This design comes from an exercise in tuning for small area on the open sky130 flow, not from production work.
The RTL was checked by simulation tests, not by an equivalence proof against the original design.
Some runs may be left out. An edit can pass the tests and still lose a function that they never use.

**Run 1: clock distribution**

(1 px per um)
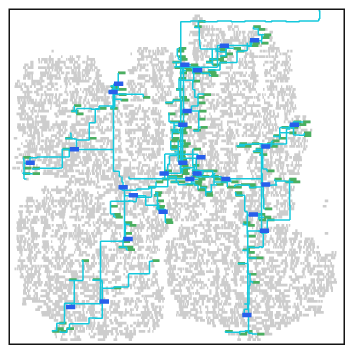
**Run 1: wires at chosen ports, followed through buffers**

(1.5 px per um)
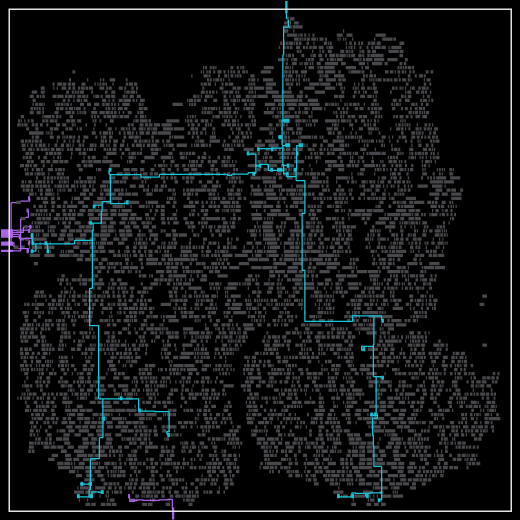
**Run 1: drive-strength map**

(1.5 px per um)
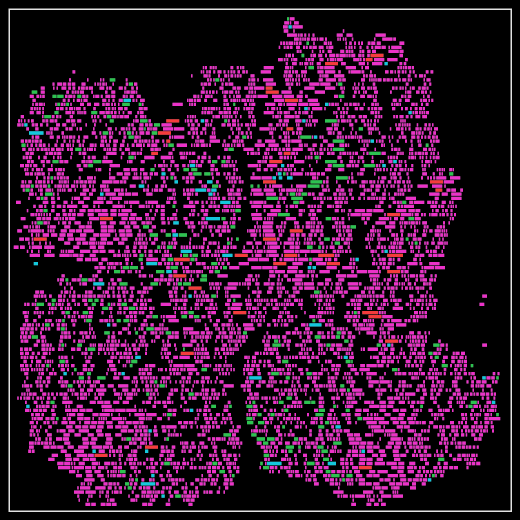
<file path="flow/design.v">
module hex_to_angle (
	input [15:0] hex_value,      
	input wire is_negative,      
	output reg [11:0] angle_dec  
);
	wire [7:0] value_8bit = hex_value[7:0];
	always @(*) begin
		if (is_negative) begin
			angle_dec = 900-(value_8bit * 899) / 255;
		end else begin
			angle_dec = 900 + ((value_8bit * 900) / 255);
		end
	end
endmodule
module hvsync_generator(
	input clk, 
	input rst,
	output vga_h_sync,
	output frame_end,
	output vga_v_sync,
	output reg inDisplayArea,
	output reg [9:0] CounterX,
	output reg [9:0] CounterY
);
reg vga_HS, vga_VS;
wire CounterXmaxed = (CounterX == 800);  
wire CounterYmaxed = (CounterY == 525);  
assign frame_end = CounterXmaxed && CounterYmaxed;
always @(posedge clk)
begin
	if (rst || CounterXmaxed)
		CounterX <= 0;
	else
		CounterX <= CounterX + 1;
end
always @(posedge clk)
begin
	if (rst)
		CounterY <= 0;
	else if (CounterXmaxed)
	begin
		if(CounterYmaxed)
			CounterY <= 0;
		else
			CounterY <= CounterY + 1;
	end
end
always @(posedge clk)
begin
	if (rst)
	begin
		vga_HS <= 0;
		vga_VS <= 0;
	end
	else
	begin
	vga_HS <= (CounterX > (640 + 16) && (CounterX < (640 + 16 + 96)));
	vga_VS <= (CounterY > (480 + 10) && (CounterY < (480 + 10 + 2)));
	end
end
always @(posedge clk)
begin
	if (rst)
		inDisplayArea <= 0;
	else
	inDisplayArea <= (CounterX < 640) && (CounterY < 480);
end
assign vga_h_sync = ~vga_HS;
assign vga_v_sync = ~vga_VS;
endmodule	
module  VGADemo (
   input clk, 
	input rst,
	input [7:0] X_VALUE, Y_VALUE, Z_VALUE,
   output reg[2:0] pixel,
   output hsync_out,
   output vsync_out,
   output frame_end
);
	wire inDisplayArea;
	wire [9:0] CounterX, CounterY;
	wire clk_25 = clk;
	hvsync_generator HVSYNC(
		.clk(clk_25),
		.rst(rst),
		.frame_end(frame_end),
		.vga_h_sync(hsync_out),
		.vga_v_sync(vsync_out),
		.CounterX(CounterX),
		.CounterY(CounterY),
		.inDisplayArea(inDisplayArea)
	);
function [7:0] get_font_data;
	input [7:0] ascii;
	input [2:0] row;
	begin
		case (ascii)
			"X": 
				case (row)
					0: get_font_data = 8'b1000_0001;
					1: get_font_data = 8'b0100_0010;
					2: get_font_data = 8'b0010_0100;
					3: get_font_data = 8'b0001_1000;
					4: get_font_data = 8'b0010_0100;
					5: get_font_data = 8'b0100_0010;
					6: get_font_data = 8'b1000_0001;
					7: get_font_data = 8'b0000_0000;
				endcase
			"Y": 
				case (row)
					0: get_font_data = 8'b1000_0001;
					1: get_font_data = 8'b0100_0010;
					2: get_font_data = 8'b0010_0100;
					3: get_font_data = 8'b0001_1000;
					4: get_font_data = 8'b0001_1000;
					5: get_font_data = 8'b0001_1000;
					6: get_font_data = 8'b0001_1000;
					7: get_font_data = 8'b0000_0000;
				endcase
			"Z": 
				case (row)
					0: get_font_data = 8'b1111_1111;
					1: get_font_data = 8'b0000_0010;
					2: get_font_data = 8'b0000_0100;
					3: get_font_data = 8'b0000_1000;
					4: get_font_data = 8'b0001_0000;
					5: get_font_data = 8'b0010_0000;
					6: get_font_data = 8'b1111_1111;
					7: get_font_data = 8'b0000_0000;
				endcase
			":": 
				case (row)
					0: get_font_data = 8'b0000_0000;
					1: get_font_data = 8'b0001_1000;
					2: get_font_data = 8'b0001_1000;
					3: get_font_data = 8'b0000_0000;
					4: get_font_data = 8'b0001_1000;
					5: get_font_data = 8'b0001_1000;
					6: get_font_data = 8'b0000_0000;
					7: get_font_data = 8'b0000_0000;
				endcase
			"0": 
				case (row)
					0: get_font_data = 8'b0011_1100;
					1: get_font_data = 8'b0100_0110;
					2: get_font_data = 8'b0100_1010;
					3: get_font_data = 8'b0101_0010;
					4: get_font_data = 8'b0110_0010;
					5: get_font_data = 8'b0100_0010;
					6: get_font_data = 8'b0011_1100;
					7: get_font_data = 8'b0000_0000;
				endcase
			"1": 
				case (row)
					0: get_font_data = 8'b0001_1000;
					1: get_font_data = 8'b0010_1000;
					2: get_font_data = 8'b0100_1000;
					3: get_font_data = 8'b0000_1000;
					4: get_font_data = 8'b0000_1000;
					5: get_font_data = 8'b0000_1000;
					6: get_font_data = 8'b0111_1110;
					7: get_font_data = 8'b0000_0000;
				endcase
			"2": 
				case (row)
					0: get_font_data = 8'b0011_1100;
					1: get_font_data = 8'b0100_0010;
					2: get_font_data = 8'b0000_0010;
					3: get_font_data = 8'b0000_1100;
					4: get_font_data = 8'b0011_0000;
					5: get_font_data = 8'b0100_0000;
					6: get_font_data = 8'b0111_1110;
					7: get_font_data = 8'b0000_0000;
				endcase
			"3": 
				case (row)
					0: get_font_data = 8'b0011_1100;
					1: get_font_data = 8'b0100_0010;
					2: get_font_data = 8'b0000_0010;
					3: get_font_data = 8'b0001_1100;
					4: get_font_data = 8'b0000_0010;
					5: get_font_data = 8'b0100_0010;
					6: get_font_data = 8'b0011_1100;
					7: get_font_data = 8'b0000_0000;
				endcase
			"4": 
				case (row)
					0: get_font_data = 8'b0000_0100;
					1: get_font_data = 8'b0000_1100;
					2: get_font_data = 8'b0001_0100;
					3: get_font_data = 8'b0010_0100;
					4: get_font_data = 8'b0111_1110;
					5: get_font_data = 8'b0000_0100;
					6: get_font_data = 8'b0000_0100;
					7: get_font_data = 8'b0000_0000;
				endcase
			"5": 
				case (row)
					0: get_font_data = 8'b0111_1110;
					1: get_font_data = 8'b0100_0000;
					2: get_font_data = 8'b0111_1100;
					3: get_font_data = 8'b0000_0010;
					4: get_font_data = 8'b0000_0010;
					5: get_font_data = 8'b0100_0010;
					6: get_font_data = 8'b0011_1100;
					7: get_font_data = 8'b0000_0000;
				endcase
			"6": 
				case (row)
					0: get_font_data = 8'b0011_1100;
					1: get_font_data = 8'b0100_0000;
					2: get_font_data = 8'b0111_1100;
					3: get_font_data = 8'b0100_0010;
					4: get_font_data = 8'b0100_0010;
					5: get_font_data = 8'b0100_0010;
					6: get_font_data = 8'b0011_1100;
					7: get_font_data = 8'b0000_0000;
				endcase
			"7": 
				case (row)
					0: get_font_data = 8'b0111_1110;
					1: get_font_data = 8'b0000_0010;
					2: get_font_data = 8'b0000_0100;
					3: get_font_data = 8'b0000_1000;
					4: get_font_data = 8'b0001_0000;
					5: get_font_data = 8'b0010_0000;
					6: get_font_data = 8'b0010_0000;
					7: get_font_data = 8'b0000_0000;
				endcase
			"8": 
				case (row)
					0: get_font_data = 8'b0011_1100;
					1: get_font_data = 8'b0100_0010;
					2: get_font_data = 8'b0100_0010;
					3: get_font_data = 8'b0011_1100;
					4: get_font_data = 8'b0100_0010;
					5: get_font_data = 8'b0100_0010;
					6: get_font_data = 8'b0011_1100;
					7: get_font_data = 8'b0000_0000;
				endcase
			"9": 
				case (row)
					0: get_font_data = 8'b0011_1100;
					1: get_font_data = 8'b0100_0010;
					2: get_font_data = 8'b0100_0010;
					3: get_font_data = 8'b0011_1110;
					4: get_font_data = 8'b0000_0010;
					5: get_font_data = 8'b0000_0010;
					6: get_font_data = 8'b0011_1100;
					7: get_font_data = 8'b0000_0000;
				endcase
			default: 
				get_font_data = 8'b0000_0000;
		endcase
	end
endfunction
function is_in_character;
	input [9:0] chx, chy;        
	input [7:0] character;       
	input [9:0] cx, cy;          
	begin
		if (cx >= chx && cx < chx + 8 && cy >= chy && cy < chy + 8) 
			begin
				reg [2:0] row;
				reg [2:0] col;
				reg [7:0] font_row;
				row = cy - chy;   
				col = cx - chx;   
				font_row = get_font_data(character, row);
				is_in_character = font_row[7-col];
			end 
		else
			is_in_character = 0;
	end
endfunction
function [7:0] get_digit;
	input [7:0] value;
	input [1:0] position;  
	begin
		case(position)
         0: get_digit = 8'd48 + (value % 10);                   
         1: get_digit = 8'd48 + ((value / 10) % 10);            
			2: get_digit = 8'd48 + ((value / 100) % 10);           
			default: get_digit = 8'd32;  
		endcase
	end
endfunction
function show_digit;
	input [7:0] value;
	input [1:0] position;  
	begin
		if (position == 0) 
			show_digit = 1;  
		else if (position == 1 && value >= 10)
			show_digit = 1;  
		else if (position == 2 && value >= 100)
			show_digit = 1;  
		else
			show_digit = 0;  
	end
endfunction
reg [7:0] x_d2, x_d1, x_d0, y_d2, y_d1, y_d0, z_d2, z_d1, z_d0;
reg x_s2, x_s1, y_s2, y_s1, z_s2, z_s1;
always @(posedge clk_25)
begin
	x_d2 <= get_digit(X_VALUE, 2); x_d1 <= get_digit(X_VALUE, 1); x_d0 <= get_digit(X_VALUE, 0);
	y_d2 <= get_digit(Y_VALUE, 2); y_d1 <= get_digit(Y_VALUE, 1); y_d0 <= get_digit(Y_VALUE, 0);
	z_d2 <= get_digit(Z_VALUE, 2); z_d1 <= get_digit(Z_VALUE, 1); z_d0 <= get_digit(Z_VALUE, 0);
	x_s2 <= show_digit(X_VALUE, 2); x_s1 <= show_digit(X_VALUE, 1);
	y_s2 <= show_digit(Y_VALUE, 2); y_s1 <= show_digit(Y_VALUE, 1);
	z_s2 <= show_digit(Z_VALUE, 2); z_s1 <= show_digit(Z_VALUE, 1);
end
localparam X_POS_X = 100;
localparam X_POS_Y = 100;
localparam Y_POS_X = 100;
localparam Y_POS_Y = 120;
localparam Z_POS_X = 100;
localparam Z_POS_Y = 140;
localparam CHAR_SPACING = 8;
wire is_text_pixel = 
	is_in_character(X_POS_X, X_POS_Y, "X", CounterX, CounterY) || 
	is_in_character(X_POS_X + 10, X_POS_Y, ":", CounterX, CounterY) ||
	(x_s2 && is_in_character(X_POS_X + 20, X_POS_Y, x_d2, CounterX, CounterY)) ||
	(x_s1 && is_in_character(X_POS_X + 28, X_POS_Y, x_d1, CounterX, CounterY)) ||
	(is_in_character(X_POS_X + 36, X_POS_Y, x_d0, CounterX, CounterY)) ||
	is_in_character(Y_POS_X, Y_POS_Y, "Y", CounterX, CounterY) ||
	is_in_character(Y_POS_X + 10, Y_POS_Y, ":", CounterX, CounterY) ||
	(y_s2 && is_in_character(Y_POS_X + 20, Y_POS_Y, y_d2, CounterX, CounterY)) ||
	(y_s1 && is_in_character(Y_POS_X + 28, Y_POS_Y, y_d1, CounterX, CounterY)) ||
	(is_in_character(Y_POS_X + 36, Y_POS_Y, y_d0, CounterX, CounterY)) ||
	is_in_character(Z_POS_X, Z_POS_Y, "Z", CounterX, CounterY) ||
	is_in_character(Z_POS_X + 10, Z_POS_Y, ":", CounterX, CounterY) ||
	(z_s2 && is_in_character(Z_POS_X + 20, Z_POS_Y, z_d2, CounterX, CounterY)) ||
	(z_s1 && is_in_character(Z_POS_X + 28, Z_POS_Y, z_d1, CounterX, CounterY)) ||
	(is_in_character(Z_POS_X + 36, Z_POS_Y, z_d0, CounterX, CounterY));
always @(posedge clk_25)
begin
	if (rst)
		pixel <= 3'b000;
	else if (inDisplayArea) 
		begin
			if (is_text_pixel)
				pixel <= 3'b111;
			else
				pixel <= 3'b000;
		end
	else
		pixel <= 3'b000;
end
endmodule
module angle_display (
	input clk,
	input rst,
	input [7:0] x_hex,
	input x_neg,
	input [7:0] y_hex,
	input y_neg,
	input [7:0] z_hex,
	input z_neg,
	output [2:0] pixel,
	output hsync,
	output vsync
);
	wire frame_end;
	reg [7:0] abs_x, abs_y, abs_z;
	reg neg_x, neg_y, neg_z;
	always @(posedge clk)
	begin
		if (rst)
		begin
			abs_x <= 8'd0;
			abs_y <= 8'd0;
			abs_z <= 8'd0;
			neg_x <= 1'b0;
			neg_y <= 1'b0;
			neg_z <= 1'b0;
		end
		else if (frame_end)
		begin
			abs_x <= x_hex;
			abs_y <= y_hex;
			abs_z <= z_hex;
			neg_x <= x_neg;
			neg_y <= y_neg;
			neg_z <= z_neg;
		end
	end
	wire [11:0] miliangle_wireX, miliangle_wireY, miliangle_wireZ;
	hex_to_angle hex_to_angleX(
		.hex_value({8'b0, abs_x}),
		.is_negative(neg_x),
		.angle_dec(miliangle_wireX)
	);
	hex_to_angle hex_to_angleY(
		.hex_value({8'b0, abs_y}),
		.is_negative(neg_y),
		.angle_dec(miliangle_wireY)
	);
	hex_to_angle hex_to_angleZ(
		.hex_value({8'b0, abs_z}),
		.is_negative(neg_z),
		.angle_dec(miliangle_wireZ)
	);
	reg [11:0] ang_x_q, ang_y_q, ang_z_q;
	reg [7:0] deg_x_q, deg_y_q, deg_z_q;
	always @(posedge clk)
	begin
		ang_x_q <= miliangle_wireX;
		ang_y_q <= miliangle_wireY;
		ang_z_q <= miliangle_wireZ;
		deg_x_q <= ang_x_q / 10;
		deg_y_q <= ang_y_q / 10;
		deg_z_q <= ang_z_q / 10;
	end
	VGADemo vga_inst (
		.clk(clk),
		.rst(rst),
		.X_VALUE(deg_x_q),
		.Y_VALUE(deg_y_q),
		.Z_VALUE(deg_z_q),
		.pixel(pixel),
		.hsync_out(hsync),
		.vsync_out(vsync),
		.frame_end(frame_end)
	);
endmodule
</file>
<file path="flow/run.sh">
#!/bin/bash
# synth_recipe.tcl (not shown) runs the flow's synth.tcl, then flattens the netlist and writes it again
# the make line also repeats each setting of config.mk as NAME=value (left out here)
make -C /OpenROAD-flow-scripts/flow DESIGN_CONFIG=/design/flow/config.mk WORK_HOME=/design/flow/orfs CLKGATE_MAP_FILE= SYNTH_SCRIPT=/design/flow/synth_recipe.tcl finish
</file>
<file path="flow/config.mk">
export PLATFORM = sky130hd
export DESIGN_NAME = angle_display
export DESIGN_NICKNAME = angle_display
export VERILOG_FILES = /design/flow/design.v
export SDC_FILE = /design/flow/constraint.sdc
export NUM_CORES = 4
export LEC_CHECK = 0
export CAP_MARGIN = 20
export CORE_MARGIN = 2
export CORE_UTILIZATION = 40
export SLEW_MARGIN = 20
</file>
<file path="flow/constraint.sdc">
create_clock -name core_clock -period 40.0 [get_ports {clk}]
set_input_delay 8.0000 -clock core_clock [delete_from_list [all_inputs] [get_ports {clk}]]
set_output_delay 8.0000 -clock core_clock [all_outputs]
set_load 0.01 [all_outputs]
</file>
==> results.py, run 1 <==
metrics = {
    "outcome": {
        "outcome": "timing/DRC/antenna clean",
    },
    "floorplanning": {
        "core_mm2": 0.107,
        "taps": 1403,
        "top_level_ports": 34,
        "die_h_um": 334,
        "die_width_um": 334,
        "initial_core_util_pct": 40.5,
    },
    "layout": {
        "multi_input_area_share_pct": 81.9,
        "multi_input_gates": 5439,
        "clk_share_pct": 2.17,
        "seqCellArea_mm2": 0.00403,
        "final_nets": 6398,
        "design.seq.count": 201,
        "drive_gt1_share_pct": 6.12,
        "buffers": 66,
        "area_growth_pct": 5.07,
        "fin_area_mm2": 0.0457,
        "diodes": 0,
        "layout_commonest_cell": "nand2_1",
        "final_cells": 7412,
        "fill_cells": 11000,
    },
    "worst_setup_path": {
        "path_max_fanout": 13,
        "r2r_setup_slack_ns": 26.22,
        "critPathMaxStageDelay_ns": 0.80,
        "worstSetupPathType": "reg2reg",
        "worstPathRequired_ns": 40.50,
        "worst_setup_path_end_kind": "flip-flop",
    },
    "routing": {
        "drt_iter0_markers": 4313,
        "wl_mm": 134,
        "dr.pass1.iters": 9,
        "viasPerCell": 6.30,
        "drcViolationCount": 0,
        "vias": 46700,
    },
    "synth": {
        "yosysMostFrequentCell": "nand2_1",
        "synth_top_area_share_pct": 9.79,
        "synth.area.mux_share_pct": 4.31,
        "synth_common_cells": "nand2_1, nor2_1, a21oi_1",
        "yosys-top-cells-area": "ha_1, dfxtp_1, nand2_1, xnor2_1, nor2_1",
        "syn_area_mm2": 0.0435,
        "synth-compound-area-share_pct": 33.4,
        "ys.warnings.count": 4,
        "synth_fa_ha_area_share_pct": 12.2,
        "synthXorXnorAreaFrac_pct": 7.64,
        "ys.flop_type": "dfxtp_1",
        "synth_top_area_cell": "ha_1",
        "synth-seq-cells": 201,
        "synthArstFlopShare_pct": 0,
        "synth_cell_types": 144,
        "synth_top_family_by_area": "compound AO/OA/AOI/OAI gates",
        "synth_fp_nets": 6586,
    },
    "clock_tree": {
        "post_cts_buffers": 0,
        "cts.repair.resized": 0,
        "clk_pin_slew_worst_paths_ns": 0.06,
        "cts-root-buf": "clkbuf_16",
        "ctsLongestPathBuffers": 3,
        "clock_sinks": 201,
    },
    "sta": {
        "setup_violations": 0,
        "period_share_pct": 34.4,
        "slew_viol_final": 0,
        "fin_skew_ns": 0.0216,
        "setup_ws_ns": 26.22,
        "tightest_slew_ns": 1.05,
        "slew_headroom_pct": 30.3,
        "tns_ns": 0,
        "hold_viol": 0,
    },
    "global_routing": {
        "grt_antenna_before_repair": 0,
        "overflow": 0,
        "grt_pass1_vias": 42600,
        "grt_pass1_wl_mm": 220,
    },
    "placed_design": {
        "post-dp-hpwl_mm": 103,
        "place_inst": 7359,
        "gp_congestion": 0.935,
        "placedInstanceArea_mm2": 0.0446,
    },
    "flow_run": {
        "maxCapViolCount": 0,
    },
}
Notes on 'clock distribution' above:
[clock wires] cyan | length: 3,930 um
[flip-flops] green | count: 201
[clock drivers] blue | count: 28
routed clock nets: 29

Notes on 'wires at chosen ports, followed through buffers' above:
[rst] cyan | direction: input | edge: north | end cells: 44 | wire: 1,110 um
[x_hex] purple | direction: input | edge: 7 west, 1 south | end cells: 8 | wire: 185 um

Notes on 'drive-strength map' above:
[_6 and larger] red | cells: 39
[_2 cells] green | cells: 263
[_3 and _4 cells] cyan | cells: 66
[_0 and _1 cells] magenta | cells: 5,641

run 1: critical path, delay by kind of cell (launching register included):
| family | cells | cell delay (ns) |
|---|---|---|
| compound gates | 17 | 6.01 |
| xor+xnor | 1 | 0.79 |
| fa+ha+maj | 5 | 2.06 |
| buf+inv | 4 | 0.63 |
| flops | 1 | 0.66 |
| mux | 2 | 0.82 |
| simple gates | 10 | 2.71 |
run 1: per-layer routing:
| layer | up-vias | track usage (%) | wire (um) |
|---|---|---|---|
| met3 | 197 | 1.92 | 7110 |
| met2 | 1594 | 38.0 | 60900 |
| met1 | 21800 | 31.9 | 63200 |
| met4 | 0 | 5.12 | 2740 |
| li1 | 23100 | - | - |
| met5 | - | 0 | 0 |
run 1: worst paths after layout:
check / from / endpoint / cells after the start
worst max-delay path: abs_x[1] / ang_x_q[10] / 39
worst min-delay path: deg_x_q[0] / vga_inst.x_d0[0] / 0
worst min register to register: deg_x_q[0] / vga_inst.x_d0[0] / 0
worst max register to register: abs_x[1] / ang_x_q[10] / 39
run 1: kinds of logic after synthesis:
group	after synthesis
adder cells (fa/ha/maj)	403
buffers and inverters	535
XOR/XNOR	370
multiplexers	164
flip-flops	201
AO/OA/AOI/OAI	2063
AND/OR/NAND/NOR	2439
**Run 1: the whole layout, all layers**

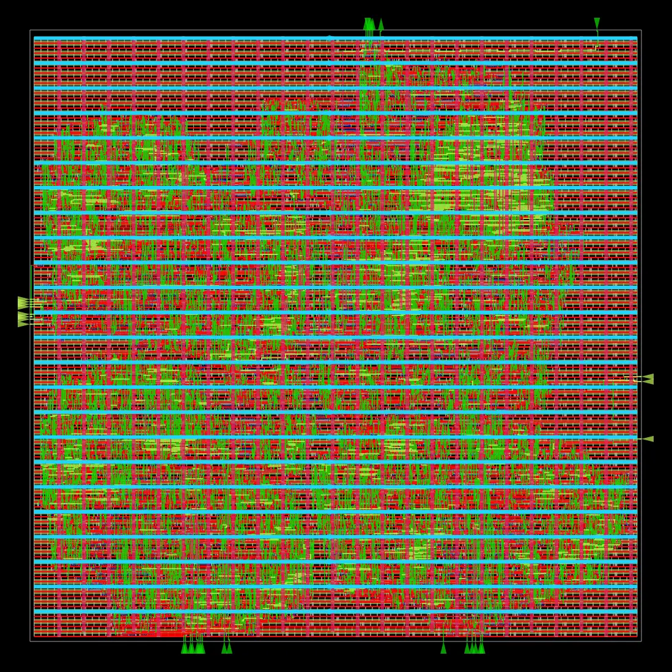

==> run 2: a larger rewrite; changed files in full <==
==> flow/design.v <==
module hex_to_angle (
	input clk,
	input init,                  
	input sweep,                 
	input [7:0] i,
	input [7:0] m,               
	input s,                     
	input zero,                  
	output reg hun,              
	output reg [3:0] ten,
	output reg [3:0] uni
);
	function [255:0] step_table;
		input neg;
		integer k;
		begin
			for (k = 0; k < 256; k = k + 1)
				if (neg)
					step_table[k] = (k < 255) &&
						(((899*(k+1) + 2295) / 2550) != ((899*k + 2295) / 2550));
				else
					step_table[k] = ((6*(k+1)) / 17) != ((6*k) / 17);
		end
	endfunction
	localparam [255:0] STEP_POS = step_table(1'b0);
	localparam [255:0] STEP_NEG = step_table(1'b1);
	wire below = (i < m);
	wire inc = sweep && !zero && (s ? (!below && STEP_NEG[i]) : (below && STEP_POS[i]));
	always @(posedge clk)
	begin
		if (init)
		begin
			hun <= 1'b0;
			ten <= (s && !zero) ? 4'd0 : 4'd9;
			uni <= 4'd0;
		end
		else if (inc)
		begin
			if (uni == 4'd9)
			begin
				uni <= 4'd0;
				if (ten == 4'd9)
				begin
					ten <= 4'd0;
					hun <= 1'b1;
				end
				else
					ten <= ten + 4'd1;
			end
			else
				uni <= uni + 4'd1;
		end
	end
endmodule
module hvsync_generator(
	input clk,
	input rst,
	output reg [9:0] hd,
	output reg [9:0] vd,
	output frame_end,
	output hsync,
	output vsync
);
	wire hd_end = (hd == 10'd800);
	always @(posedge clk)
	begin
		if (rst)
		begin
			hd <= 10'd800;
			vd <= 10'd525;
		end
		else
		begin
			hd <= hd_end ? 10'd0 : hd + 10'd1;
			if (hd_end)
				vd <= (vd == 10'd525) ? 10'd0 : vd + 10'd1;
		end
	end
	assign frame_end = (hd == 10'd799) && (vd == 10'd525);
	assign hsync = ~((hd > 10'd656) && (hd < 10'd752));
	assign vsync = ~(vd == 10'd491);
endmodule
module VGADemo (
	input [9:0] cx,
	input [9:0] cy,
	input hun,
	input [3:0] ten,
	input [3:0] uni,
	output text
);
	function [7:0] font;
		input [3:0] code;    
		input [2:0] row;
		begin
			font = 8'h00;
			case (code)
				4'd0: case (row) 0: font = 8'b0011_1100; 1: font = 8'b0100_0110; 2: font = 8'b0100_1010; 3: font = 8'b0101_0010; 4: font = 8'b0110_0010; 5: font = 8'b0100_0010; 6: font = 8'b0011_1100; default: font = 8'h00; endcase
				4'd1: case (row) 0: font = 8'b0001_1000; 1: font = 8'b0010_1000; 2: font = 8'b0100_1000; 3: font = 8'b0000_1000; 4: font = 8'b0000_1000; 5: font = 8'b0000_1000; 6: font = 8'b0111_1110; default: font = 8'h00; endcase
				4'd2: case (row) 0: font = 8'b0011_1100; 1: font = 8'b0100_0010; 2: font = 8'b0000_0010; 3: font = 8'b0000_1100; 4: font = 8'b0011_0000; 5: font = 8'b0100_0000; 6: font = 8'b0111_1110; default: font = 8'h00; endcase
				4'd3: case (row) 0: font = 8'b0011_1100; 1: font = 8'b0100_0010; 2: font = 8'b0000_0010; 3: font = 8'b0001_1100; 4: font = 8'b0000_0010; 5: font = 8'b0100_0010; 6: font = 8'b0011_1100; default: font = 8'h00; endcase
				4'd4: case (row) 0: font = 8'b0000_0100; 1: font = 8'b0000_1100; 2: font = 8'b0001_0100; 3: font = 8'b0010_0100; 4: font = 8'b0111_1110; 5: font = 8'b0000_0100; 6: font = 8'b0000_0100; default: font = 8'h00; endcase
				4'd5: case (row) 0: font = 8'b0111_1110; 1: font = 8'b0100_0000; 2: font = 8'b0111_1100; 3: font = 8'b0000_0010; 4: font = 8'b0000_0010; 5: font = 8'b0100_0010; 6: font = 8'b0011_1100; default: font = 8'h00; endcase
				4'd6: case (row) 0: font = 8'b0011_1100; 1: font = 8'b0100_0000; 2: font = 8'b0111_1100; 3: font = 8'b0100_0010; 4: font = 8'b0100_0010; 5: font = 8'b0100_0010; 6: font = 8'b0011_1100; default: font = 8'h00; endcase
				4'd7: case (row) 0: font = 8'b0111_1110; 1: font = 8'b0000_0010; 2: font = 8'b0000_0100; 3: font = 8'b0000_1000; 4: font = 8'b0001_0000; 5: font = 8'b0010_0000; 6: font = 8'b0010_0000; default: font = 8'h00; endcase
				4'd8: case (row) 0: font = 8'b0011_1100; 1: font = 8'b0100_0010; 2: font = 8'b0100_0010; 3: font = 8'b0011_1100; 4: font = 8'b0100_0010; 5: font = 8'b0100_0010; 6: font = 8'b0011_1100; default: font = 8'h00; endcase
				4'd9: case (row) 0: font = 8'b0011_1100; 1: font = 8'b0100_0010; 2: font = 8'b0100_0010; 3: font = 8'b0011_1110; 4: font = 8'b0000_0010; 5: font = 8'b0000_0010; 6: font = 8'b0011_1100; default: font = 8'h00; endcase
				4'd10: case (row) 0: font = 8'b1000_0001; 1: font = 8'b0100_0010; 2: font = 8'b0010_0100; 3: font = 8'b0001_1000; 4: font = 8'b0010_0100; 5: font = 8'b0100_0010; 6: font = 8'b1000_0001; default: font = 8'h00; endcase
				4'd11: case (row) 0: font = 8'b1000_0001; 1: font = 8'b0100_0010; 2: font = 8'b0010_0100; 3: font = 8'b0001_1000; 4: font = 8'b0001_1000; 5: font = 8'b0001_1000; 6: font = 8'b0001_1000; default: font = 8'h00; endcase
				4'd12: case (row) 0: font = 8'b1111_1111; 1: font = 8'b0000_0010; 2: font = 8'b0000_0100; 3: font = 8'b0000_1000; 4: font = 8'b0001_0000; 5: font = 8'b0010_0000; 6: font = 8'b1111_1111; default: font = 8'h00; endcase
				4'd13: case (row) 1: font = 8'b0001_1000; 2: font = 8'b0001_1000; 4: font = 8'b0001_1000; 5: font = 8'b0001_1000; default: font = 8'h00; endcase
				default: font = 8'h00;
			endcase
		end
	endfunction
	wire line_x = (cy >= 10'd100) && (cy < 10'd108);
	wire line_y = (cy >= 10'd120) && (cy < 10'd128);
	wire line_z = (cy >= 10'd140) && (cy < 10'd148);
	wire [2:0] row = line_y ? cy[2:0] : (cy[2:0] ^ 3'd4);
	wire c_letter = (cx >= 10'd100) && (cx < 10'd108);
	wire c_colon  = (cx >= 10'd110) && (cx < 10'd118);
	wire c_hun    = (cx[9:3] == 7'd15);    
	wire c_ten    = (cx[9:3] == 7'd16);    
	wire c_uni    = (cx[9:3] == 7'd17);    
	reg [3:0] code;
	reg [2:0] col;
	reg show;
	always @(*)
	begin
		code = 4'd0;
		col = cx[2:0];
		show = 1'b0;
		if (c_letter)
		begin
			code = line_x ? 4'd10 : (line_y ? 4'd11 : 4'd12);
			col = cx[2:0] ^ 3'd4;
			show = 1'b1;
		end
		else if (c_colon)
		begin
			code = 4'd13;
			col = cx[2:0] - 3'd6;
			show = 1'b1;
		end
		else if (c_hun)
		begin
			code = 4'd1;
			show = hun;
		end
		else if (c_ten)
		begin
			code = ten;
			show = hun || (ten != 4'd0);
		end
		else if (c_uni)
		begin
			code = uni;
			show = 1'b1;
		end
	end
	wire [7:0] bits = font(code, row);
	assign text = (line_x || line_y || line_z) && show && bits[3'd7 - col];
endmodule
module angle_display (
	input clk,
	input rst,
	input [7:0] x_hex,
	input x_neg,
	input [7:0] y_hex,
	input y_neg,
	input [7:0] z_hex,
	input z_neg,
	output [2:0] pixel,
	output hsync,
	output vsync
);
	wire [9:0] hd, vd;
	wire frame_end;
	hvsync_generator HVSYNC (
		.clk(clk),
		.rst(rst),
		.hd(hd),
		.vd(vd),
		.frame_end(frame_end),
		.hsync(hsync),
		.vsync(vsync)
	);
	reg [7:0] abs_x, abs_y, abs_z;
	reg neg_x, neg_y, neg_z;
	reg zero;
	always @(posedge clk)
	begin
		if (rst)
			zero <= 1'b1;
		else if (frame_end)
			zero <= 1'b0;
		if (frame_end)
		begin
			abs_x <= x_hex;
			abs_y <= y_hex;
			abs_z <= z_hex;
			neg_x <= x_neg;
			neg_y <= y_neg;
			neg_z <= z_neg;
		end
	end
	wire [7:0] m = vd[5] ? (vd[4] ? abs_y : abs_x) : abs_z;
	wire s = vd[5] ? (vd[4] ? neg_y : neg_x) : neg_z;
	wire hun;
	wire [3:0] ten, uni;
	hex_to_angle CONV (
		.clk(clk),
		.init(hd[9:8] == 2'b01),
		.sweep(hd[9:8] == 2'b10),
		.i(hd[7:0]),
		.m(m),
		.s(s),
		.zero(zero),
		.hun(hun),
		.ten(ten),
		.uni(uni)
	);
	wire text;
	VGADemo TEXT (
		.cx(hd),
		.cy(vd),
		.hun(hun),
		.ten(ten),
		.uni(uni),
		.text(text)
	);
	assign pixel = {3{text}};
endmodule
**Run 2: the whole layout, all layers**

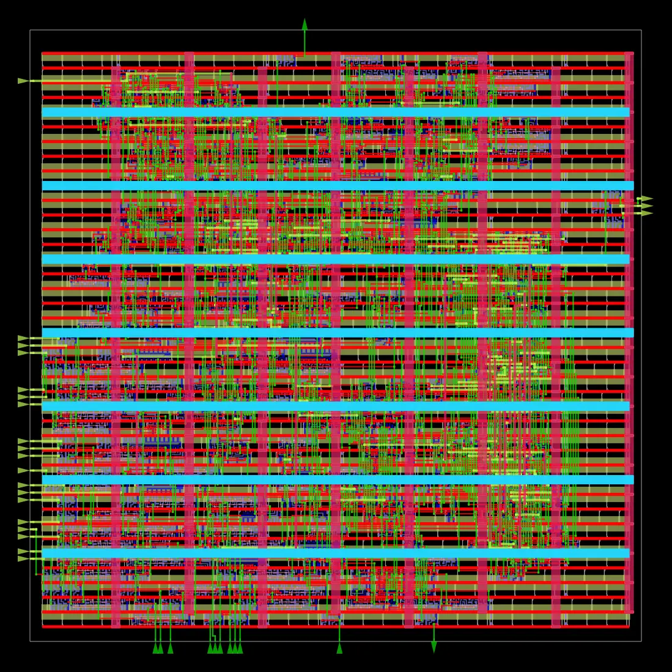
# rows: 39
fin area: 0.00543 mm^2

**Run 2: drive-strength map**

(4 px per um)
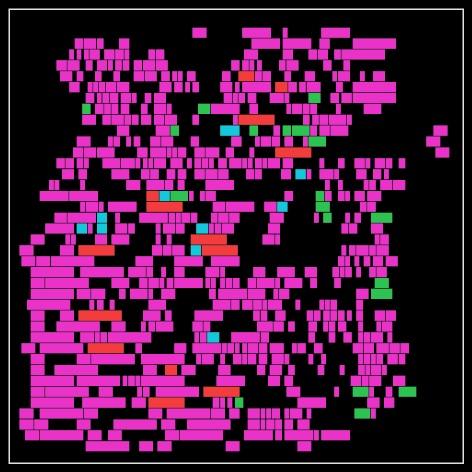
[_2 cells] green | cells: 19
[_6 and larger] red | cells: 14
[_3 and _4 cells] cyan | cells: 10
[_0 and _1 cells] magenta | cells: 555

**Run 2: wire density map**

(3 px per um) 23 x 23 tiles, from black (low) to pale yellow (high), scaled to the fullest tile. Values are wire area over tile area, all layers added.
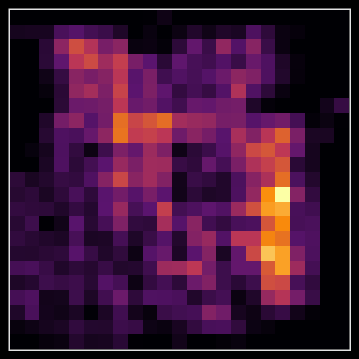
tiles over half the peak: 6.8%
nearly empty tiles: 23%
mean over tiles: 0.17

**Run 2: clock distribution**

(3 px per um)
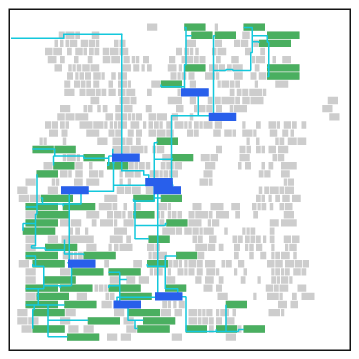
[clock drivers] blue | count: 9
[flip-flops] green | count: 57
[clock wires] cyan | length: 818 um
routed clock nets: 10

==> results.py, run 2 <==
metrics = {
    "layout": {
        "buffers": 40,
        "seqCellArea_mm2": 0.00145,
        "area_growth_pct": 14.0,
        "drive_gt1_share_pct": 7.19,
        "fill_cells": 1123,
        "clk_share_pct": 5.71,
        "multi_input_gates": 469,
        "diodes": 0,
        "design.seq.count": 57,
        "nClkBuffers": 9,
        "final_nets": 642,
    },
    "sta": {
        "setup_violations": 0,
        "slew_headroom_pct": 43.0,
        "hold_viol": 0,
        "slew_viol_final": 0,
        "period_share_pct": 32.2,
        "tns_ns": 0,
        "fin_skew_ns": 0.00777,
    },
    "clock_tree": {
        "clock_sinks": 57,
        "ctsLongestPathBuffers": 2,
        "cts-root-buf": "clkbuf_16",
        "clk_pin_slew_worst_paths_ns": 0.06,
    },
    "synth": {
        "synth.area.mux_share_pct": 3.15,
        "yosysMostFrequentCell": "nor2_1",
        "ys.flop_type": "edfxtp_1",
        "synth_fp_nets": 637,
        "synth_fa_ha_area_share_pct": 5.25,
        "synth_top_area_share_pct": 19.5,
        "syn_area_mm2": 0.00476,
        "synth-compound-area-share_pct": 25.1,
        "synth_common_cells": "nor2_1, nand2_1, a21oi_1, o21ai_0, edfxtp_1",
        "synth-seq-cells": 57,
        "synth_top_area_cell": "edfxtp_1",
        "synth_cell_types": 73,
        "yosys-top-cells-area": "edfxtp_1, dfxtp_1, ha_1, nor2_1, nand2_1",
    },
    "floorplanning": {
        "taps": 143,
        "initial_core_util_pct": 41.4,
        "core_mm2": 0.0115,
        "die_h_um": 113,
        "top_level_ports": 34,
        "die_width_um": 113,
    },
    "worst_hold_path": {
        "whs_endpoint": "CONV.hun",
        "hp-start": "CONV.hun",
    },
    "routing": {
        "drt_iter0_markers": 314,
        "drcViolationCount": 0,
        "dr_wl_met3_um": 762,
        "viasPerCell": 6.25,
        "vias": 4631,
        "wl_met1_mm": 5.69,
        "dr.pass1.iters": 18,
        "dr_wl_met2_mm": 6.46,
    },
    "placed_design": {
        "gp_congestion": 0.927,
        "placedInstanceArea_mm2": 0.00512,
    },
    "worst_setup_path": {
        "path_max_fanout": 15,
        "critPathBufInv": 1,
        "worst_setup_path_end_kind": "output pin",
        "worstPathRequired_ns": 32.00,
        "worstSetupPathType": "reg2out",
        "r2r_setup_slack_ns": 35.72,
        "r2r_cells": 10,
        "timing.rr.end": "CONV.ten[3]",
        "critPathMaxStageDelay_ns": 0.77,
        "critical_path.top_delay_family": "compound AO/OA/AOI/OAI gates",
    },
    "flow_run": {
        "maxCapViolCount": 0,
    },
    "global_routing": {
        "gr-usage-met1_pct": 26.3,
        "grtUsageMet3_pct": 3.05,
        "grt_pass1_vias": 4305,
        "grt_pass1_wl_mm": 21.7,
        "grt-busiest-layer": "met2",
        "grt_antenna_before_repair": 0,
        "overflow": 0,
    },
    "outcome": {
        "outcome": "timing/DRC/antenna clean",
    },
}
run 2: per-stage QoR:
stage / instances / setup slack [ns] / hold WS, ns
5_1_grt: 741 / 26.72 / 0.561
6_report: 741 / 27.13 / 0.535
3_3_place_gp: 725 / 27.61 / 0.524
2_1_floorplan: 588 / 28.88 / 0.455
3_5_place_dp: 725 / 27.59 / 0.530
4_1_cts: 741 / 27.21 / 0.539
run 2: worst max-delay path by stage:
stage / to / from / depth (start not counted)
final: pixel[1] / HVSYNC.hd[0] / 10
after global placement: pixel[1] / HVSYNC.hd[0] / 10
after CTS: pixel[1] / HVSYNC.vd[4] / 9
after global routing: pixel[2] / HVSYNC.vd[4] / 9
after detailed placement: pixel[1] / HVSYNC.vd[4] / 9
after floorplan: pixel[0] / HVSYNC.hd[1] / 10
**Run 2: wires at chosen ports, followed through buffers**

(4 px per um)
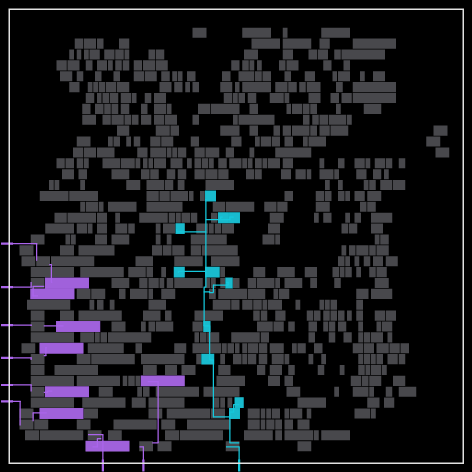

==> run 3: a larger rewrite; changed files in full <==
removed: flow/run.sh
==> flow/design.v <==
module hex_to_angle (
	input clk,
	input init,                  
	input sweep,                 
	input [7:0] i,
	input [7:0] m,               
	input s,                     
	input zero,                  
	output reg hun,              
	output reg [3:0] ten,
	output reg [3:0] uni
);
	function [255:0] step_table;
		input neg;
		integer k;
		begin
			for (k = 0; k < 256; k = k + 1)
				if (neg)
					step_table[k] = (k < 255) &&
						(((899*(k+1) + 2295) / 2550) != ((899*k + 2295) / 2550));
				else
					step_table[k] = ((6*(k+1)) / 17) != ((6*k) / 17);
		end
	endfunction
	localparam [255:0] STEP_POS = step_table(1'b0);
	localparam [255:0] STEP_NEG = step_table(1'b1);
	wire below = (i < m);
	wire inc = sweep && !zero && (s ? (!below && STEP_NEG[i]) : (below && STEP_POS[i]));
	always @(posedge clk)
	begin
		if (init)
		begin
			hun <= 1'b0;
			ten <= (s && !zero) ? 4'd0 : 4'd9;
			uni <= 4'd0;
		end
		else if (inc)
		begin
			if (uni == 4'd9)
			begin
				uni <= 4'd0;
				if (ten == 4'd9)
				begin
					ten <= 4'd0;
					hun <= 1'b1;
				end
				else
					ten <= ten + 4'd1;
			end
			else
				uni <= uni + 4'd1;
		end
	end
endmodule
module hvsync_generator(
	input clk,
	input rst,
	output reg [9:0] hd,
	output reg [9:0] vd,
	output frame_end,
	output hsync,
	output vsync
);
	wire hd_end = hd[9] & hd[8] & hd[5];                   
	wire vd_end = vd[9] & vd[3] & vd[2] & vd[0];           
	always @(posedge clk)
	begin
		if (rst)
		begin
			hd <= 10'd800;
			vd <= 10'd525;
		end
		else
		begin
			hd <= hd_end ? 10'd0 : hd + 10'd1;
			if (hd_end)
				vd <= vd_end ? 10'd0 : vd + 10'd1;
		end
	end
	assign frame_end = hd[9] & hd[8] & (&hd[4:0]) & vd_end;
	assign hsync = ~(hd[9] & ~hd[8] & hd[7] & (hd[6:0] >= 7'd17) & (hd[6:0] <= 7'd111));
	assign vsync = ~(vd[8:0] == 9'd491);
endmodule
module VGADemo (
	input [9:0] cx,
	input [9:0] cy,
	input hun,
	input [3:0] ten,
	input [3:0] uni,
	output text
);
	function [7:0] digit_font;
		input [3:0] code;
		input [2:0] row;
		begin
			digit_font = 8'h00;
			case (code)
				4'd0: case (row) 0: digit_font = 8'b0011_1100; 1: digit_font = 8'b0100_0110; 2: digit_font = 8'b0100_1010; 3: digit_font = 8'b0101_0010; 4: digit_font = 8'b0110_0010; 5: digit_font = 8'b0100_0010; 6: digit_font = 8'b0011_1100; default: digit_font = 8'h00; endcase
				4'd1: case (row) 0: digit_font = 8'b0001_1000; 1: digit_font = 8'b0010_1000; 2: digit_font = 8'b0100_1000; 3: digit_font = 8'b0000_1000; 4: digit_font = 8'b0000_1000; 5: digit_font = 8'b0000_1000; 6: digit_font = 8'b0111_1110; default: digit_font = 8'h00; endcase
				4'd2: case (row) 0: digit_font = 8'b0011_1100; 1: digit_font = 8'b0100_0010; 2: digit_font = 8'b0000_0010; 3: digit_font = 8'b0000_1100; 4: digit_font = 8'b0011_0000; 5: digit_font = 8'b0100_0000; 6: digit_font = 8'b0111_1110; default: digit_font = 8'h00; endcase
				4'd3: case (row) 0: digit_font = 8'b0011_1100; 1: digit_font = 8'b0100_0010; 2: digit_font = 8'b0000_0010; 3: digit_font = 8'b0001_1100; 4: digit_font = 8'b0000_0010; 5: digit_font = 8'b0100_0010; 6: digit_font = 8'b0011_1100; default: digit_font = 8'h00; endcase
				4'd4: case (row) 0: digit_font = 8'b0000_0100; 1: digit_font = 8'b0000_1100; 2: digit_font = 8'b0001_0100; 3: digit_font = 8'b0010_0100; 4: digit_font = 8'b0111_1110; 5: digit_font = 8'b0000_0100; 6: digit_font = 8'b0000_0100; default: digit_font = 8'h00; endcase
				4'd5: case (row) 0: digit_font = 8'b0111_1110; 1: digit_font = 8'b0100_0000; 2: digit_font = 8'b0111_1100; 3: digit_font = 8'b0000_0010; 4: digit_font = 8'b0000_0010; 5: digit_font = 8'b0100_0010; 6: digit_font = 8'b0011_1100; default: digit_font = 8'h00; endcase
				4'd6: case (row) 0: digit_font = 8'b0011_1100; 1: digit_font = 8'b0100_0000; 2: digit_font = 8'b0111_1100; 3: digit_font = 8'b0100_0010; 4: digit_font = 8'b0100_0010; 5: digit_font = 8'b0100_0010; 6: digit_font = 8'b0011_1100; default: digit_font = 8'h00; endcase
				4'd7: case (row) 0: digit_font = 8'b0111_1110; 1: digit_font = 8'b0000_0010; 2: digit_font = 8'b0000_0100; 3: digit_font = 8'b0000_1000; 4: digit_font = 8'b0001_0000; 5: digit_font = 8'b0010_0000; 6: digit_font = 8'b0010_0000; default: digit_font = 8'h00; endcase
				4'd8: case (row) 0: digit_font = 8'b0011_1100; 1: digit_font = 8'b0100_0010; 2: digit_font = 8'b0100_0010; 3: digit_font = 8'b0011_1100; 4: digit_font = 8'b0100_0010; 5: digit_font = 8'b0100_0010; 6: digit_font = 8'b0011_1100; default: digit_font = 8'h00; endcase
				4'd9: case (row) 0: digit_font = 8'b0011_1100; 1: digit_font = 8'b0100_0010; 2: digit_font = 8'b0100_0010; 3: digit_font = 8'b0011_1110; 4: digit_font = 8'b0000_0010; 5: digit_font = 8'b0000_0010; 6: digit_font = 8'b0011_1100; default: digit_font = 8'h00; endcase
				default: digit_font = 8'h00;
			endcase
		end
	endfunction
	function [7:0] letter_font;
		input [1:0] which;       
		input [2:0] row;
		begin
			letter_font = 8'h00;
			case (which)
				2'd0: case (row) 0: letter_font = 8'b1000_0001; 1: letter_font = 8'b0100_0010; 2: letter_font = 8'b0010_0100; 3: letter_font = 8'b0001_1000; 4: letter_font = 8'b0010_0100; 5: letter_font = 8'b0100_0010; 6: letter_font = 8'b1000_0001; default: letter_font = 8'h00; endcase
				2'd1: case (row) 0: letter_font = 8'b1000_0001; 1: letter_font = 8'b0100_0010; 2: letter_font = 8'b0010_0100; 3: letter_font = 8'b0001_1000; 4: letter_font = 8'b0001_1000; 5: letter_font = 8'b0001_1000; 6: letter_font = 8'b0001_1000; default: letter_font = 8'h00; endcase
				default: case (row) 0: letter_font = 8'b1111_1111; 1: letter_font = 8'b0000_0010; 2: letter_font = 8'b0000_0100; 3: letter_font = 8'b0000_1000; 4: letter_font = 8'b0001_0000; 5: letter_font = 8'b0010_0000; 6: letter_font = 8'b1111_1111; default: letter_font = 8'h00; endcase
			endcase
		end
	endfunction
	wire line_x = (cy[8:3] == 6'd12 & cy[2]) | (cy[8:3] == 6'd13 & ~cy[2]);
	wire line_y = (cy[8:3] == 6'd15);
	wire line_z = (cy[8:3] == 6'd17 & cy[2]) | (cy[8:3] == 6'd18 & ~cy[2]);
	wire [2:0] row = {cy[2] ^ ~line_y, cy[1:0]};
	wire c_letter = (cx[9:3] == 7'd12 & cx[2]) | (cx[9:3] == 7'd13 & ~cx[2]);
	wire c_colon  = (cx == 10'd113) | (cx == 10'd114);
	wire c_hun    = (cx[9:3] == 7'd15);
	wire c_ten    = (cx[9:3] == 7'd16);
	wire c_uni    = (cx[9:3] == 7'd17);
	wire [3:0] code = c_hun ? 4'd1 : (c_ten ? ten : uni);
	wire show = c_hun ? hun : (c_ten ? (hun | (ten != 4'd0)) : c_uni);
	wire [7:0] dbits = digit_font(code, row);
	wire [7:0] lbits = letter_font(line_x ? 2'd0 : (line_y ? 2'd1 : 2'd2), row);
	wire colon_row = (row == 3'd1) | (row == 3'd2) | (row == 3'd4) | (row == 3'd5);
	wire on_letter = c_letter & lbits[3'd7 - {~cx[2], cx[1:0]}];
	wire on_colon  = c_colon & colon_row;
	wire on_digit  = show & dbits[3'd7 - cx[2:0]];
	assign text = (line_x | line_y | line_z) & (on_letter | on_colon | on_digit);
endmodule
module angle_display (
	input clk,
	input rst,
	input [7:0] x_hex,
	input x_neg,
	input [7:0] y_hex,
	input y_neg,
	input [7:0] z_hex,
	input z_neg,
	output [2:0] pixel,
	output hsync,
	output vsync
);
	wire [9:0] hd, vd;
	wire frame_end;
	hvsync_generator HVSYNC (
		.clk(clk),
		.rst(rst),
		.hd(hd),
		.vd(vd),
		.frame_end(frame_end),
		.hsync(hsync),
		.vsync(vsync)
	);
	reg [7:0] abs_x, abs_y, abs_z;
	reg neg_x, neg_y, neg_z;
	reg zero;
	always @(posedge clk)
	begin
		if (rst)
			zero <= 1'b1;
		else if (frame_end)
			zero <= 1'b0;
		if (frame_end)
		begin
			abs_x <= x_hex;
			abs_y <= y_hex;
			abs_z <= z_hex;
			neg_x <= x_neg;
			neg_y <= y_neg;
			neg_z <= z_neg;
		end
	end
	wire [7:0] m = vd[5] ? (vd[4] ? abs_y : abs_x) : abs_z;
	wire s = vd[5] ? (vd[4] ? neg_y : neg_x) : neg_z;
	wire hun;
	wire [3:0] ten, uni;
	hex_to_angle CONV (
		.clk(clk),
		.init(~hd[9] & hd[8]),
		.sweep(hd[9] & ~hd[8]),
		.i(hd[7:0]),
		.m(m),
		.s(s),
		.zero(zero),
		.hun(hun),
		.ten(ten),
		.uni(uni)
	);
	wire text;
	VGADemo TEXT (
		.cx(hd),
		.cy(vd),
		.hun(hun),
		.ten(ten),
		.uni(uni),
		.text(text)
	);
	assign pixel = {3{text}};
endmodule
==> flow/flow/run.sh <==
#!/bin/bash
# Layout flow: the standard flow (standard.sh) unchanged, except that the
# synthesis maps the logic with a stronger ABC script (deep.abc: deepsyn, then
# area mapping) in place of ORFS's abc call. The synthesis script is otherwise
# synth_recipe.tcl and ORFS's synth.tcl as they are, so the registers, their
# names and their cells are the standard synthesis's.
set -euo pipefail
WORK=$(pwd)
F=$WORK/flow

# ORFS's synth.tcl with its abc call replaced
sed "s#log_cmd abc {\*}\$abc_args#log_cmd abc -script $F/deep.abc {*}\$lib_args {*}\$lib_dont_use_args#" \
	"$FLOW_HOME/scripts/synth.tcl" > "$WORK/synth_body.tcl"
grep -q "deep.abc" "$WORK/synth_body.tcl"
# synth_recipe.tcl sourcing it
sed "s#source \$::env(SCRIPTS_DIR)/synth.tcl#source $WORK/synth_body.tcl#" \
	"$WORK/synth_recipe.tcl" > "$WORK/own_synth.tcl"
grep -q "synth_body" "$WORK/own_synth.tcl"
# standard.sh with that synthesis script
sed "s#SYNTH_SCRIPT=[^ ]*#SYNTH_SCRIPT=$WORK/own_synth.tcl#" "$WORK/standard.sh" > "$WORK/own_standard.sh"
grep -q "own_synth" "$WORK/own_standard.sh"

bash "$WORK/own_standard.sh" synth > "$WORK/synth.log" 2>&1
bash "$WORK/standard.sh" > "$WORK/layout.log" 2>&1
==> flow/flow/deep.abc <==
strash
&get -n
&deepsyn -T 60
&put
dch -f
amap
==> flow/standard.sh <==
#!/bin/bash
# synth_recipe.tcl (not shown) runs the flow's synth.tcl, then flattens the netlist and writes it again
# the make line also repeats each setting of config.mk as NAME=value (left out here)
make -C /OpenROAD-flow-scripts/flow DESIGN_CONFIG=/design/flow/config.mk WORK_HOME=/design/flow/orfs CLKGATE_MAP_FILE= SYNTH_SCRIPT=/design/flow/synth_recipe.tcl "${@:-finish}"
**Run 3: wires at chosen ports, followed through buffers**

(6 px per um)
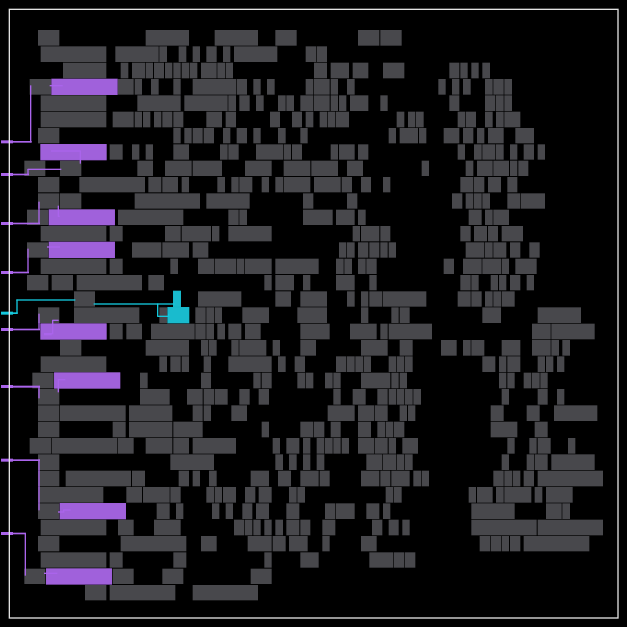
[x_hex] purple | direction: input | edge: west | end cells: 8 | wire: 96.7 um
[rst] cyan | direction: input | edge: west | end cells: 2 | wire: 30.1 um

**Run 3: the whole layout, all layers**

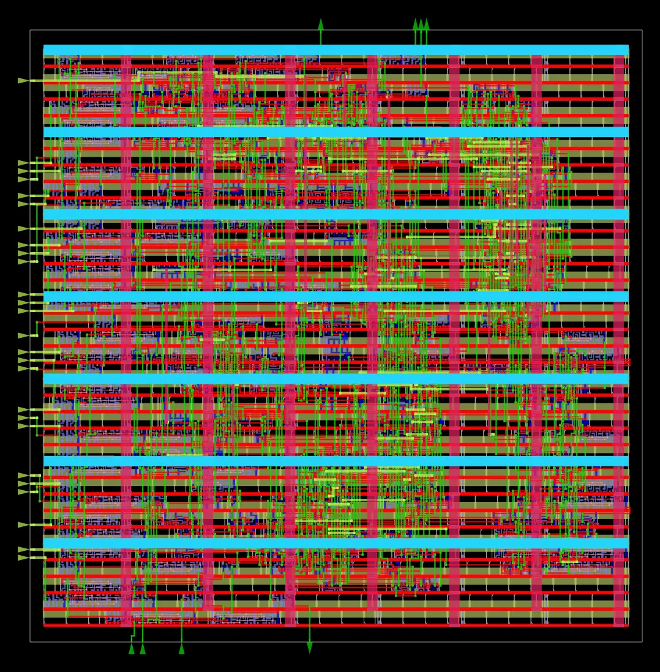
Ports: 34
# rows: 35
DRT Wirelength: 10.7 mm

**Run 3: clock distribution**

(4 px per um)
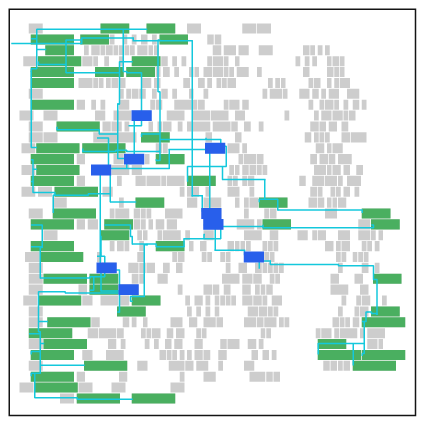
skew final: 0.0194 ns

**Run 3: drive-strength map**

(4 px per um)
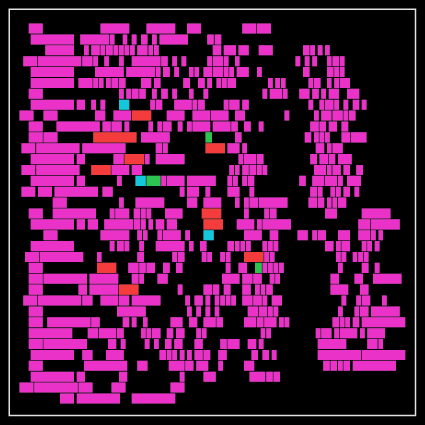
[_2 cells] green | cells: 3
[_6 and larger] red | cells: 10
[_3 and _4 cells] cyan | cells: 3
[_0 and _1 cells] magenta | cells: 516

==> results.py, run 3 <==
metrics = {
    "synth": {
        "synth_fp_nets": 535,
        "synth_fa_ha_area_share_pct": 6.95,
        "synthArstFlopShare_pct": 0,
        "synth_common_cells": "nor2_1, clkinv_1, nand2_1",
        "synth_top_family_by_area": "compound AO/OA/AOI/OAI gates",
        "yosysMostFrequentCell": "nor2_1",
        "syn_area_mm2": 0.00378,
        "synth_top_area_share_pct": 24.6,
        "synthXorXnorAreaFrac_pct": 0,
        "synth_cell_types": 44,
        "ys.flop_type": "edfxtp_1",
        "synth.area.mux_share_pct": 0,
    },
    "placed_design": {
        "post-dp-hpwl_mm": 8.21,
        "place_ws_ns": 27.15,
    },
    "global_routing": {
        "grt-busiest-layer": "met2",
        "overflow": 0,
        "grtUsageMet3_pct": 3.24,
        "met2_usage_pct": 35.9,
        "gr-usage-met1_pct": 28.1,
        "grt_pass1_wl_mm": 17.5,
    },
    "routing": {
        "dr_wl_met3_um": 631,
        "viasPerCell": 5.85,
        "dr_wl_met2_mm": 4.96,
        "wl_met1_mm": 4.84,
    },
    "worst_setup_path": {
        "worstSetupPathType": "reg2out",
        "path_max_fanout": 7,
        "critPathBufInv": 5,
        "worst_setup_path_end_kind": "output pin",
    },
    "outcome": {
        "outcome": "timing/DRC/antenna clean",
    },
    "sta": {
        "hold_viol": 0,
        "setup_violations": 0,
        "period_share_pct": 33.7,
        "tns_ns": 0,
        "whs_ns": 0.480,
        "slew_headroom_pct": 51.3,
        "tightest_slew_ns": 0.725,
    },
    "clock_tree": {
        "clock_sinks": 57,
        "cts-root-buf": "clkbuf_8",
        "clk_pin_slew_worst_paths_ns": 0.09,
    },
    "layout": {
        "drive_gt1_share_pct": 3.01,
        "fill_cells": 945,
        "final_cells": 643,
        "fin_area_mm2": 0.00442,
        "final_nets": 577,
    },
    "floorplanning": {
        "die_h_um": 101,
    },
}
run 3: cell count changes after synthesis, sizes merged, moves of 18 or more:
cell    previous run  this run
a21oi             33        15
buf               26         3
clkbuf            20         0
clkinv             0        64
nand2             53        34
nor2              59       109
run 3: worst paths after layout:
path | startpoint | to | cells past startpoint
setup / recovery | HVSYNC.vd[2] | pixel[2] | 18
hold reg to reg | zero | zero | 2
hold / removal | zero | zero | 2
setup reg to reg | HVSYNC.hd[0] | CONV.uni[3] | 20
run 3: area by class of cell:
class | count | area, um^2 | share of cell area, %
flip-flops and latches | 57 | 1450 | 32.8
clock inverters | 6 | 58.8 | 1.33
multi-input cells | 361 | 2070 | 46.8
repair buffers | 34 | 338 | 7.64
clock buffers | 10 | 128 | 2.88
inverters | 64 | 240 | 5.43
well taps | 111 | 139 | 3.14
run 3: worst register-to-register path, delay by kind of cell, from the launching register on:
family | cells | cell delay (ns)
AO/OA/AOI/OAI | 7 | 1.40
adder cells (fa/ha/maj) | 1 | 0.47
flip-flops | 1 | 0.59
AND/OR/NAND/NOR | 8 | 1.09
buffers and inverters | 4 | 0.79
**Run 3: wire density map**

(4 px per um) 20 x 20 tiles, from black (low) to pale yellow (high), scaled to the fullest tile. Values are wire area over tile area, all layers added.
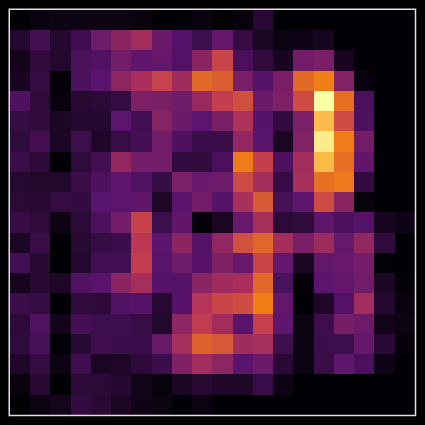

--- run 4 (diff from run 3) ---
==> flow/flow/run.sh (replaced) <==
#!/bin/bash
# Layout flow: the standard flow (standard.sh), with three changes:
# - synthesis maps the logic with a stronger ABC script (deep.abc: deepsyn,
#   then area mapping) in place of ORFS's abc call, and lets ABC see the
#   adders and comparators as plain logic (no half/full-adder extraction, no
#   Kogge-Stone carry map). The synthesis script is otherwise synth_recipe.tcl
#   and ORFS's synth.tcl as they are, so the registers, their names and their
#   cells are the standard synthesis's.
# - the port buffers are buf_1 cells (the outputs drive 10 fF).
# Each tool's output goes to a log file in the work folder.
set -euo pipefail
WORK=$(pwd)
F=$WORK/flow

# ORFS's synth.tcl with its abc call replaced
sed "s#log_cmd abc {\*}\$abc_args#log_cmd abc -script $F/deep.abc {*}\$lib_args {*}\$lib_dont_use_args#" \
	"$FLOW_HOME/scripts/synth.tcl" > "$WORK/synth_body.tcl"
grep -q "deep.abc" "$WORK/synth_body.tcl"
# synth_recipe.tcl sourcing it
sed "s#source \$::env(SCRIPTS_DIR)/synth.tcl#source $WORK/synth_body.tcl#" \
	"$WORK/synth_recipe.tcl" > "$WORK/own_synth.tcl"
grep -q "synth_body" "$WORK/own_synth.tcl"
# standard.sh with that synthesis script and settings
sed "s#SYNTH_SCRIPT=[^ ]*#SYNTH_SCRIPT=$WORK/own_synth.tcl ADDER_MAP_FILE= SYNTH_OPERATIONS_ARGS=-flatten 'BUFFER_PORTS_ARGS=-buffer_cell sky130_fd_sc_hd__buf_1'#" \
	"$WORK/standard.sh" > "$WORK/own_standard.sh"
grep -q "own_synth" "$WORK/own_standard.sh"

bash "$WORK/own_standard.sh" synth > "$WORK/synth.log" 2>&1
bash "$WORK/own_standard.sh" > "$WORK/layout.log" 2>&1
--- a/flow/config.mk
+++ b/flow/config.mk
@@ -9,3 +9,4 @@
 export CORE_MARGIN = 2
 export CORE_UTILIZATION = 40
+export CTS_BUF_LIST = sky130_fd_sc_hd__clkbuf_4
 export SLEW_MARGIN = 20
**Run 4: wire density map**

(4 px per um) 19 x 19 tiles, from black (low) to pale yellow (high), scaled to the fullest tile. Values are wire area over tile area, all layers added.
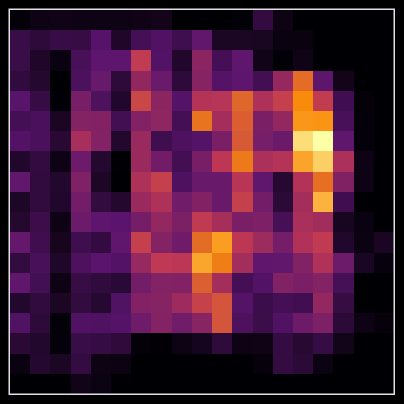
nearly empty tiles: 21%
tiles over half the peak: 9.1%
densest ninth of the die: centre
mean over tiles: 0.16

**Run 4: clock distribution**

(4 px per um)
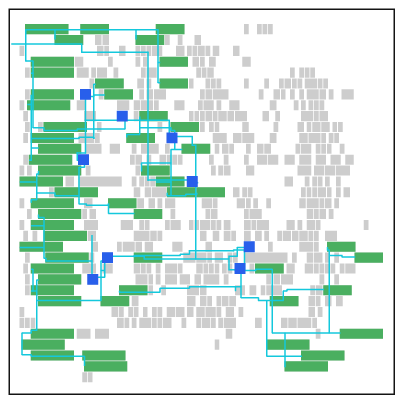
[clock drivers] blue | count: 9
[flip-flops] green | count: 57
[clock wires] cyan | length: 813 um
flops lie: spread over the die
routed clock nets: 10

**Run 4: wires at chosen ports, followed through buffers**

(6 px per um)
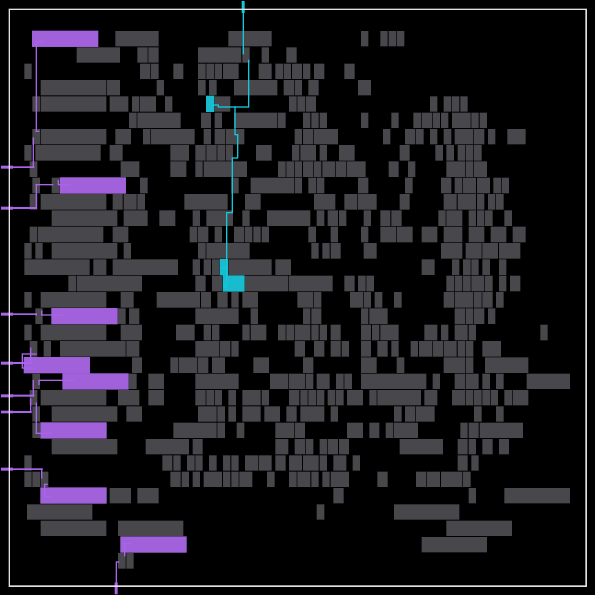
[rst] cyan | direction: input | edge: north | end cells: 3 | wire: 55.4 um
[x_hex] purple | direction: input | edge: 7 west, 1 south | end cells: 8 | wire: 101 um

**Run 4: the whole layout, all layers**

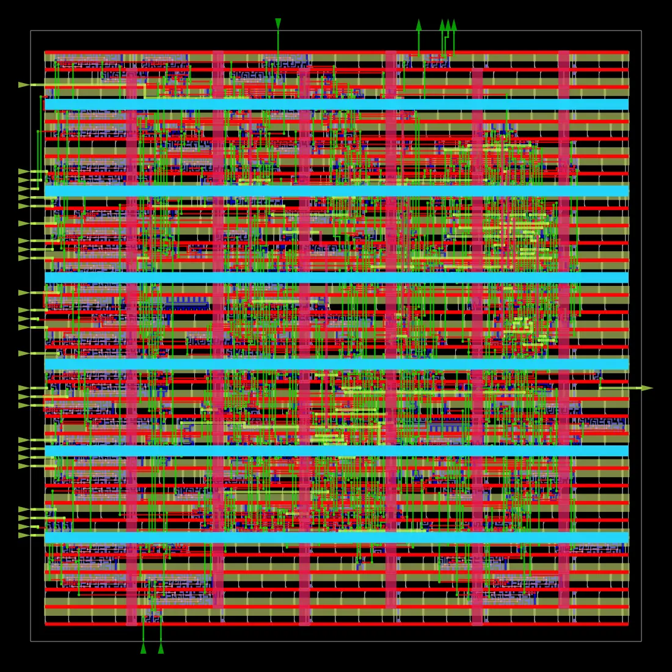
Die ar.: 0.00920 mm^2
die width: 95.9 um

==> results.py, run 4 <==
metrics = {
    "placed_design": {
        "gp_congestion": 0.916,
        "place_ws_ns": 28.07,
        "place_inst": 569,
        "post-dp-hpwl_mm": 6.97,
        "placedInstanceArea_mm2": 0.00362,
    },
    "global_routing": {
        "grt_pass1_vias": 3187,
        "grt-busiest-layer": "met2",
        "grtUsageMet3_pct": 4.15,
        "grt_pass1_wl_mm": 15.0,
        "grt_antenna_before_repair": 0,
        "gr-usage-met1_pct": 27.2,
    },
    "clock_tree": {
        "post_cts_buffers": 0,
        "cts.repair.resized": 0,
        "clock_sinks": 57,
        "cts-root-buf": "clkbuf_4",
        "insertion_delay_ns": 0.40,
        "clk_pin_slew_worst_paths_ns": 0.09,
    },
    "outcome": {
        "outcome": "timing/DRC/antenna clean",
    },
    "sta": {
        "fin_skew_ns": 0.0214,
        "period_share_pct": 31.1,
        "setup_violations": 0,
        "tns_ns": 0,
        "hold_viol": 0,
        "whs_ns": 0.490,
        "tightest_slew_ns": 0.907,
        "setup_ws_ns": 27.57,
        "slew_headroom_pct": 38.9,
    },
    "worst_setup_path": {
        "critical_path.top_delay_family": "compound AO/OA/AOI/OAI gates",
        "critPathMaxStageDelay_ns": 0.61,
        "critPathBufInv": 2,
        "timing.rr.end": "CONV.ten[0]",
        "worst_setup_path_end_kind": "output pin",
        "r2r_cells": 23,
        "reg2reg_from": "HVSYNC.hd[0]",
        "worstSetupPathType": "reg2out",
        "path_max_fanout": 13,
        "cp_num_cells": 14,
        "crit_start": "HVSYNC.hd[3]",
        "crit_path_end": "pixel[2]",
        "r2r_setup_slack_ns": 35.19,
    },
    "layout": {
        "seq_area_share_pct": 38.4,
        "final_nets": 504,
        "largest_cell_class": "multi-input combinational cells",
        "final_cells": 585,
        "multi_input_gates": 313,
        "multi_input_area_share_pct": 44.6,
        "fill_cells": 838,
        "inv_count": 60,
        "diodes": 0,
        "buffers": 34,
        "fin_area_mm2": 0.00378,
        "nonClkBufAreaFrac_pct": 3.47,
        "clk_share_pct": 4.17,
        "nClkBuffers": 10,
        "drive_gt1_share_pct": 3.54,
        "seqCellArea_mm2": 0.00145,
    },
    "synth": {
        "synth_cell_types": 37,
        "synth_common_cells": "nor2_1, clkinv_1, nand2_1",
        "synthArstFlopShare_pct": 0,
        "synth-seq-cells": 57,
        "synth_top_area_cell": "edfxtp_1",
        "yosysMostFrequentCell": "nor2_1",
        "synth_top_area_share_pct": 27.6,
        "ys.flop_type": "edfxtp_1",
    },
    "flow_run": {
        "maxCapViolCount": 0,
    },
    "floorplanning": {
        "taps": 105,
        "core_mm2": 0.00822,
        "rows": 33,
        "top_level_ports": 34,
    },
    "worst_hold_path": {
        "whs_endpoint": "HVSYNC.vd[9]",
        "hp-start": "HVSYNC.vd[9]",
    },
    "routing": {
        "drt_iter0_markers": 294,
        "wl_mm": 8.95,
        "drcViolationCount": 0,
        "vias": 3380,
    },
}
[run 4: cell types whose count changed in the layout (fill, tap and decap cells not counted), sizes merged, moves of 6 or more]
cell	previous run	this run
nand3	16	10
ha	21	0
clkdlybuf4s50	33	0
o21bai	9	0
buf	1	34
o22ai	22	9
nor2	109	100
[run 4: cell families (layout without fill, tap and decap cells)]
logic type	Yosys count	count (layout)	synth area share (%)
compound gates	123	123	25.6
buf+inv	63	110	7.33
flops	57	57	43.0
simple gates	190	190	24.1
[run 4: layer usage]
metal / share of wire, % / wire length (um)
met4: 2.4 / 215
met1: 44 / 3940
met5: 0 / 0
met2: 48 / 4300
met3: 5.5 / 493
**Run 4: drive-strength map**

(4 px per um)
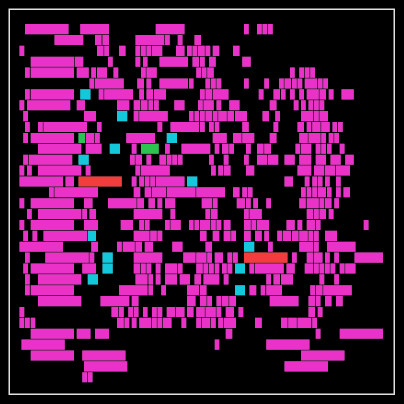

--- run 5 (diff from run 4) ---
--- a/flow/flow/run.sh
+++ b/flow/flow/run.sh
@@ -8,6 +8,8 @@
 #   cells are the standard synthesis's.
 # - the port buffers are buf_1 cells (the outputs drive 10 fF).
+# - clock tree synthesis adds no dummy loads and uses small clock buffers.
 # Each tool's output goes to a log file in the work folder.
 set -euo pipefail
+CTS="-sink_clustering_enable -repair_clock_nets -dont_use_dummy_load -sink_clustering_size 30 -buf_list sky130_fd_sc_hd__clkbuf_8"
 WORK=$(pwd)
 F=$WORK/flow
@@ -22,5 +24,5 @@
 grep -q "synth_body" "$WORK/own_synth.tcl"
 # standard.sh with that synthesis script and settings
-sed "s#SYNTH_SCRIPT=[^ ]*#SYNTH_SCRIPT=$WORK/own_synth.tcl ADDER_MAP_FILE= SYNTH_OPERATIONS_ARGS=-flatten 'BUFFER_PORTS_ARGS=-buffer_cell sky130_fd_sc_hd__buf_1'#" \
+sed "s#SYNTH_SCRIPT=[^ ]*#SYNTH_SCRIPT=$WORK/own_synth.tcl ADDER_MAP_FILE= SYNTH_OPERATIONS_ARGS=-flatten 'BUFFER_PORTS_ARGS=-buffer_cell sky130_fd_sc_hd__buf_1' 'CTS_ARGS=$CTS'#" \
 	"$WORK/standard.sh" > "$WORK/own_standard.sh"
 grep -q "own_synth" "$WORK/own_standard.sh"
--- a/flow/config.mk
+++ b/flow/config.mk
@@ -9,4 +9,3 @@
 export CORE_MARGIN = 2
 export CORE_UTILIZATION = 40
-export CTS_BUF_LIST = sky130_fd_sc_hd__clkbuf_4
 export SLEW_MARGIN = 20
**Run 5: drive-strength map**

(4 px per um)
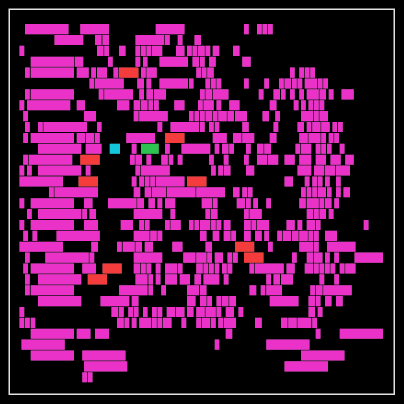
[_6 and larger] red | cells: 9
[_0 and _1 cells] magenta | cells: 462
[_3 and _4 cells] cyan | cells: 1
[_2 cells] green | cells: 1

**Run 5: the whole layout, all layers**

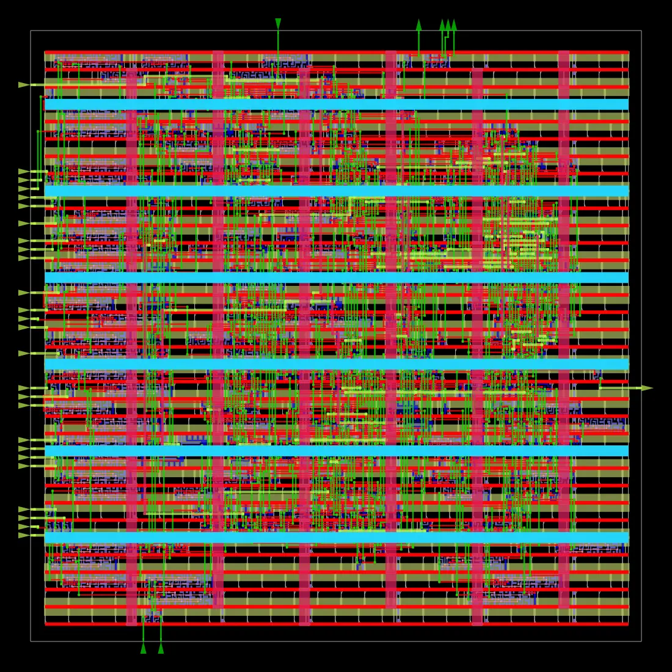
DRT Wirelength: 9.04 mm
Die Ht: 95.9 um
# rows: 33

**Run 5: wires at chosen ports, followed through buffers**

(6 px per um)
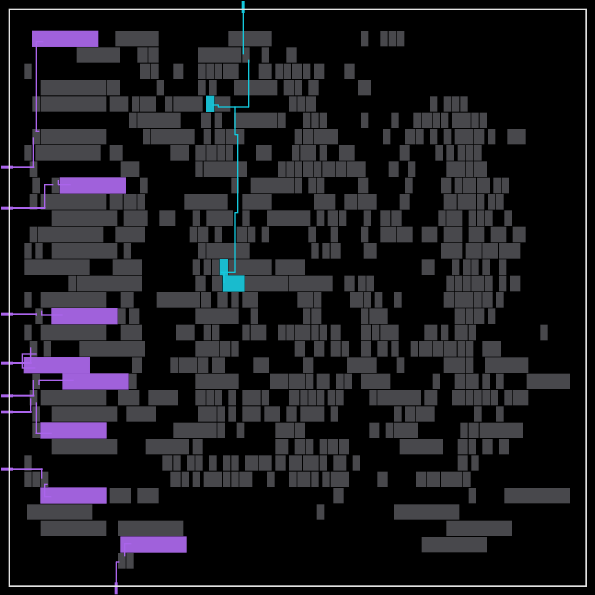
[x_hex] purple | direction: input | edge: 7 west, 1 south | end cells: 8 | wire: 101 um
[rst] cyan | direction: input | edge: north | end cells: 3 | wire: 53.6 um

**Run 5: wire density map**

(4 px per um) 19 x 19 tiles, from black (low) to pale yellow (high), scaled to the fullest tile. Values are wire area over tile area, all layers added.
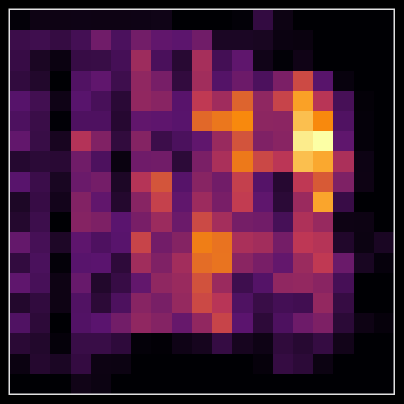
mean over tiles: 0.16
densest ninth of the die: centre
fullest tile: 0.73
nearly empty tiles: 21%
tiles over half the peak: 9.7%

==> results.py, run 5 <==
metrics = {
    "sta": {
        "fin_skew_ns": 0.0211,
        "setup_violations": 0,
        "hold_viol": 0,
        "slew_viol_final": 0,
        "slew_headroom_pct": 38.9,
        "tightest_slew_ns": 0.907,
        "period_share_pct": 30.9,
        "tns_ns": 0,
    },
    "global_routing": {
        "grt_pass1_vias": 3192,
        "grt_antenna_before_repair": 0,
        "overflow": 0,
        "grt_pass1_wl_mm": 15.1,
    },
    "placed_design": {
        "place_inst": 569,
        "gp_congestion": 0.916,
        "placedInstanceArea_mm2": 0.00362,
        "place_ws_ns": 28.07,
        "post-dp-hpwl_mm": 6.97,
    },
    "worst_setup_path": {
        "critPathMaxStageDelay_ns": 0.59,
        "worstSetupPathType": "reg2out",
        "worstPathRequired_ns": 32.00,
        "worst_setup_path_end_kind": "output pin",
        "critPathBufInv": 2,
        "critical_path.top_delay_family": "compound AO/OA/AOI/OAI gates",
        "path_max_fanout": 13,
    },
    "synth": {
        "synth_top_area_cell": "edfxtp_1",
        "synth_fp_nets": 462,
        "yosysMostFrequentCell": "nor2_1",
        "synth_cell_types": 37,
        "yosys-top-cells-area": "edfxtp_1, dfxtp_1, nor2_1, clkinv_1, o21ai_0",
        "ys.warnings.count": 4,
        "synth-seq-cells": 57,
        "syn_area_mm2": 0.00338,
        "ys.flop_type": "edfxtp_1",
        "synthArstFlopShare_pct": 0,
    },
    "routing": {
        "drcViolationCount": 0,
        "drt_iter0_markers": 285,
        "vias": 3360,
        "viasPerCell": 5.81,
        "dr.pass1.iters": 5,
    },
    "floorplanning": {
        "die_width_um": 95.9,
        "die_area_mm2": 0.00920,
        "initial_core_util_pct": 41.1,
    },
    "layout": {
        "drive_gt1_share_pct": 2.33,
        "fin_area_mm2": 0.00375,
        "layout_commonest_cell": "nor2_1",
        "area_growth_pct": 11.0,
        "final_cells": 578,
        "diodes": 0,
        "final_nets": 504,
    },
    "clock_tree": {
        "clk_pin_slew_worst_paths_ns": 0.06,
        "cts-root-buf": "clkbuf_8",
        "cts.repair.resized": 0,
        "insertion_delay_ns": 0.33,
        "clock_sinks": 57,
        "ctsLongestPathBuffers": 2,
    },
    "outcome": {
        "outcome": "timing/DRC/antenna clean",
    },
    "flow_run": {
        "maxCapViolCount": 0,
    },
}
-- run 5: layer usage --
metal  wire length, um  vias to the layer above  track usage [%]
met5                 0                        -                0
met4               236                        0             8.33
met3               500                       19             5.25
met2              4310                      132             35.6
met1              3990                     1547             26.8
li1                  -                     1662                -
-- run 5: final timing paths --
path	startpoint	end	slack (ns)	cells after the start
worst max-delay path	HVSYNC.hd[3]	pixel[2]	27.62	14
worst min-delay path	HVSYNC.vd[9]	HVSYNC.vd[9]	0.48	1
worst max register to register	HVSYNC.hd[0]	CONV.ten[0]	35.16	23
worst min register to register	HVSYNC.vd[9]	HVSYNC.vd[9]	0.48	1
-- run 5: cell families (layout without fill, tap and decap cells) --
group	count (synthesis)	count (layout)	share of synthesized area, %
buffers and inverters	63	103	7.33
flip-flops	57	57	43.0
AND/OR/NAND/NOR	190	190	24.1
AO/OA/AOI/OAI	123	123	25.6
-- run 5: final cells by class --
type                            instances  area [um^2]
Clock buffer                            9          124
Fill cell                             833         4470
Inverter                               60          225
Multi-Input combinational cell        313         1690
Sequential cell                        57         1450
Tap cell                              105          131
Timing Repair Buffer                   34          131
--- run 6 (diff from run 5) ---
--- a/flow/flow/run.sh
+++ b/flow/flow/run.sh
@@ -11,5 +11,5 @@
 # Each tool's output goes to a log file in the work folder.
 set -euo pipefail
-CTS="-sink_clustering_enable -repair_clock_nets -dont_use_dummy_load -sink_clustering_size 30 -buf_list sky130_fd_sc_hd__clkbuf_8"
+CTS="-sink_clustering_enable -repair_clock_nets -dont_use_dummy_load -sink_clustering_size 30 -sink_clustering_max_diameter 300 -buf_list sky130_fd_sc_hd__clkbuf_8"
 WORK=$(pwd)
 F=$WORK/flow
**Run 6: clock distribution**

(4 px per um)
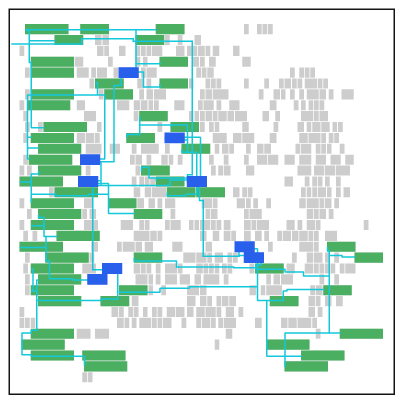
[clock wires] cyan | length: 837 um
[clock drivers] blue | count: 9
[flip-flops] green | count: 57
flops lie: spread over the die
routed clock nets: 10

==> results.py, run 6 <==
metrics = {
    "sta": {
        "setup_violations": 0,
        "hold_viol": 0,
        "slew_viol_final": 0,
        "fin_skew_ns": 0.0211,
        "tns_ns": 0,
        "slew_headroom_pct": 38.9,
        "period_share_pct": 30.9,
        "tightest_slew_ns": 0.907,
    },
    "worst_hold_path": {
        "hp-start": "HVSYNC.vd[9]",
    },
    "floorplanning": {
        "die_width_um": 95.9,
        "die_h_um": 95.9,
        "taps": 105,
        "core_mm2": 0.00822,
        "die_area_mm2": 0.00920,
    },
    "synth": {
        "synth_common_cells": "nor2_1, clkinv_1, nand2_1",
        "synth_cell_types": 37,
        "synth.area.mux_share_pct": 0,
        "synth-compound-area-share_pct": 25.6,
        "syn_area_mm2": 0.00338,
        "synth_fp_nets": 462,
        "ys.flop_type": "edfxtp_1",
        "synth-simple-area-share_pct": 24.1,
        "yosys-top-cells-area": "edfxtp_1, dfxtp_1, nor2_1, clkinv_1, o21ai_0",
        "ys.warnings.count": 4,
        "synth_top_family_by_area": "compound AO/OA/AOI/OAI gates",
        "synth_top_area_cell": "edfxtp_1",
        "synthArstFlopShare_pct": 0,
    },
    "clock_tree": {
        "cts-root-buf": "clkbuf_8",
        "cts.repair.resized": 0,
        "post_cts_buffers": 0,
        "clock_sinks": 57,
        "clk_pin_slew_worst_paths_ns": 0.06,
    },
    "routing": {
        "dr.pass1.iters": 5,
        "vias": 3360,
        "wl_mm": 9.04,
        "drcViolationCount": 0,
    },
    "layout": {
        "multi_input_area_share_pct": 45.0,
        "area_growth_pct": 11.0,
        "layout_commonest_cell": "nor2_1",
        "largest_cell_class": "multi-input combinational cells",
        "buffers": 34,
        "nClkBuffers": 9,
        "nonClkBufAreaFrac_pct": 3.50,
    },
    "global_routing": {
        "grt_antenna_before_repair": 0,
    },
    "worst_setup_path": {
        "worstPathRequired_ns": 32.00,
        "r2r_setup_slack_ns": 35.16,
        "critical_path.top_delay_family": "compound AO/OA/AOI/OAI gates",
        "critPathMaxStageDelay_ns": 0.59,
        "crit_start": "HVSYNC.hd[3]",
        "worst_setup_path_end_kind": "output pin",
        "worstSetupPathType": "reg2out",
    },
    "flow_run": {
        "maxCapViolCount": 0,
    },
    "placed_design": {
        "gp_congestion": 0.916,
        "post-dp-hpwl_mm": 6.97,
        "place_inst": 569,
    },
    "outcome": {
        "outcome": "timing/DRC/antenna clean",
    },
}
run 6: cell counts in the layout (fill, tap and decap cells not counted):
No cell type changed its count.
run 6: worst reg2reg max path: cells and delay by family (launching register included):
kind                   cells  cell delay [ns]
AOI/OAI and AO/OA          7             1.40
buffers and inverters      2             0.35
DFF                        1             0.50
and+or+nand+nor           14             2.23
run 6: metrics by stage:
stage               hold slack (ns)  util, %  area (um^2)
CTS                           0.484     45.6         3750
global route                  0.490     45.6         3750
floorplan                     0.451        -         3380
detailed placement            0.472     44.1         3620
global placement              0.467     44.1         3620
finish                        0.481     45.6         3750
run 6: final timing paths:
path | end | cells after the start
worst min-delay path | HVSYNC.vd[9] | 1
worst min register to register | HVSYNC.vd[9] | 1
worst max register to register | CONV.ten[0] | 23
worst max-delay path | pixel[2] | 14
run 6: layer usage:
layer | up-vias | wire [um] | GRT usage, %
met1 | 1547 | 3990 | 26.8
met2 | 132 | 4310 | 35.6
li1 | 1662 | - | -
met5 | - | 0 | 0
met3 | 19 | 500 | 5.25
met4 | 0 | 236 | 8.33
--- run 7 (diff from run 6) ---
--- a/flow/flow/run.sh
+++ b/flow/flow/run.sh
@@ -11,5 +11,5 @@
 # Each tool's output goes to a log file in the work folder.
 set -euo pipefail
-CTS="-sink_clustering_enable -repair_clock_nets -dont_use_dummy_load -sink_clustering_size 30 -sink_clustering_max_diameter 300 -buf_list sky130_fd_sc_hd__clkbuf_8"
+CTS="-sink_clustering_enable -repair_clock_nets -dont_use_dummy_load -sink_clustering_size 60 -sink_clustering_max_diameter 300 -buf_list sky130_fd_sc_hd__clkbuf_16"
 WORK=$(pwd)
 F=$WORK/flow
**Run 7: clock distribution**

(4 px per um)
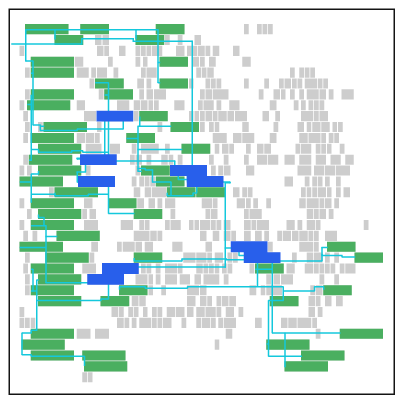
[flip-flops] green | count: 57
[clock drivers] blue | count: 9
[clock wires] cyan | length: 824 um
routed clock nets: 10

**Run 7: drive-strength map**

(4 px per um)
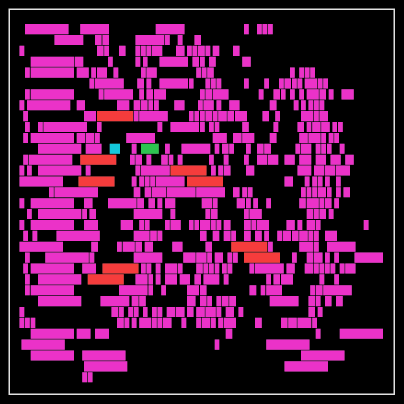
[_2 cells] green | cells: 1
[_3 and _4 cells] cyan | cells: 1
[_0 and _1 cells] magenta | cells: 462
[_6 and larger] red | cells: 9

==> results.py, run 7 <==
metrics = {
    "floorplanning": {
        "die_area_mm2": 0.00920,
        "initial_core_util_pct": 41.1,
        "rows": 33,
        "top_level_ports": 34,
        "die_width_um": 95.9,
    },
    "placed_design": {
        "place_inst": 569,
        "placedInstanceArea_mm2": 0.00362,
    },
    "worst_setup_path": {
        "critPathMaxStageDelay_ns": 0.59,
        "worst_setup_path_end_kind": "output pin",
        "critical_path.top_delay_family": "compound AO/OA/AOI/OAI gates",
        "r2r_cells": 23,
        "path_max_fanout": 13,
        "worstSetupPathType": "reg2out",
        "cp_num_cells": 14,
    },
    "clock_tree": {
        "cts-root-buf": "clkbuf_16",
        "post_cts_buffers": 0,
        "cts.repair.resized": 0,
    },
    "layout": {
        "final_cells": 578,
        "fill_cells": 821,
        "fin_area_mm2": 0.00385,
        "drive_gt1_share_pct": 2.33,
        "layout_commonest_cell": "nor2_1",
    },
    "routing": {
        "dr_wl_met3_um": 559,
        "wl_mm": 9.02,
        "dr_wl_met2_mm": 4.31,
        "vias": 3370,
        "drcViolationCount": 0,
    },
    "synth": {
        "yosys-top-cells-area": "edfxtp_1, dfxtp_1, nor2_1, clkinv_1, o21ai_0",
        "ys.flop_type": "edfxtp_1",
        "ys.warnings.count": 4,
        "synth-seq-cells": 57,
        "synth_top_area_share_pct": 27.6,
        "yosysMostFrequentCell": "nor2_1",
        "synthArstFlopShare_pct": 0,
        "syn_area_mm2": 0.00338,
        "synth_common_cells": "nor2_1, clkinv_1, nand2_1",
    },
    "outcome": {
        "outcome": "timing/DRC/antenna clean",
    },
    "sta": {
        "hold_viol": 0,
        "slew_viol_final": 0,
        "tightest_slew_ns": 0.908,
    },
    "global_routing": {
        "grtUsageMet3_pct": 4.39,
        "grt-busiest-layer": "met2",
        "overflow": 0,
        "grt_antenna_before_repair": 0,
    },
    "worst_hold_path": {
        "worstHoldPathCells": 1,
    },
    "flow_run": {
        "maxCapViolCount": 0,
    },
}
**Run 7: wire density map**

(4 px per um) 19 x 19 tiles, from black (low) to pale yellow (high), scaled to the fullest tile. Values are wire area over tile area, all layers added.
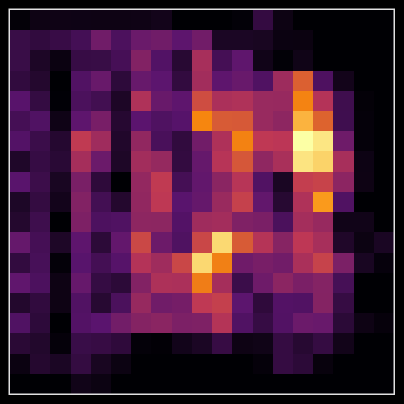
tiles over half the peak: 9.1%
fullest tile: 0.73
mean over tiles: 0.16
densest ninth of the die: centre
nearly empty tiles: 21%

**Run 7: wires at chosen ports, followed through buffers**

(6 px per um)
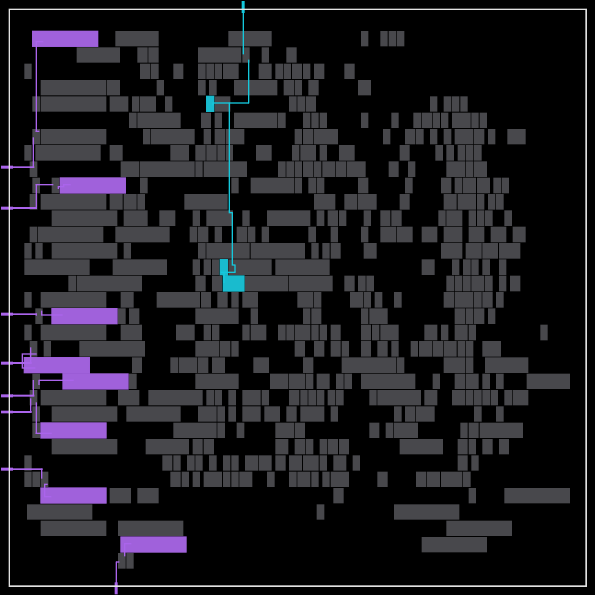
[rst] cyan | direction: input | edge: north | end cells: 3 | wire: 53.6 um
[x_hex] purple | direction: input | edge: 7 west, 1 south | end cells: 8 | wire: 101 um

## run 7: cell counts after synthesis
Identical to the previous run, type by type.
## run 7: path summary, 6_finish.rpt
kind | startpoint | end | slack (ns)
worst max-delay path | HVSYNC.hd[3] | pixel[2] | 27.67
worst min-delay path | HVSYNC.vd[9] | HVSYNC.vd[9] | 0.48
worst max register to register | HVSYNC.hd[0] | CONV.ten[2] | 35.21
worst min register to register | HVSYNC.vd[9] | HVSYNC.vd[9] | 0.48
## run 7: area by class of cell
type / instances / share of cell area (%)
sequential: 57 / 37.7
multi-input combinational: 313 / 43.8
timing repair buffer: 34 / 3.41
inverter: 60 / 5.85
clock buffer: 9 / 5.85
tap: 105 / 3.41
## run 7: cell families after synthesis
| kind of cell | after synthesis | share of synthesized area [%] |
|---|---|---|
| AND/OR/NAND/NOR | 190 | 24.1 |
| AO/OA/AOI/OAI | 123 | 25.6 |
| buffers and inverters | 63 | 7.33 |
| flip-flops | 57 | 43.0 |
**Run 7: the whole layout, all layers**

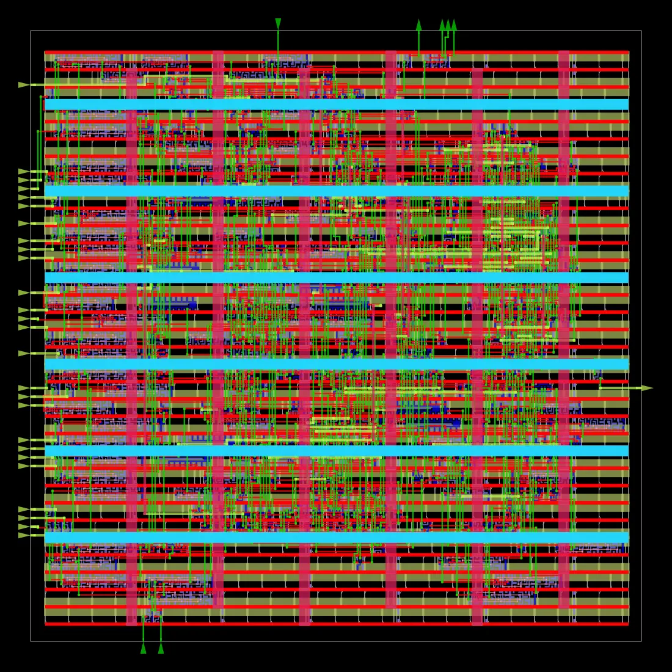

--- run 8 (diff from run 7) ---
--- a/flow/flow/run.sh
+++ b/flow/flow/run.sh
@@ -11,5 +11,5 @@
 # Each tool's output goes to a log file in the work folder.
 set -euo pipefail
-CTS="-sink_clustering_enable -repair_clock_nets -dont_use_dummy_load -sink_clustering_size 60 -sink_clustering_max_diameter 300 -buf_list sky130_fd_sc_hd__clkbuf_16"
+CTS="-sink_clustering_enable -repair_clock_nets -dont_use_dummy_load -buf_list sky130_fd_sc_hd__clkbuf_4"
 WORK=$(pwd)
 F=$WORK/flow
**Run 8: the whole layout, all layers**

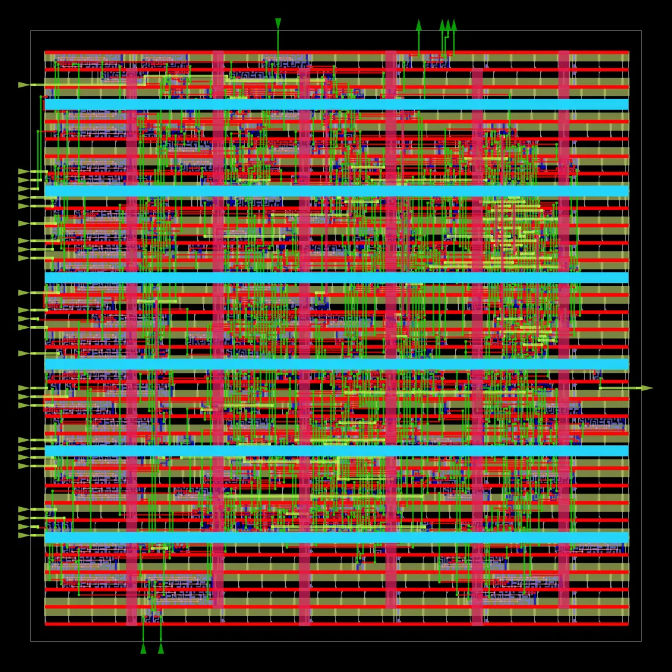
DRT Wirelength: 8.94 mm
fin area: 0.00369 mm^2
fin cells: 578
Layout Utilization: 44.9%

**Run 8: drive-strength map**

(4 px per um)
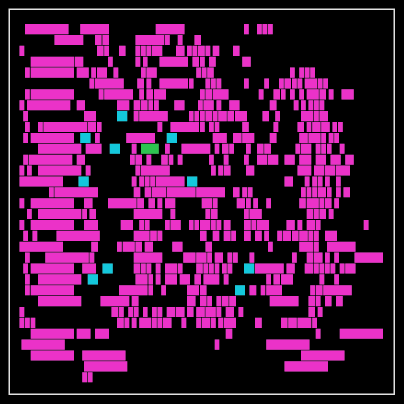
[_0 and _1 cells] magenta | cells: 462
[_3 and _4 cells] cyan | cells: 10
[_2 cells] green | cells: 1

**Run 8: wire density map**

(4 px per um) 19 x 19 tiles, from black (low) to pale yellow (high), scaled to the fullest tile. Values are wire area over tile area, all layers added.
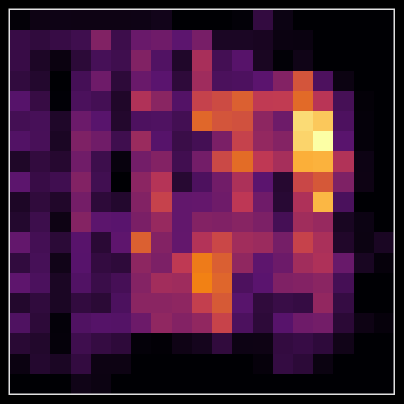
tiles over half the peak: 10%
fullest tile: 0.74
nearly empty tiles: 21%
densest ninth of the die: centre
mean over tiles: 0.16

**Run 8: clock distribution**

(4 px per um)
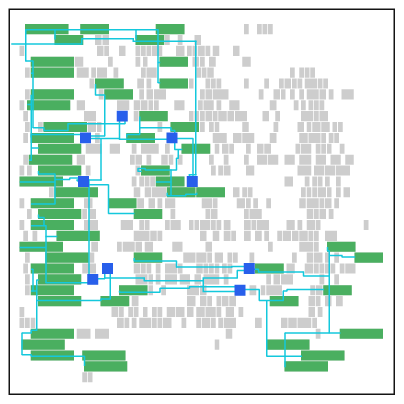
[clock wires] cyan | length: 800 um
[flip-flops] green | count: 57
[clock drivers] blue | count: 9
flops lie: spread over the die
routed clock nets: 10

==> results.py, run 8 <==
metrics = {
    "worst_setup_path": {
        "critPathMaxStageDelay_ns": 0.60,
        "worst_setup_path_end_kind": "output pin",
        "worstSetupPathType": "reg2out",
        "r2r_cells": 23,
        "worstPathRequired_ns": 32.00,
        "startpoint_type": "flip-flop",
        "critical_path.top_delay_family": "compound AO/OA/AOI/OAI gates",
        "critPathBufInv": 2,
        "timing.rr.end": "CONV.ten[0]",
        "crit_slowest_cell": "dfxtp_1",
        "reg2reg_from": "HVSYNC.hd[0]",
        "path_max_fanout": 13,
        "cp_num_cells": 14,
        "crit_start": "HVSYNC.hd[3]",
        "crit_path_end": "pixel[2]",
        "r2r_setup_slack_ns": 35.22,
    },
    "clock_tree": {
        "post_cts_buffers": 0,
        "cts-root-buf": "clkbuf_4",
        "ctsLongestPathBuffers": 2,
        "cts_buffers": 9,
        "insertion_delay_ns": 0.39,
        "cts.repair.resized": 0,
        "clock_sinks": 57,
        "clk_pin_slew_worst_paths_ns": 0.08,
    },
    "layout": {
        "final_nets": 504,
        "diodes": 0,
        "fill_cells": 842,
        "area_growth_pct": 9.30,
        "top_regs": "HVSYNC.hd (10), HVSYNC.vd (10)",
        "drive_gt1_share_pct": 2.33,
        "layout_commonest_cell": "nor2_1",
    },
    "global_routing": {
        "grt_pass1_vias": 3176,
        "overflow": 0,
        "grt_antenna_before_repair": 0,
        "grt_pass1_wl_mm": 15.0,
    },
    "sta": {
        "tightest_slew_ns": 0.904,
        "whs_ns": 0.486,
        "fin_skew_ns": 0.0382,
        "setup_violations": 0,
        "setup_ws_ns": 27.56,
        "hold_viol": 0,
        "slew_headroom_pct": 39.1,
        "tns_ns": 0,
        "period_share_pct": 31.1,
        "slew_viol_final": 0,
    },
    "placed_design": {
        "post-dp-hpwl_mm": 6.97,
        "placedInstanceArea_mm2": 0.00362,
        "place_ws_ns": 28.07,
        "gp_congestion": 0.916,
    },
    "worst_hold_path": {
        "whs_endpoint": "HVSYNC.vd[9]",
        "worstHoldPathCells": 1,
        "hp-start": "HVSYNC.vd[9]",
    },
    "synth": {
        "synth-seq-cells": 57,
        "synth_common_cells": "nor2_1, clkinv_1, nand2_1",
        "synth-compound-area-share_pct": 25.6,
        "synth_fp_nets": 462,
        "ys.warnings.count": 4,
        "syn_area_mm2": 0.00338,
        "synth_cell_types": 37,
        "synth_top_family_by_area": "compound AO/OA/AOI/OAI gates",
        "synth.area.mux_share_pct": 0,
        "yosys-top-cells-area": "edfxtp_1, dfxtp_1, nor2_1, clkinv_1, o21ai_0",
        "ys.flop_type": "edfxtp_1",
        "synth-simple-area-share_pct": 24.1,
        "synthArstFlopShare_pct": 0,
        "synthXorXnorAreaFrac_pct": 0,
        "synth_top_area_share_pct": 27.6,
        "synth_fa_ha_area_share_pct": 0,
        "synth_top_area_cell": "edfxtp_1",
        "yosysMostFrequentCell": "nor2_1",
    },
    "floorplanning": {
        "top_level_ports": 34,
        "rows": 33,
        "core_mm2": 0.00822,
        "die_area_mm2": 0.00920,
        "die_width_um": 95.9,
        "initial_core_util_pct": 41.1,
        "die_h_um": 95.9,
    },
    "outcome": {
        "outcome": "timing/DRC/antenna clean",
    },
    "routing": {
        "ant_nets": 0,
        "dr.pass1.iters": 5,
        "drcViolationCount": 0,
        "drt_iter0_markers": 242,
        "viasPerCell": 5.81,
        "vias": 3359,
    },
    "flow_run": {
        "maxCapViolCount": 0,
    },
}
## run 8: cell types whose count changed in the layout (fill, tap and decap cells not counted)
cell,before,now
clkbuf_16,9,0
clkbuf_4,0,9
## run 8: stage by stage
step	instances
finish	578
global route	578
CTS	578
detailed placement	569
global placement	569
floorplan	433
## run 8: layer usage
metal  GRT usage [%]  wire, um  up-vias
met5               0         0        -
met4            7.86       183        0
met3            3.92       522       20
met2            35.5      4280      129
met1            27.1      3950     1545
li1                -         -     1665
## run 8: area by class of cell
| type | count | area (um^2) | share of cell area [%] |
|---|---|---|---|
| inverters | 60 | 225 | 6.10 |
| clock buffers | 9 | 67.6 | 1.83 |
| flip-flops and latches | 57 | 1450 | 39.3 |
| well taps | 105 | 131 | 3.56 |
| repair buffers | 34 | 131 | 3.56 |
| multi-input cells | 313 | 1690 | 45.6 |
**Run 8: wires at chosen ports, followed through buffers**

(6 px per um)
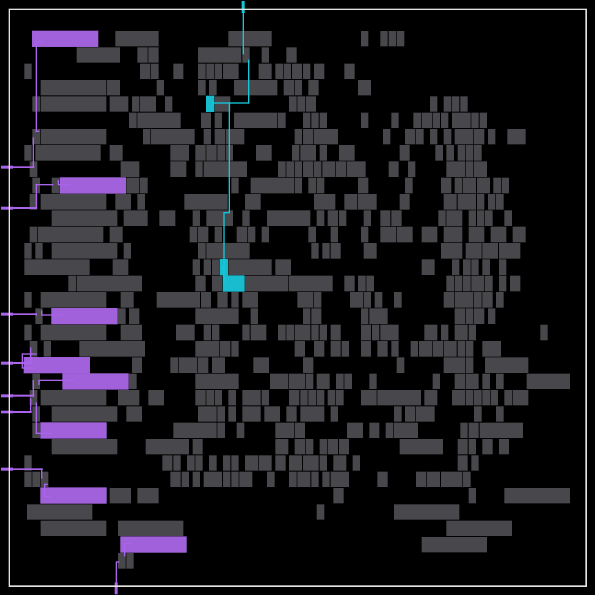

--- run 9 (diff from run 8) ---
==> flow/flow/run.sh (replaced) <==
#!/bin/bash
# Layout flow: the standard flow (standard.sh), with these changes:
# - synthesis maps the logic with ABC's deepsyn and area mapping, under
#   several seeds, keeping the smallest (abc_best.tcl), in place of ORFS's
#   abc call, and lets ABC see adders and comparators as plain logic (no
#   half/full-adder extraction, no Kogge-Stone carry map). The synthesis
#   script is otherwise synth_recipe.tcl and ORFS's synth.tcl as they are, so
#   the registers, their names and their cells are the standard synthesis's.
# - the port buffers are buf_1 cells (the outputs drive 10 fF).
# - clock tree synthesis adds no dummy loads and uses clkbuf_4 buffers.
# Each tool's output goes to a log file in the work folder.
set -euo pipefail
CTS="-sink_clustering_enable -repair_clock_nets -dont_use_dummy_load -buf_list sky130_fd_sc_hd__clkbuf_4"
WORK=$(pwd)
F=$WORK/flow

# ORFS's synth.tcl with its abc call replaced
sed "s#log_cmd abc {\*}\$abc_args#source $F/abc_best.tcl#" \
	"$FLOW_HOME/scripts/synth.tcl" > "$WORK/synth_body.tcl"
grep -q "abc_best.tcl" "$WORK/synth_body.tcl"
# synth_recipe.tcl sourcing it
sed "s#source \$::env(SCRIPTS_DIR)/synth.tcl#source $WORK/synth_body.tcl#" \
	"$WORK/synth_recipe.tcl" > "$WORK/own_synth.tcl"
grep -q "synth_body" "$WORK/own_synth.tcl"
# standard.sh with that synthesis script and settings
sed "s#SYNTH_SCRIPT=[^ ]*#SYNTH_SCRIPT=$WORK/own_synth.tcl ADDER_MAP_FILE= SYNTH_OPERATIONS_ARGS=-flatten 'BUFFER_PORTS_ARGS=-buffer_cell sky130_fd_sc_hd__buf_1' 'CTS_ARGS=$CTS'#" \
	"$WORK/standard.sh" > "$WORK/own_standard.sh"
grep -q "own_synth" "$WORK/own_standard.sh"

bash "$WORK/own_standard.sh" synth > "$WORK/synth.log" 2>&1
bash "$WORK/own_standard.sh" > "$WORK/layout.log" 2>&1
==> flow/flow/abc_best.tcl (new file) <==
# Technology mapping for synth.tcl, in place of its single abc call: map the
# logic with deepsyn (under several random seeds) and area mapping, and keep
# the smallest result. Only the combinational logic changes; the flip-flops
# were mapped before this step.
set abc_dir [file dirname [info script]]
set abc_tmp $::env(RESULTS_DIR)
yosys design -save abc_pre
set abc_best_area -1
set abc_best_seed -1
foreach abc_seed {0 1 2 3 4 5 6 7} {
  yosys design -load abc_pre
  set fh [open $abc_tmp/deep_$abc_seed.abc w]
  puts $fh "strash\n&get -n\n&deepsyn -T 20 -S $abc_seed\n&put\ndch -f\namap"
  close $fh
  log_cmd abc -script $abc_tmp/deep_$abc_seed.abc {*}$lib_args {*}$lib_dont_use_args
  set abc_stat [tee -q -s result.string stat {*}$lib_args]
  if { ![regexp {Chip area for module [^:]*: ([0-9.]+)} $abc_stat -> abc_area] } {
    error "no area after abc"
  }
  puts "abc seed $abc_seed: area $abc_area"
  if { $abc_best_area < 0 || $abc_area < $abc_best_area } {
    set abc_best_area $abc_area
    set abc_best_seed $abc_seed
    yosys design -save abc_best
  }
}
puts "abc: kept seed $abc_best_seed, area $abc_best_area"
yosys design -load abc_best
removed: flow/flow/deep.abc
**Run 9: wires at chosen ports, followed through buffers**

(6 px per um)
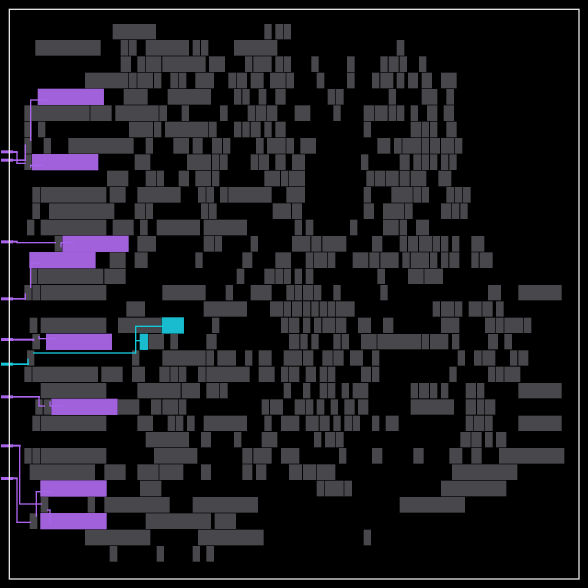
port bufs: 33

**Run 9: the whole layout, all layers**

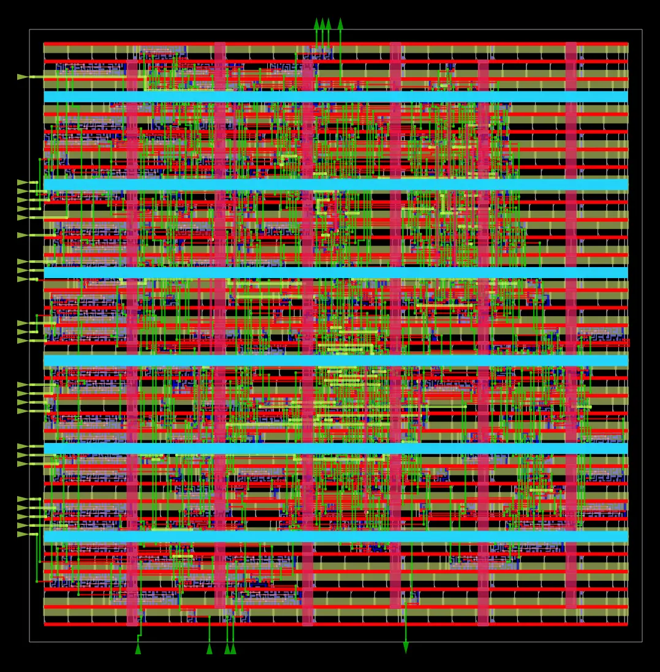
Layout Utilization: 44.4%
Die Ht: 94.7 um
fin area: 0.00359 mm^2

==> results.py, run 9 <==
metrics = {
    "synth": {
        "synth_cell_types": 45,
        "synth_common_cells": "nor2_1, clkinv_1, edfxtp_1, nand2_1, o21ai_0",
        "yosysMostFrequentCell": "nor2_1",
        "synthArstFlopShare_pct": 0,
        "ys.warnings.count": 4,
        "synth_fp_nets": 443,
        "synth_top_area_share_pct": 28.3,
        "yosys-top-cells-area": "edfxtp_1, dfxtp_1, nor2_1, clkinv_1, o21ai_0",
        "synth-seq-cells": 57,
    },
    "sta": {
        "tightest_slew_ns": 0.755,
        "hold_viol": 0,
        "slew_viol_final": 0,
        "period_share_pct": 31.8,
        "fin_skew_ns": 0.0287,
        "slew_headroom_pct": 49.1,
    },
    "global_routing": {
        "grt_pass1_vias": 3223,
        "grt_antenna_before_repair": 0,
        "met2_usage_pct": 35.7,
        "grtUsageMet3_pct": 4.39,
        "grt_pass1_wl_mm": 15.3,
    },
    "flow_run": {
        "maxCapViolCount": 0,
    },
    "worst_setup_path": {
        "worstSetupPathType": "reg2out",
        "crit_start": "HVSYNC.hd[5]",
        "path_max_fanout": 11,
        "r2r_cells": 18,
        "reg2reg_from": "HVSYNC.vd[5]",
        "startpoint_type": "flip-flop",
        "worst_setup_path_end_kind": "output pin",
        "worstPathRequired_ns": 32.00,
        "timing.rr.end": "CONV.ten[0]",
        "r2r_setup_slack_ns": 35.78,
    },
    "routing": {
        "viasPerCell": 6.01,
        "dr_wl_met3_um": 466,
        "drt_iter0_markers": 390,
        "wl_mm": 9.12,
        "maxUsedRoutingLayer": "met4",
        "vias": 3352,
    },
    "layout": {
        "design.seq.count": 57,
        "seq_area_share_pct": 40.4,
        "area_growth_pct": 9.16,
        "inv_count": 52,
        "final_nets": 484,
        "nonClkBufAreaFrac_pct": 3.45,
        "multi_input_area_mm2": 0.00162,
        "nClkBuffers": 9,
        "top_regs": "HVSYNC.hd (10), HVSYNC.vd (10)",
        "seqCellArea_mm2": 0.00145,
        "multi_input_gates": 302,
        "diodes": 0,
        "layout_commonest_cell": "nor2_1",
        "clk_share_pct": 1.88,
        "largest_cell_class": "multi-input combinational cells",
        "fill_cells": 867,
    },
    "worst_hold_path": {
        "whs_endpoint": "HVSYNC.vd[8]",
        "hp-start": "HVSYNC.vd[8]",
    },
    "clock_tree": {
        "ctsLongestPathBuffers": 2,
        "cts_buffers": 9,
        "cts-root-buf": "clkbuf_4",
        "cts.repair.resized": 0,
        "insertion_delay_ns": 0.40,
        "post_cts_buffers": 0,
        "clk_pin_slew_worst_paths_ns": 0.09,
    },
    "placed_design": {
        "place_ws_ns": 27.80,
        "placedInstanceArea_mm2": 0.00353,
        "gp_congestion": 0.938,
        "post-dp-hpwl_mm": 6.81,
    },
    "floorplanning": {
        "top_level_ports": 34,
        "initial_core_util_pct": 40.7,
        "rows": 33,
        "core_mm2": 0.00809,
        "die_width_um": 94.7,
    },
    "outcome": {
        "outcome": "timing/DRC/antenna clean",
    },
}
**Run 9: wire density map**

(4 px per um) 19 x 19 tiles, from black (low) to pale yellow (high), scaled to the fullest tile. Values are wire area over tile area, all layers added.
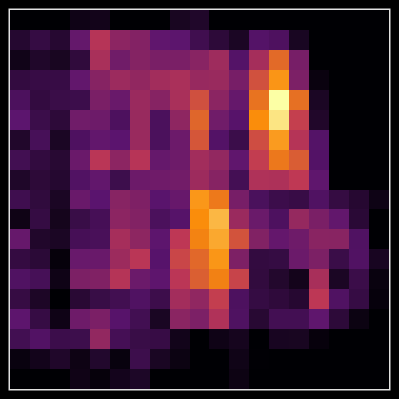
tiles over half the peak: 9.1%
fullest tile: 0.74
nearly empty tiles: 21%
mean over tiles: 0.16
emptiest ninth of the die: south-east

**Run 9: drive-strength map**

(4 px per um)
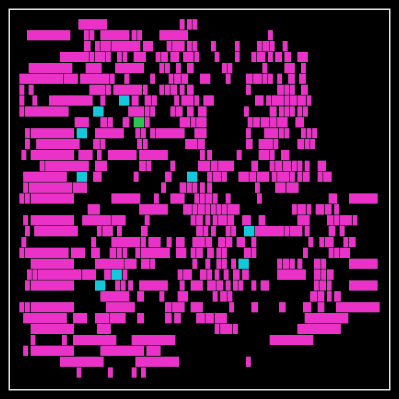
[_2 cells] green | cells: 1
[_3 and _4 cells] cyan | cells: 9
[_0 and _1 cells] magenta | cells: 443

## run 9: cell count changes in the layout (fill, tap and decap cells not counted), moves of 5 or more
cell      before  now
clkinv_1      60   52
a21oi_1       17   23
or2_0          8    2
or3_1          7    1
a222oi_1       4    9
nand3_1       10    5
## run 9: per-stage QoR
step	cells	hold slack, ns
6_report	558	0.508
3_3_place_gp	549	0.483
3_5_place_dp	549	0.491
4_1_cts	558	0.504
2_1_floorplan	414	0.455
5_1_grt	558	0.532
## run 9: worst max-delay path: stages, from the launching register on
cell and delay, ns:
dfxtp_1 0.48, nand2_1 0.27, nor2_1 0.11, nand4_1 0.19, nand2_1 0.10, o22ai_1 0.45, clkinv_1 0.27, o21ai_0 0.33
nand2_1 0.18, a211oi_1 0.34, and3_1 0.22, a2111oi_0 0.07, a31oi_1 0.15, a311oi_1 0.06, o21ai_0 0.20, o21a_1 0.14
nor2_1 0.04, o41a_1 0.14, nor4b_1 0.40, buf_1 0.20
## run 9: kinds of logic after synthesis
kind of cell | after synthesis | synth area share (%)
DFF | 57 | 44.1
buffers and inverters | 55 | 6.61
AOI/OAI and AO/OA | 124 | 26.3
and+or+nand+nor | 178 | 23.0
**Run 9: clock distribution**

(4 px per um)
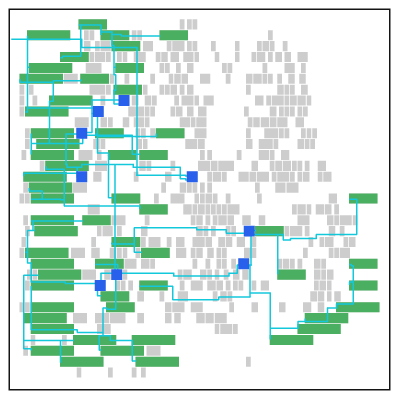

## Run 10: large edit since run 9, in outline
flow/design.v: 212 -> 202 lines; modules unchanged: 3
  VGADemo: edited, 59 -> 49 lines
--- a/flow/flow/run.sh
+++ b/flow/flow/run.sh
@@ -11,5 +11,5 @@
 # Each tool's output goes to a log file in the work folder.
 set -euo pipefail
-CTS="-sink_clustering_enable -repair_clock_nets -dont_use_dummy_load -buf_list sky130_fd_sc_hd__clkbuf_4"
+CTS="-repair_clock_nets -dont_use_dummy_load -buf_list sky130_fd_sc_hd__clkbuf_4"
 WORK=$(pwd)
 F=$WORK/flow
**Run 10: clock distribution**

(4 px per um)
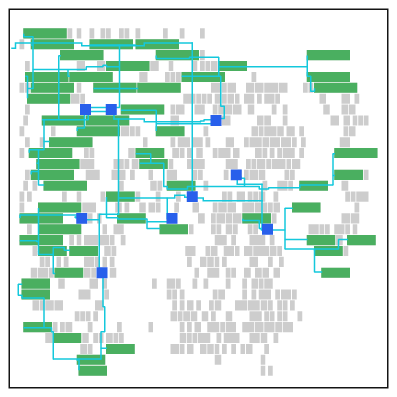
[clock drivers] blue | count: 9
[clock wires] cyan | length: 787 um
[flip-flops] green | count: 57
flops lie: spread over the die

**Run 10: wire density map**

(4 px per um) 19 x 19 tiles, from black (low) to pale yellow (high), scaled to the fullest tile. Values are wire area over tile area, all layers added.
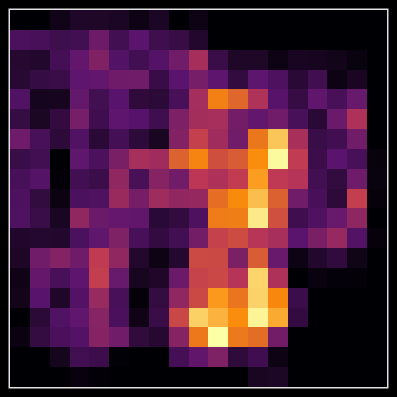
fullest tile: 0.70
tiles over half the peak: 14%
mean over tiles: 0.16
nearly empty tiles: 22%
densest ninth of the die: centre

**Run 10: drive-strength map**

(4 px per um)
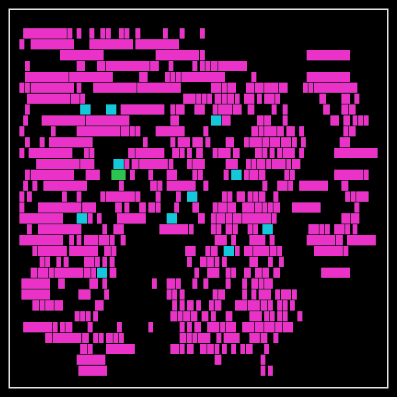
Area Overhead vs Synth: 9.72%
final worst slack: 27.37 ns
number of non-clock buffers: 35
fin area: 0.00357 mm^2

**Run 10: the whole layout, all layers**

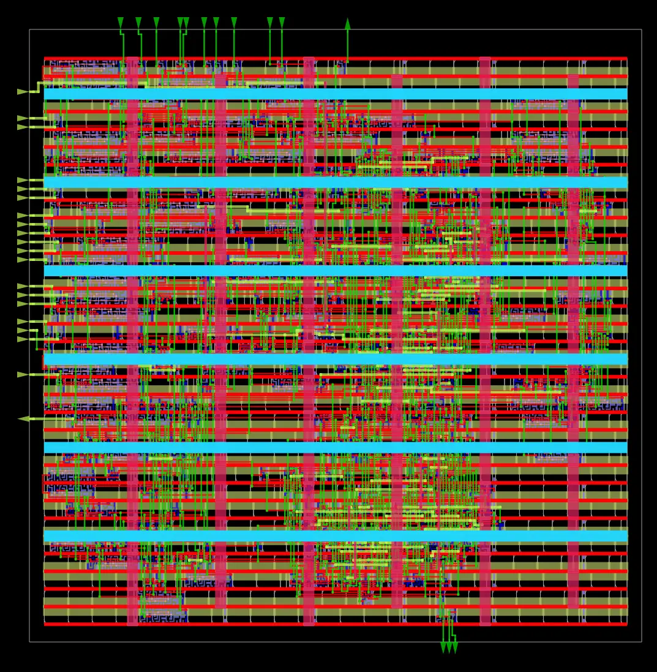
Die Ht: 94.3 um
DRT Wirelength: 8.92 mm
Die ar.: 0.00888 mm^2

==> results.py, run 10 <==
metrics = {
    "outcome": {
        "outcome": "timing/DRC/antenna clean",
    },
    "synth": {
        "synth_fp_nets": 448,
        "synth.area.mux_share_pct": 0,
        "synth_common_cells": "nor2_1, clkinv_1, edfxtp_1",
        "syn_area_mm2": 0.00326,
        "synth-compound-area-share_pct": 23.0,
        "synth_fa_ha_area_share_pct": 0,
        "ys.flop_type": "edfxtp_1",
        "ys.warnings.count": 4,
        "synthArstFlopShare_pct": 0,
        "synth-simple-area-share_pct": 25.6,
        "synth_top_area_share_pct": 28.6,
    },
    "global_routing": {
        "grt_pass1_vias": 2928,
        "grt_pass1_wl_mm": 14.2,
        "overflow": 0,
        "gr-usage-met1_pct": 29.1,
        "grtUsageMet3_pct": 5.30,
        "grt_antenna_before_repair": 0,
        "grt-busiest-layer": "met2",
    },
    "worst_setup_path": {
        "cpMostUsedCell": "nor2_1",
        "r2r_setup_slack_ns": 35.20,
        "critPathMaxStageDelay_ns": 0.48,
        "crit_chain": "clkinv_1 > nor2_1 > clkinv_1 > o221ai_1 > clkinv_1 > or3_1 > nor2_1 > a21oi_1 > nor3_1 > nor2_1 > nor3_1 > a221oi_1 > a221oi_1 > nor2_1 > nor3_1 > o2111a_1 > o221a_1 > buf_1",
        "worstSetupPathType": "reg2out",
        "startpoint_type": "flip-flop",
        "crit_slowest_cell": "dfxtp_1",
        "r2r_cells": 21,
        "timing.rr.end": "CONV.ten[1]",
        "reg2reg_from": "HVSYNC.hd[4]",
        "path_max_fanout": 8,
    },
    "layout": {
        "top_regs": "HVSYNC.hd (10), HVSYNC.vd (10)",
        "fill_cells": 813,
        "layout_commonest_cell": "nor2_1",
        "final_util_pct": 45.8,
        "multi_input_area_mm2": 0.00159,
        "drive_gt1_share_pct": 2.61,
        "diodes": 0,
        "final_cells": 562,
    },
    "floorplanning": {
        "core_mm2": 0.00781,
        "initial_core_util_pct": 41.7,
        "die_width_um": 94.3,
        "rows": 32,
    },
    "sta": {
        "slew_headroom_pct": 50.6,
        "hold_viol": 0,
        "tightest_slew_ns": 0.738,
        "fin_skew_ns": 0.0622,
        "setup_violations": 0,
    },
    "routing": {
        "dr_wl_met2_mm": 3.94,
        "wl_met1_mm": 4.13,
        "maxUsedRoutingLayer": "met4",
        "dr.pass1.iters": 5,
        "drt_iter0_markers": 313,
        "vias": 3274,
    },
    "placed_design": {
        "placedInstanceArea_mm2": 0.00351,
        "gp_congestion": 0.950,
        "io_buffers": 33,
        "place_inst": 553,
    },
    "clock_tree": {
        "ctsLongestPathBuffers": 2,
        "cts_buffers": 9,
        "clock_sinks": 57,
        "post_cts_buffers": 0,
        "insertion_delay_ns": 0.41,
        "cts-root-buf": "clkbuf_4",
        "cts.repair.resized": 0,
    },
    "worst_hold_path": {
        "whs_endpoint": "zero",
        "worstHoldPathCells": 2,
    },
    "flow_run": {
        "maxCapViolCount": 0,
    },
}
[run 10: worst max-delay path by stage]
stage	cells after the start	startpoint	to	slack, ns
floorplan	18	HVSYNC.hd[6]	pixel[0]	28.56
global placement	18	HVSYNC.hd[6]	pixel[1]	27.85
detailed placement	18	HVSYNC.hd[6]	pixel[2]	27.92
CTS	18	HVSYNC.hd[6]	pixel[2]	27.46
global route	21	HVSYNC.hd[6]	pixel[2]	26.96
finish	18	HVSYNC.hd[6]	pixel[0]	27.37
[run 10: layout make-up]
type / count / area share, %
inverters: 54 / 5.67
clock buffers: 9 / 1.89
multi-input cells: 305 / 44.4
well taps: 102 / 3.57
flip-flops and latches: 57 / 40.6
repair buffers: 35 / 3.89
[run 10: per-stage QoR]
| step | hold slack, ns |
|---|---|
| floorplan | 0.438 |
| global placement | 0.476 |
| detailed placement | 0.481 |
| CTS | 0.501 |
| global route | 0.515 |
| finish | 0.497 |

-- what the ideal ports hide --
In the flow no input, the clock included, has a driving cell. The finished layouts below were timed again as built, in two steps. Step 1: set_driving_cell puts a clkbuf_16 on clk and a buf_2 on each other input, an assumption about the parent block. Step 2 times the ports against the registers' clock, not the clock port: input delays grow and output delays shrink by t, the midpoint of the rising clock arrivals with the driver on. a / b / c = ideal ports / drivers / drivers and shift; a / b = the first two.
run	t (ns)	slack for setup (ns)	latest minus earliest clock arrival (ns)	cell pins on the clock port's net
run 1	0.651	26.224 / 26.224 / 26.224	0.025 / 0.025	1
run 2	0.369	27.130 / 27.090 / 27.459	0.008 / 0.008	1
run 3	0.360	26.517 / 26.483 / 26.844	0.019 / 0.019	1
run 4	0.420	27.573 / 27.544 / 27.964	0.021 / 0.021	1
run 5	0.352	27.621 / 27.589 / 27.941	0.023 / 0.023	1
run 6	0.352	27.621 / 27.589 / 27.941	0.023 / 0.023	1
run 7	0.347	27.668 / 27.632 / 27.978	0.017 / 0.017	1
run 8	0.404	27.559 / 27.530 / 27.934	0.038 / 0.038	1
run 9	0.415	27.280 / 27.250 / 27.665	0.029 / 0.029	1
run 10	0.409	27.371 / 27.340 / 27.749	0.062 / 0.062	1
After both steps every run listed still meets setup and hold.
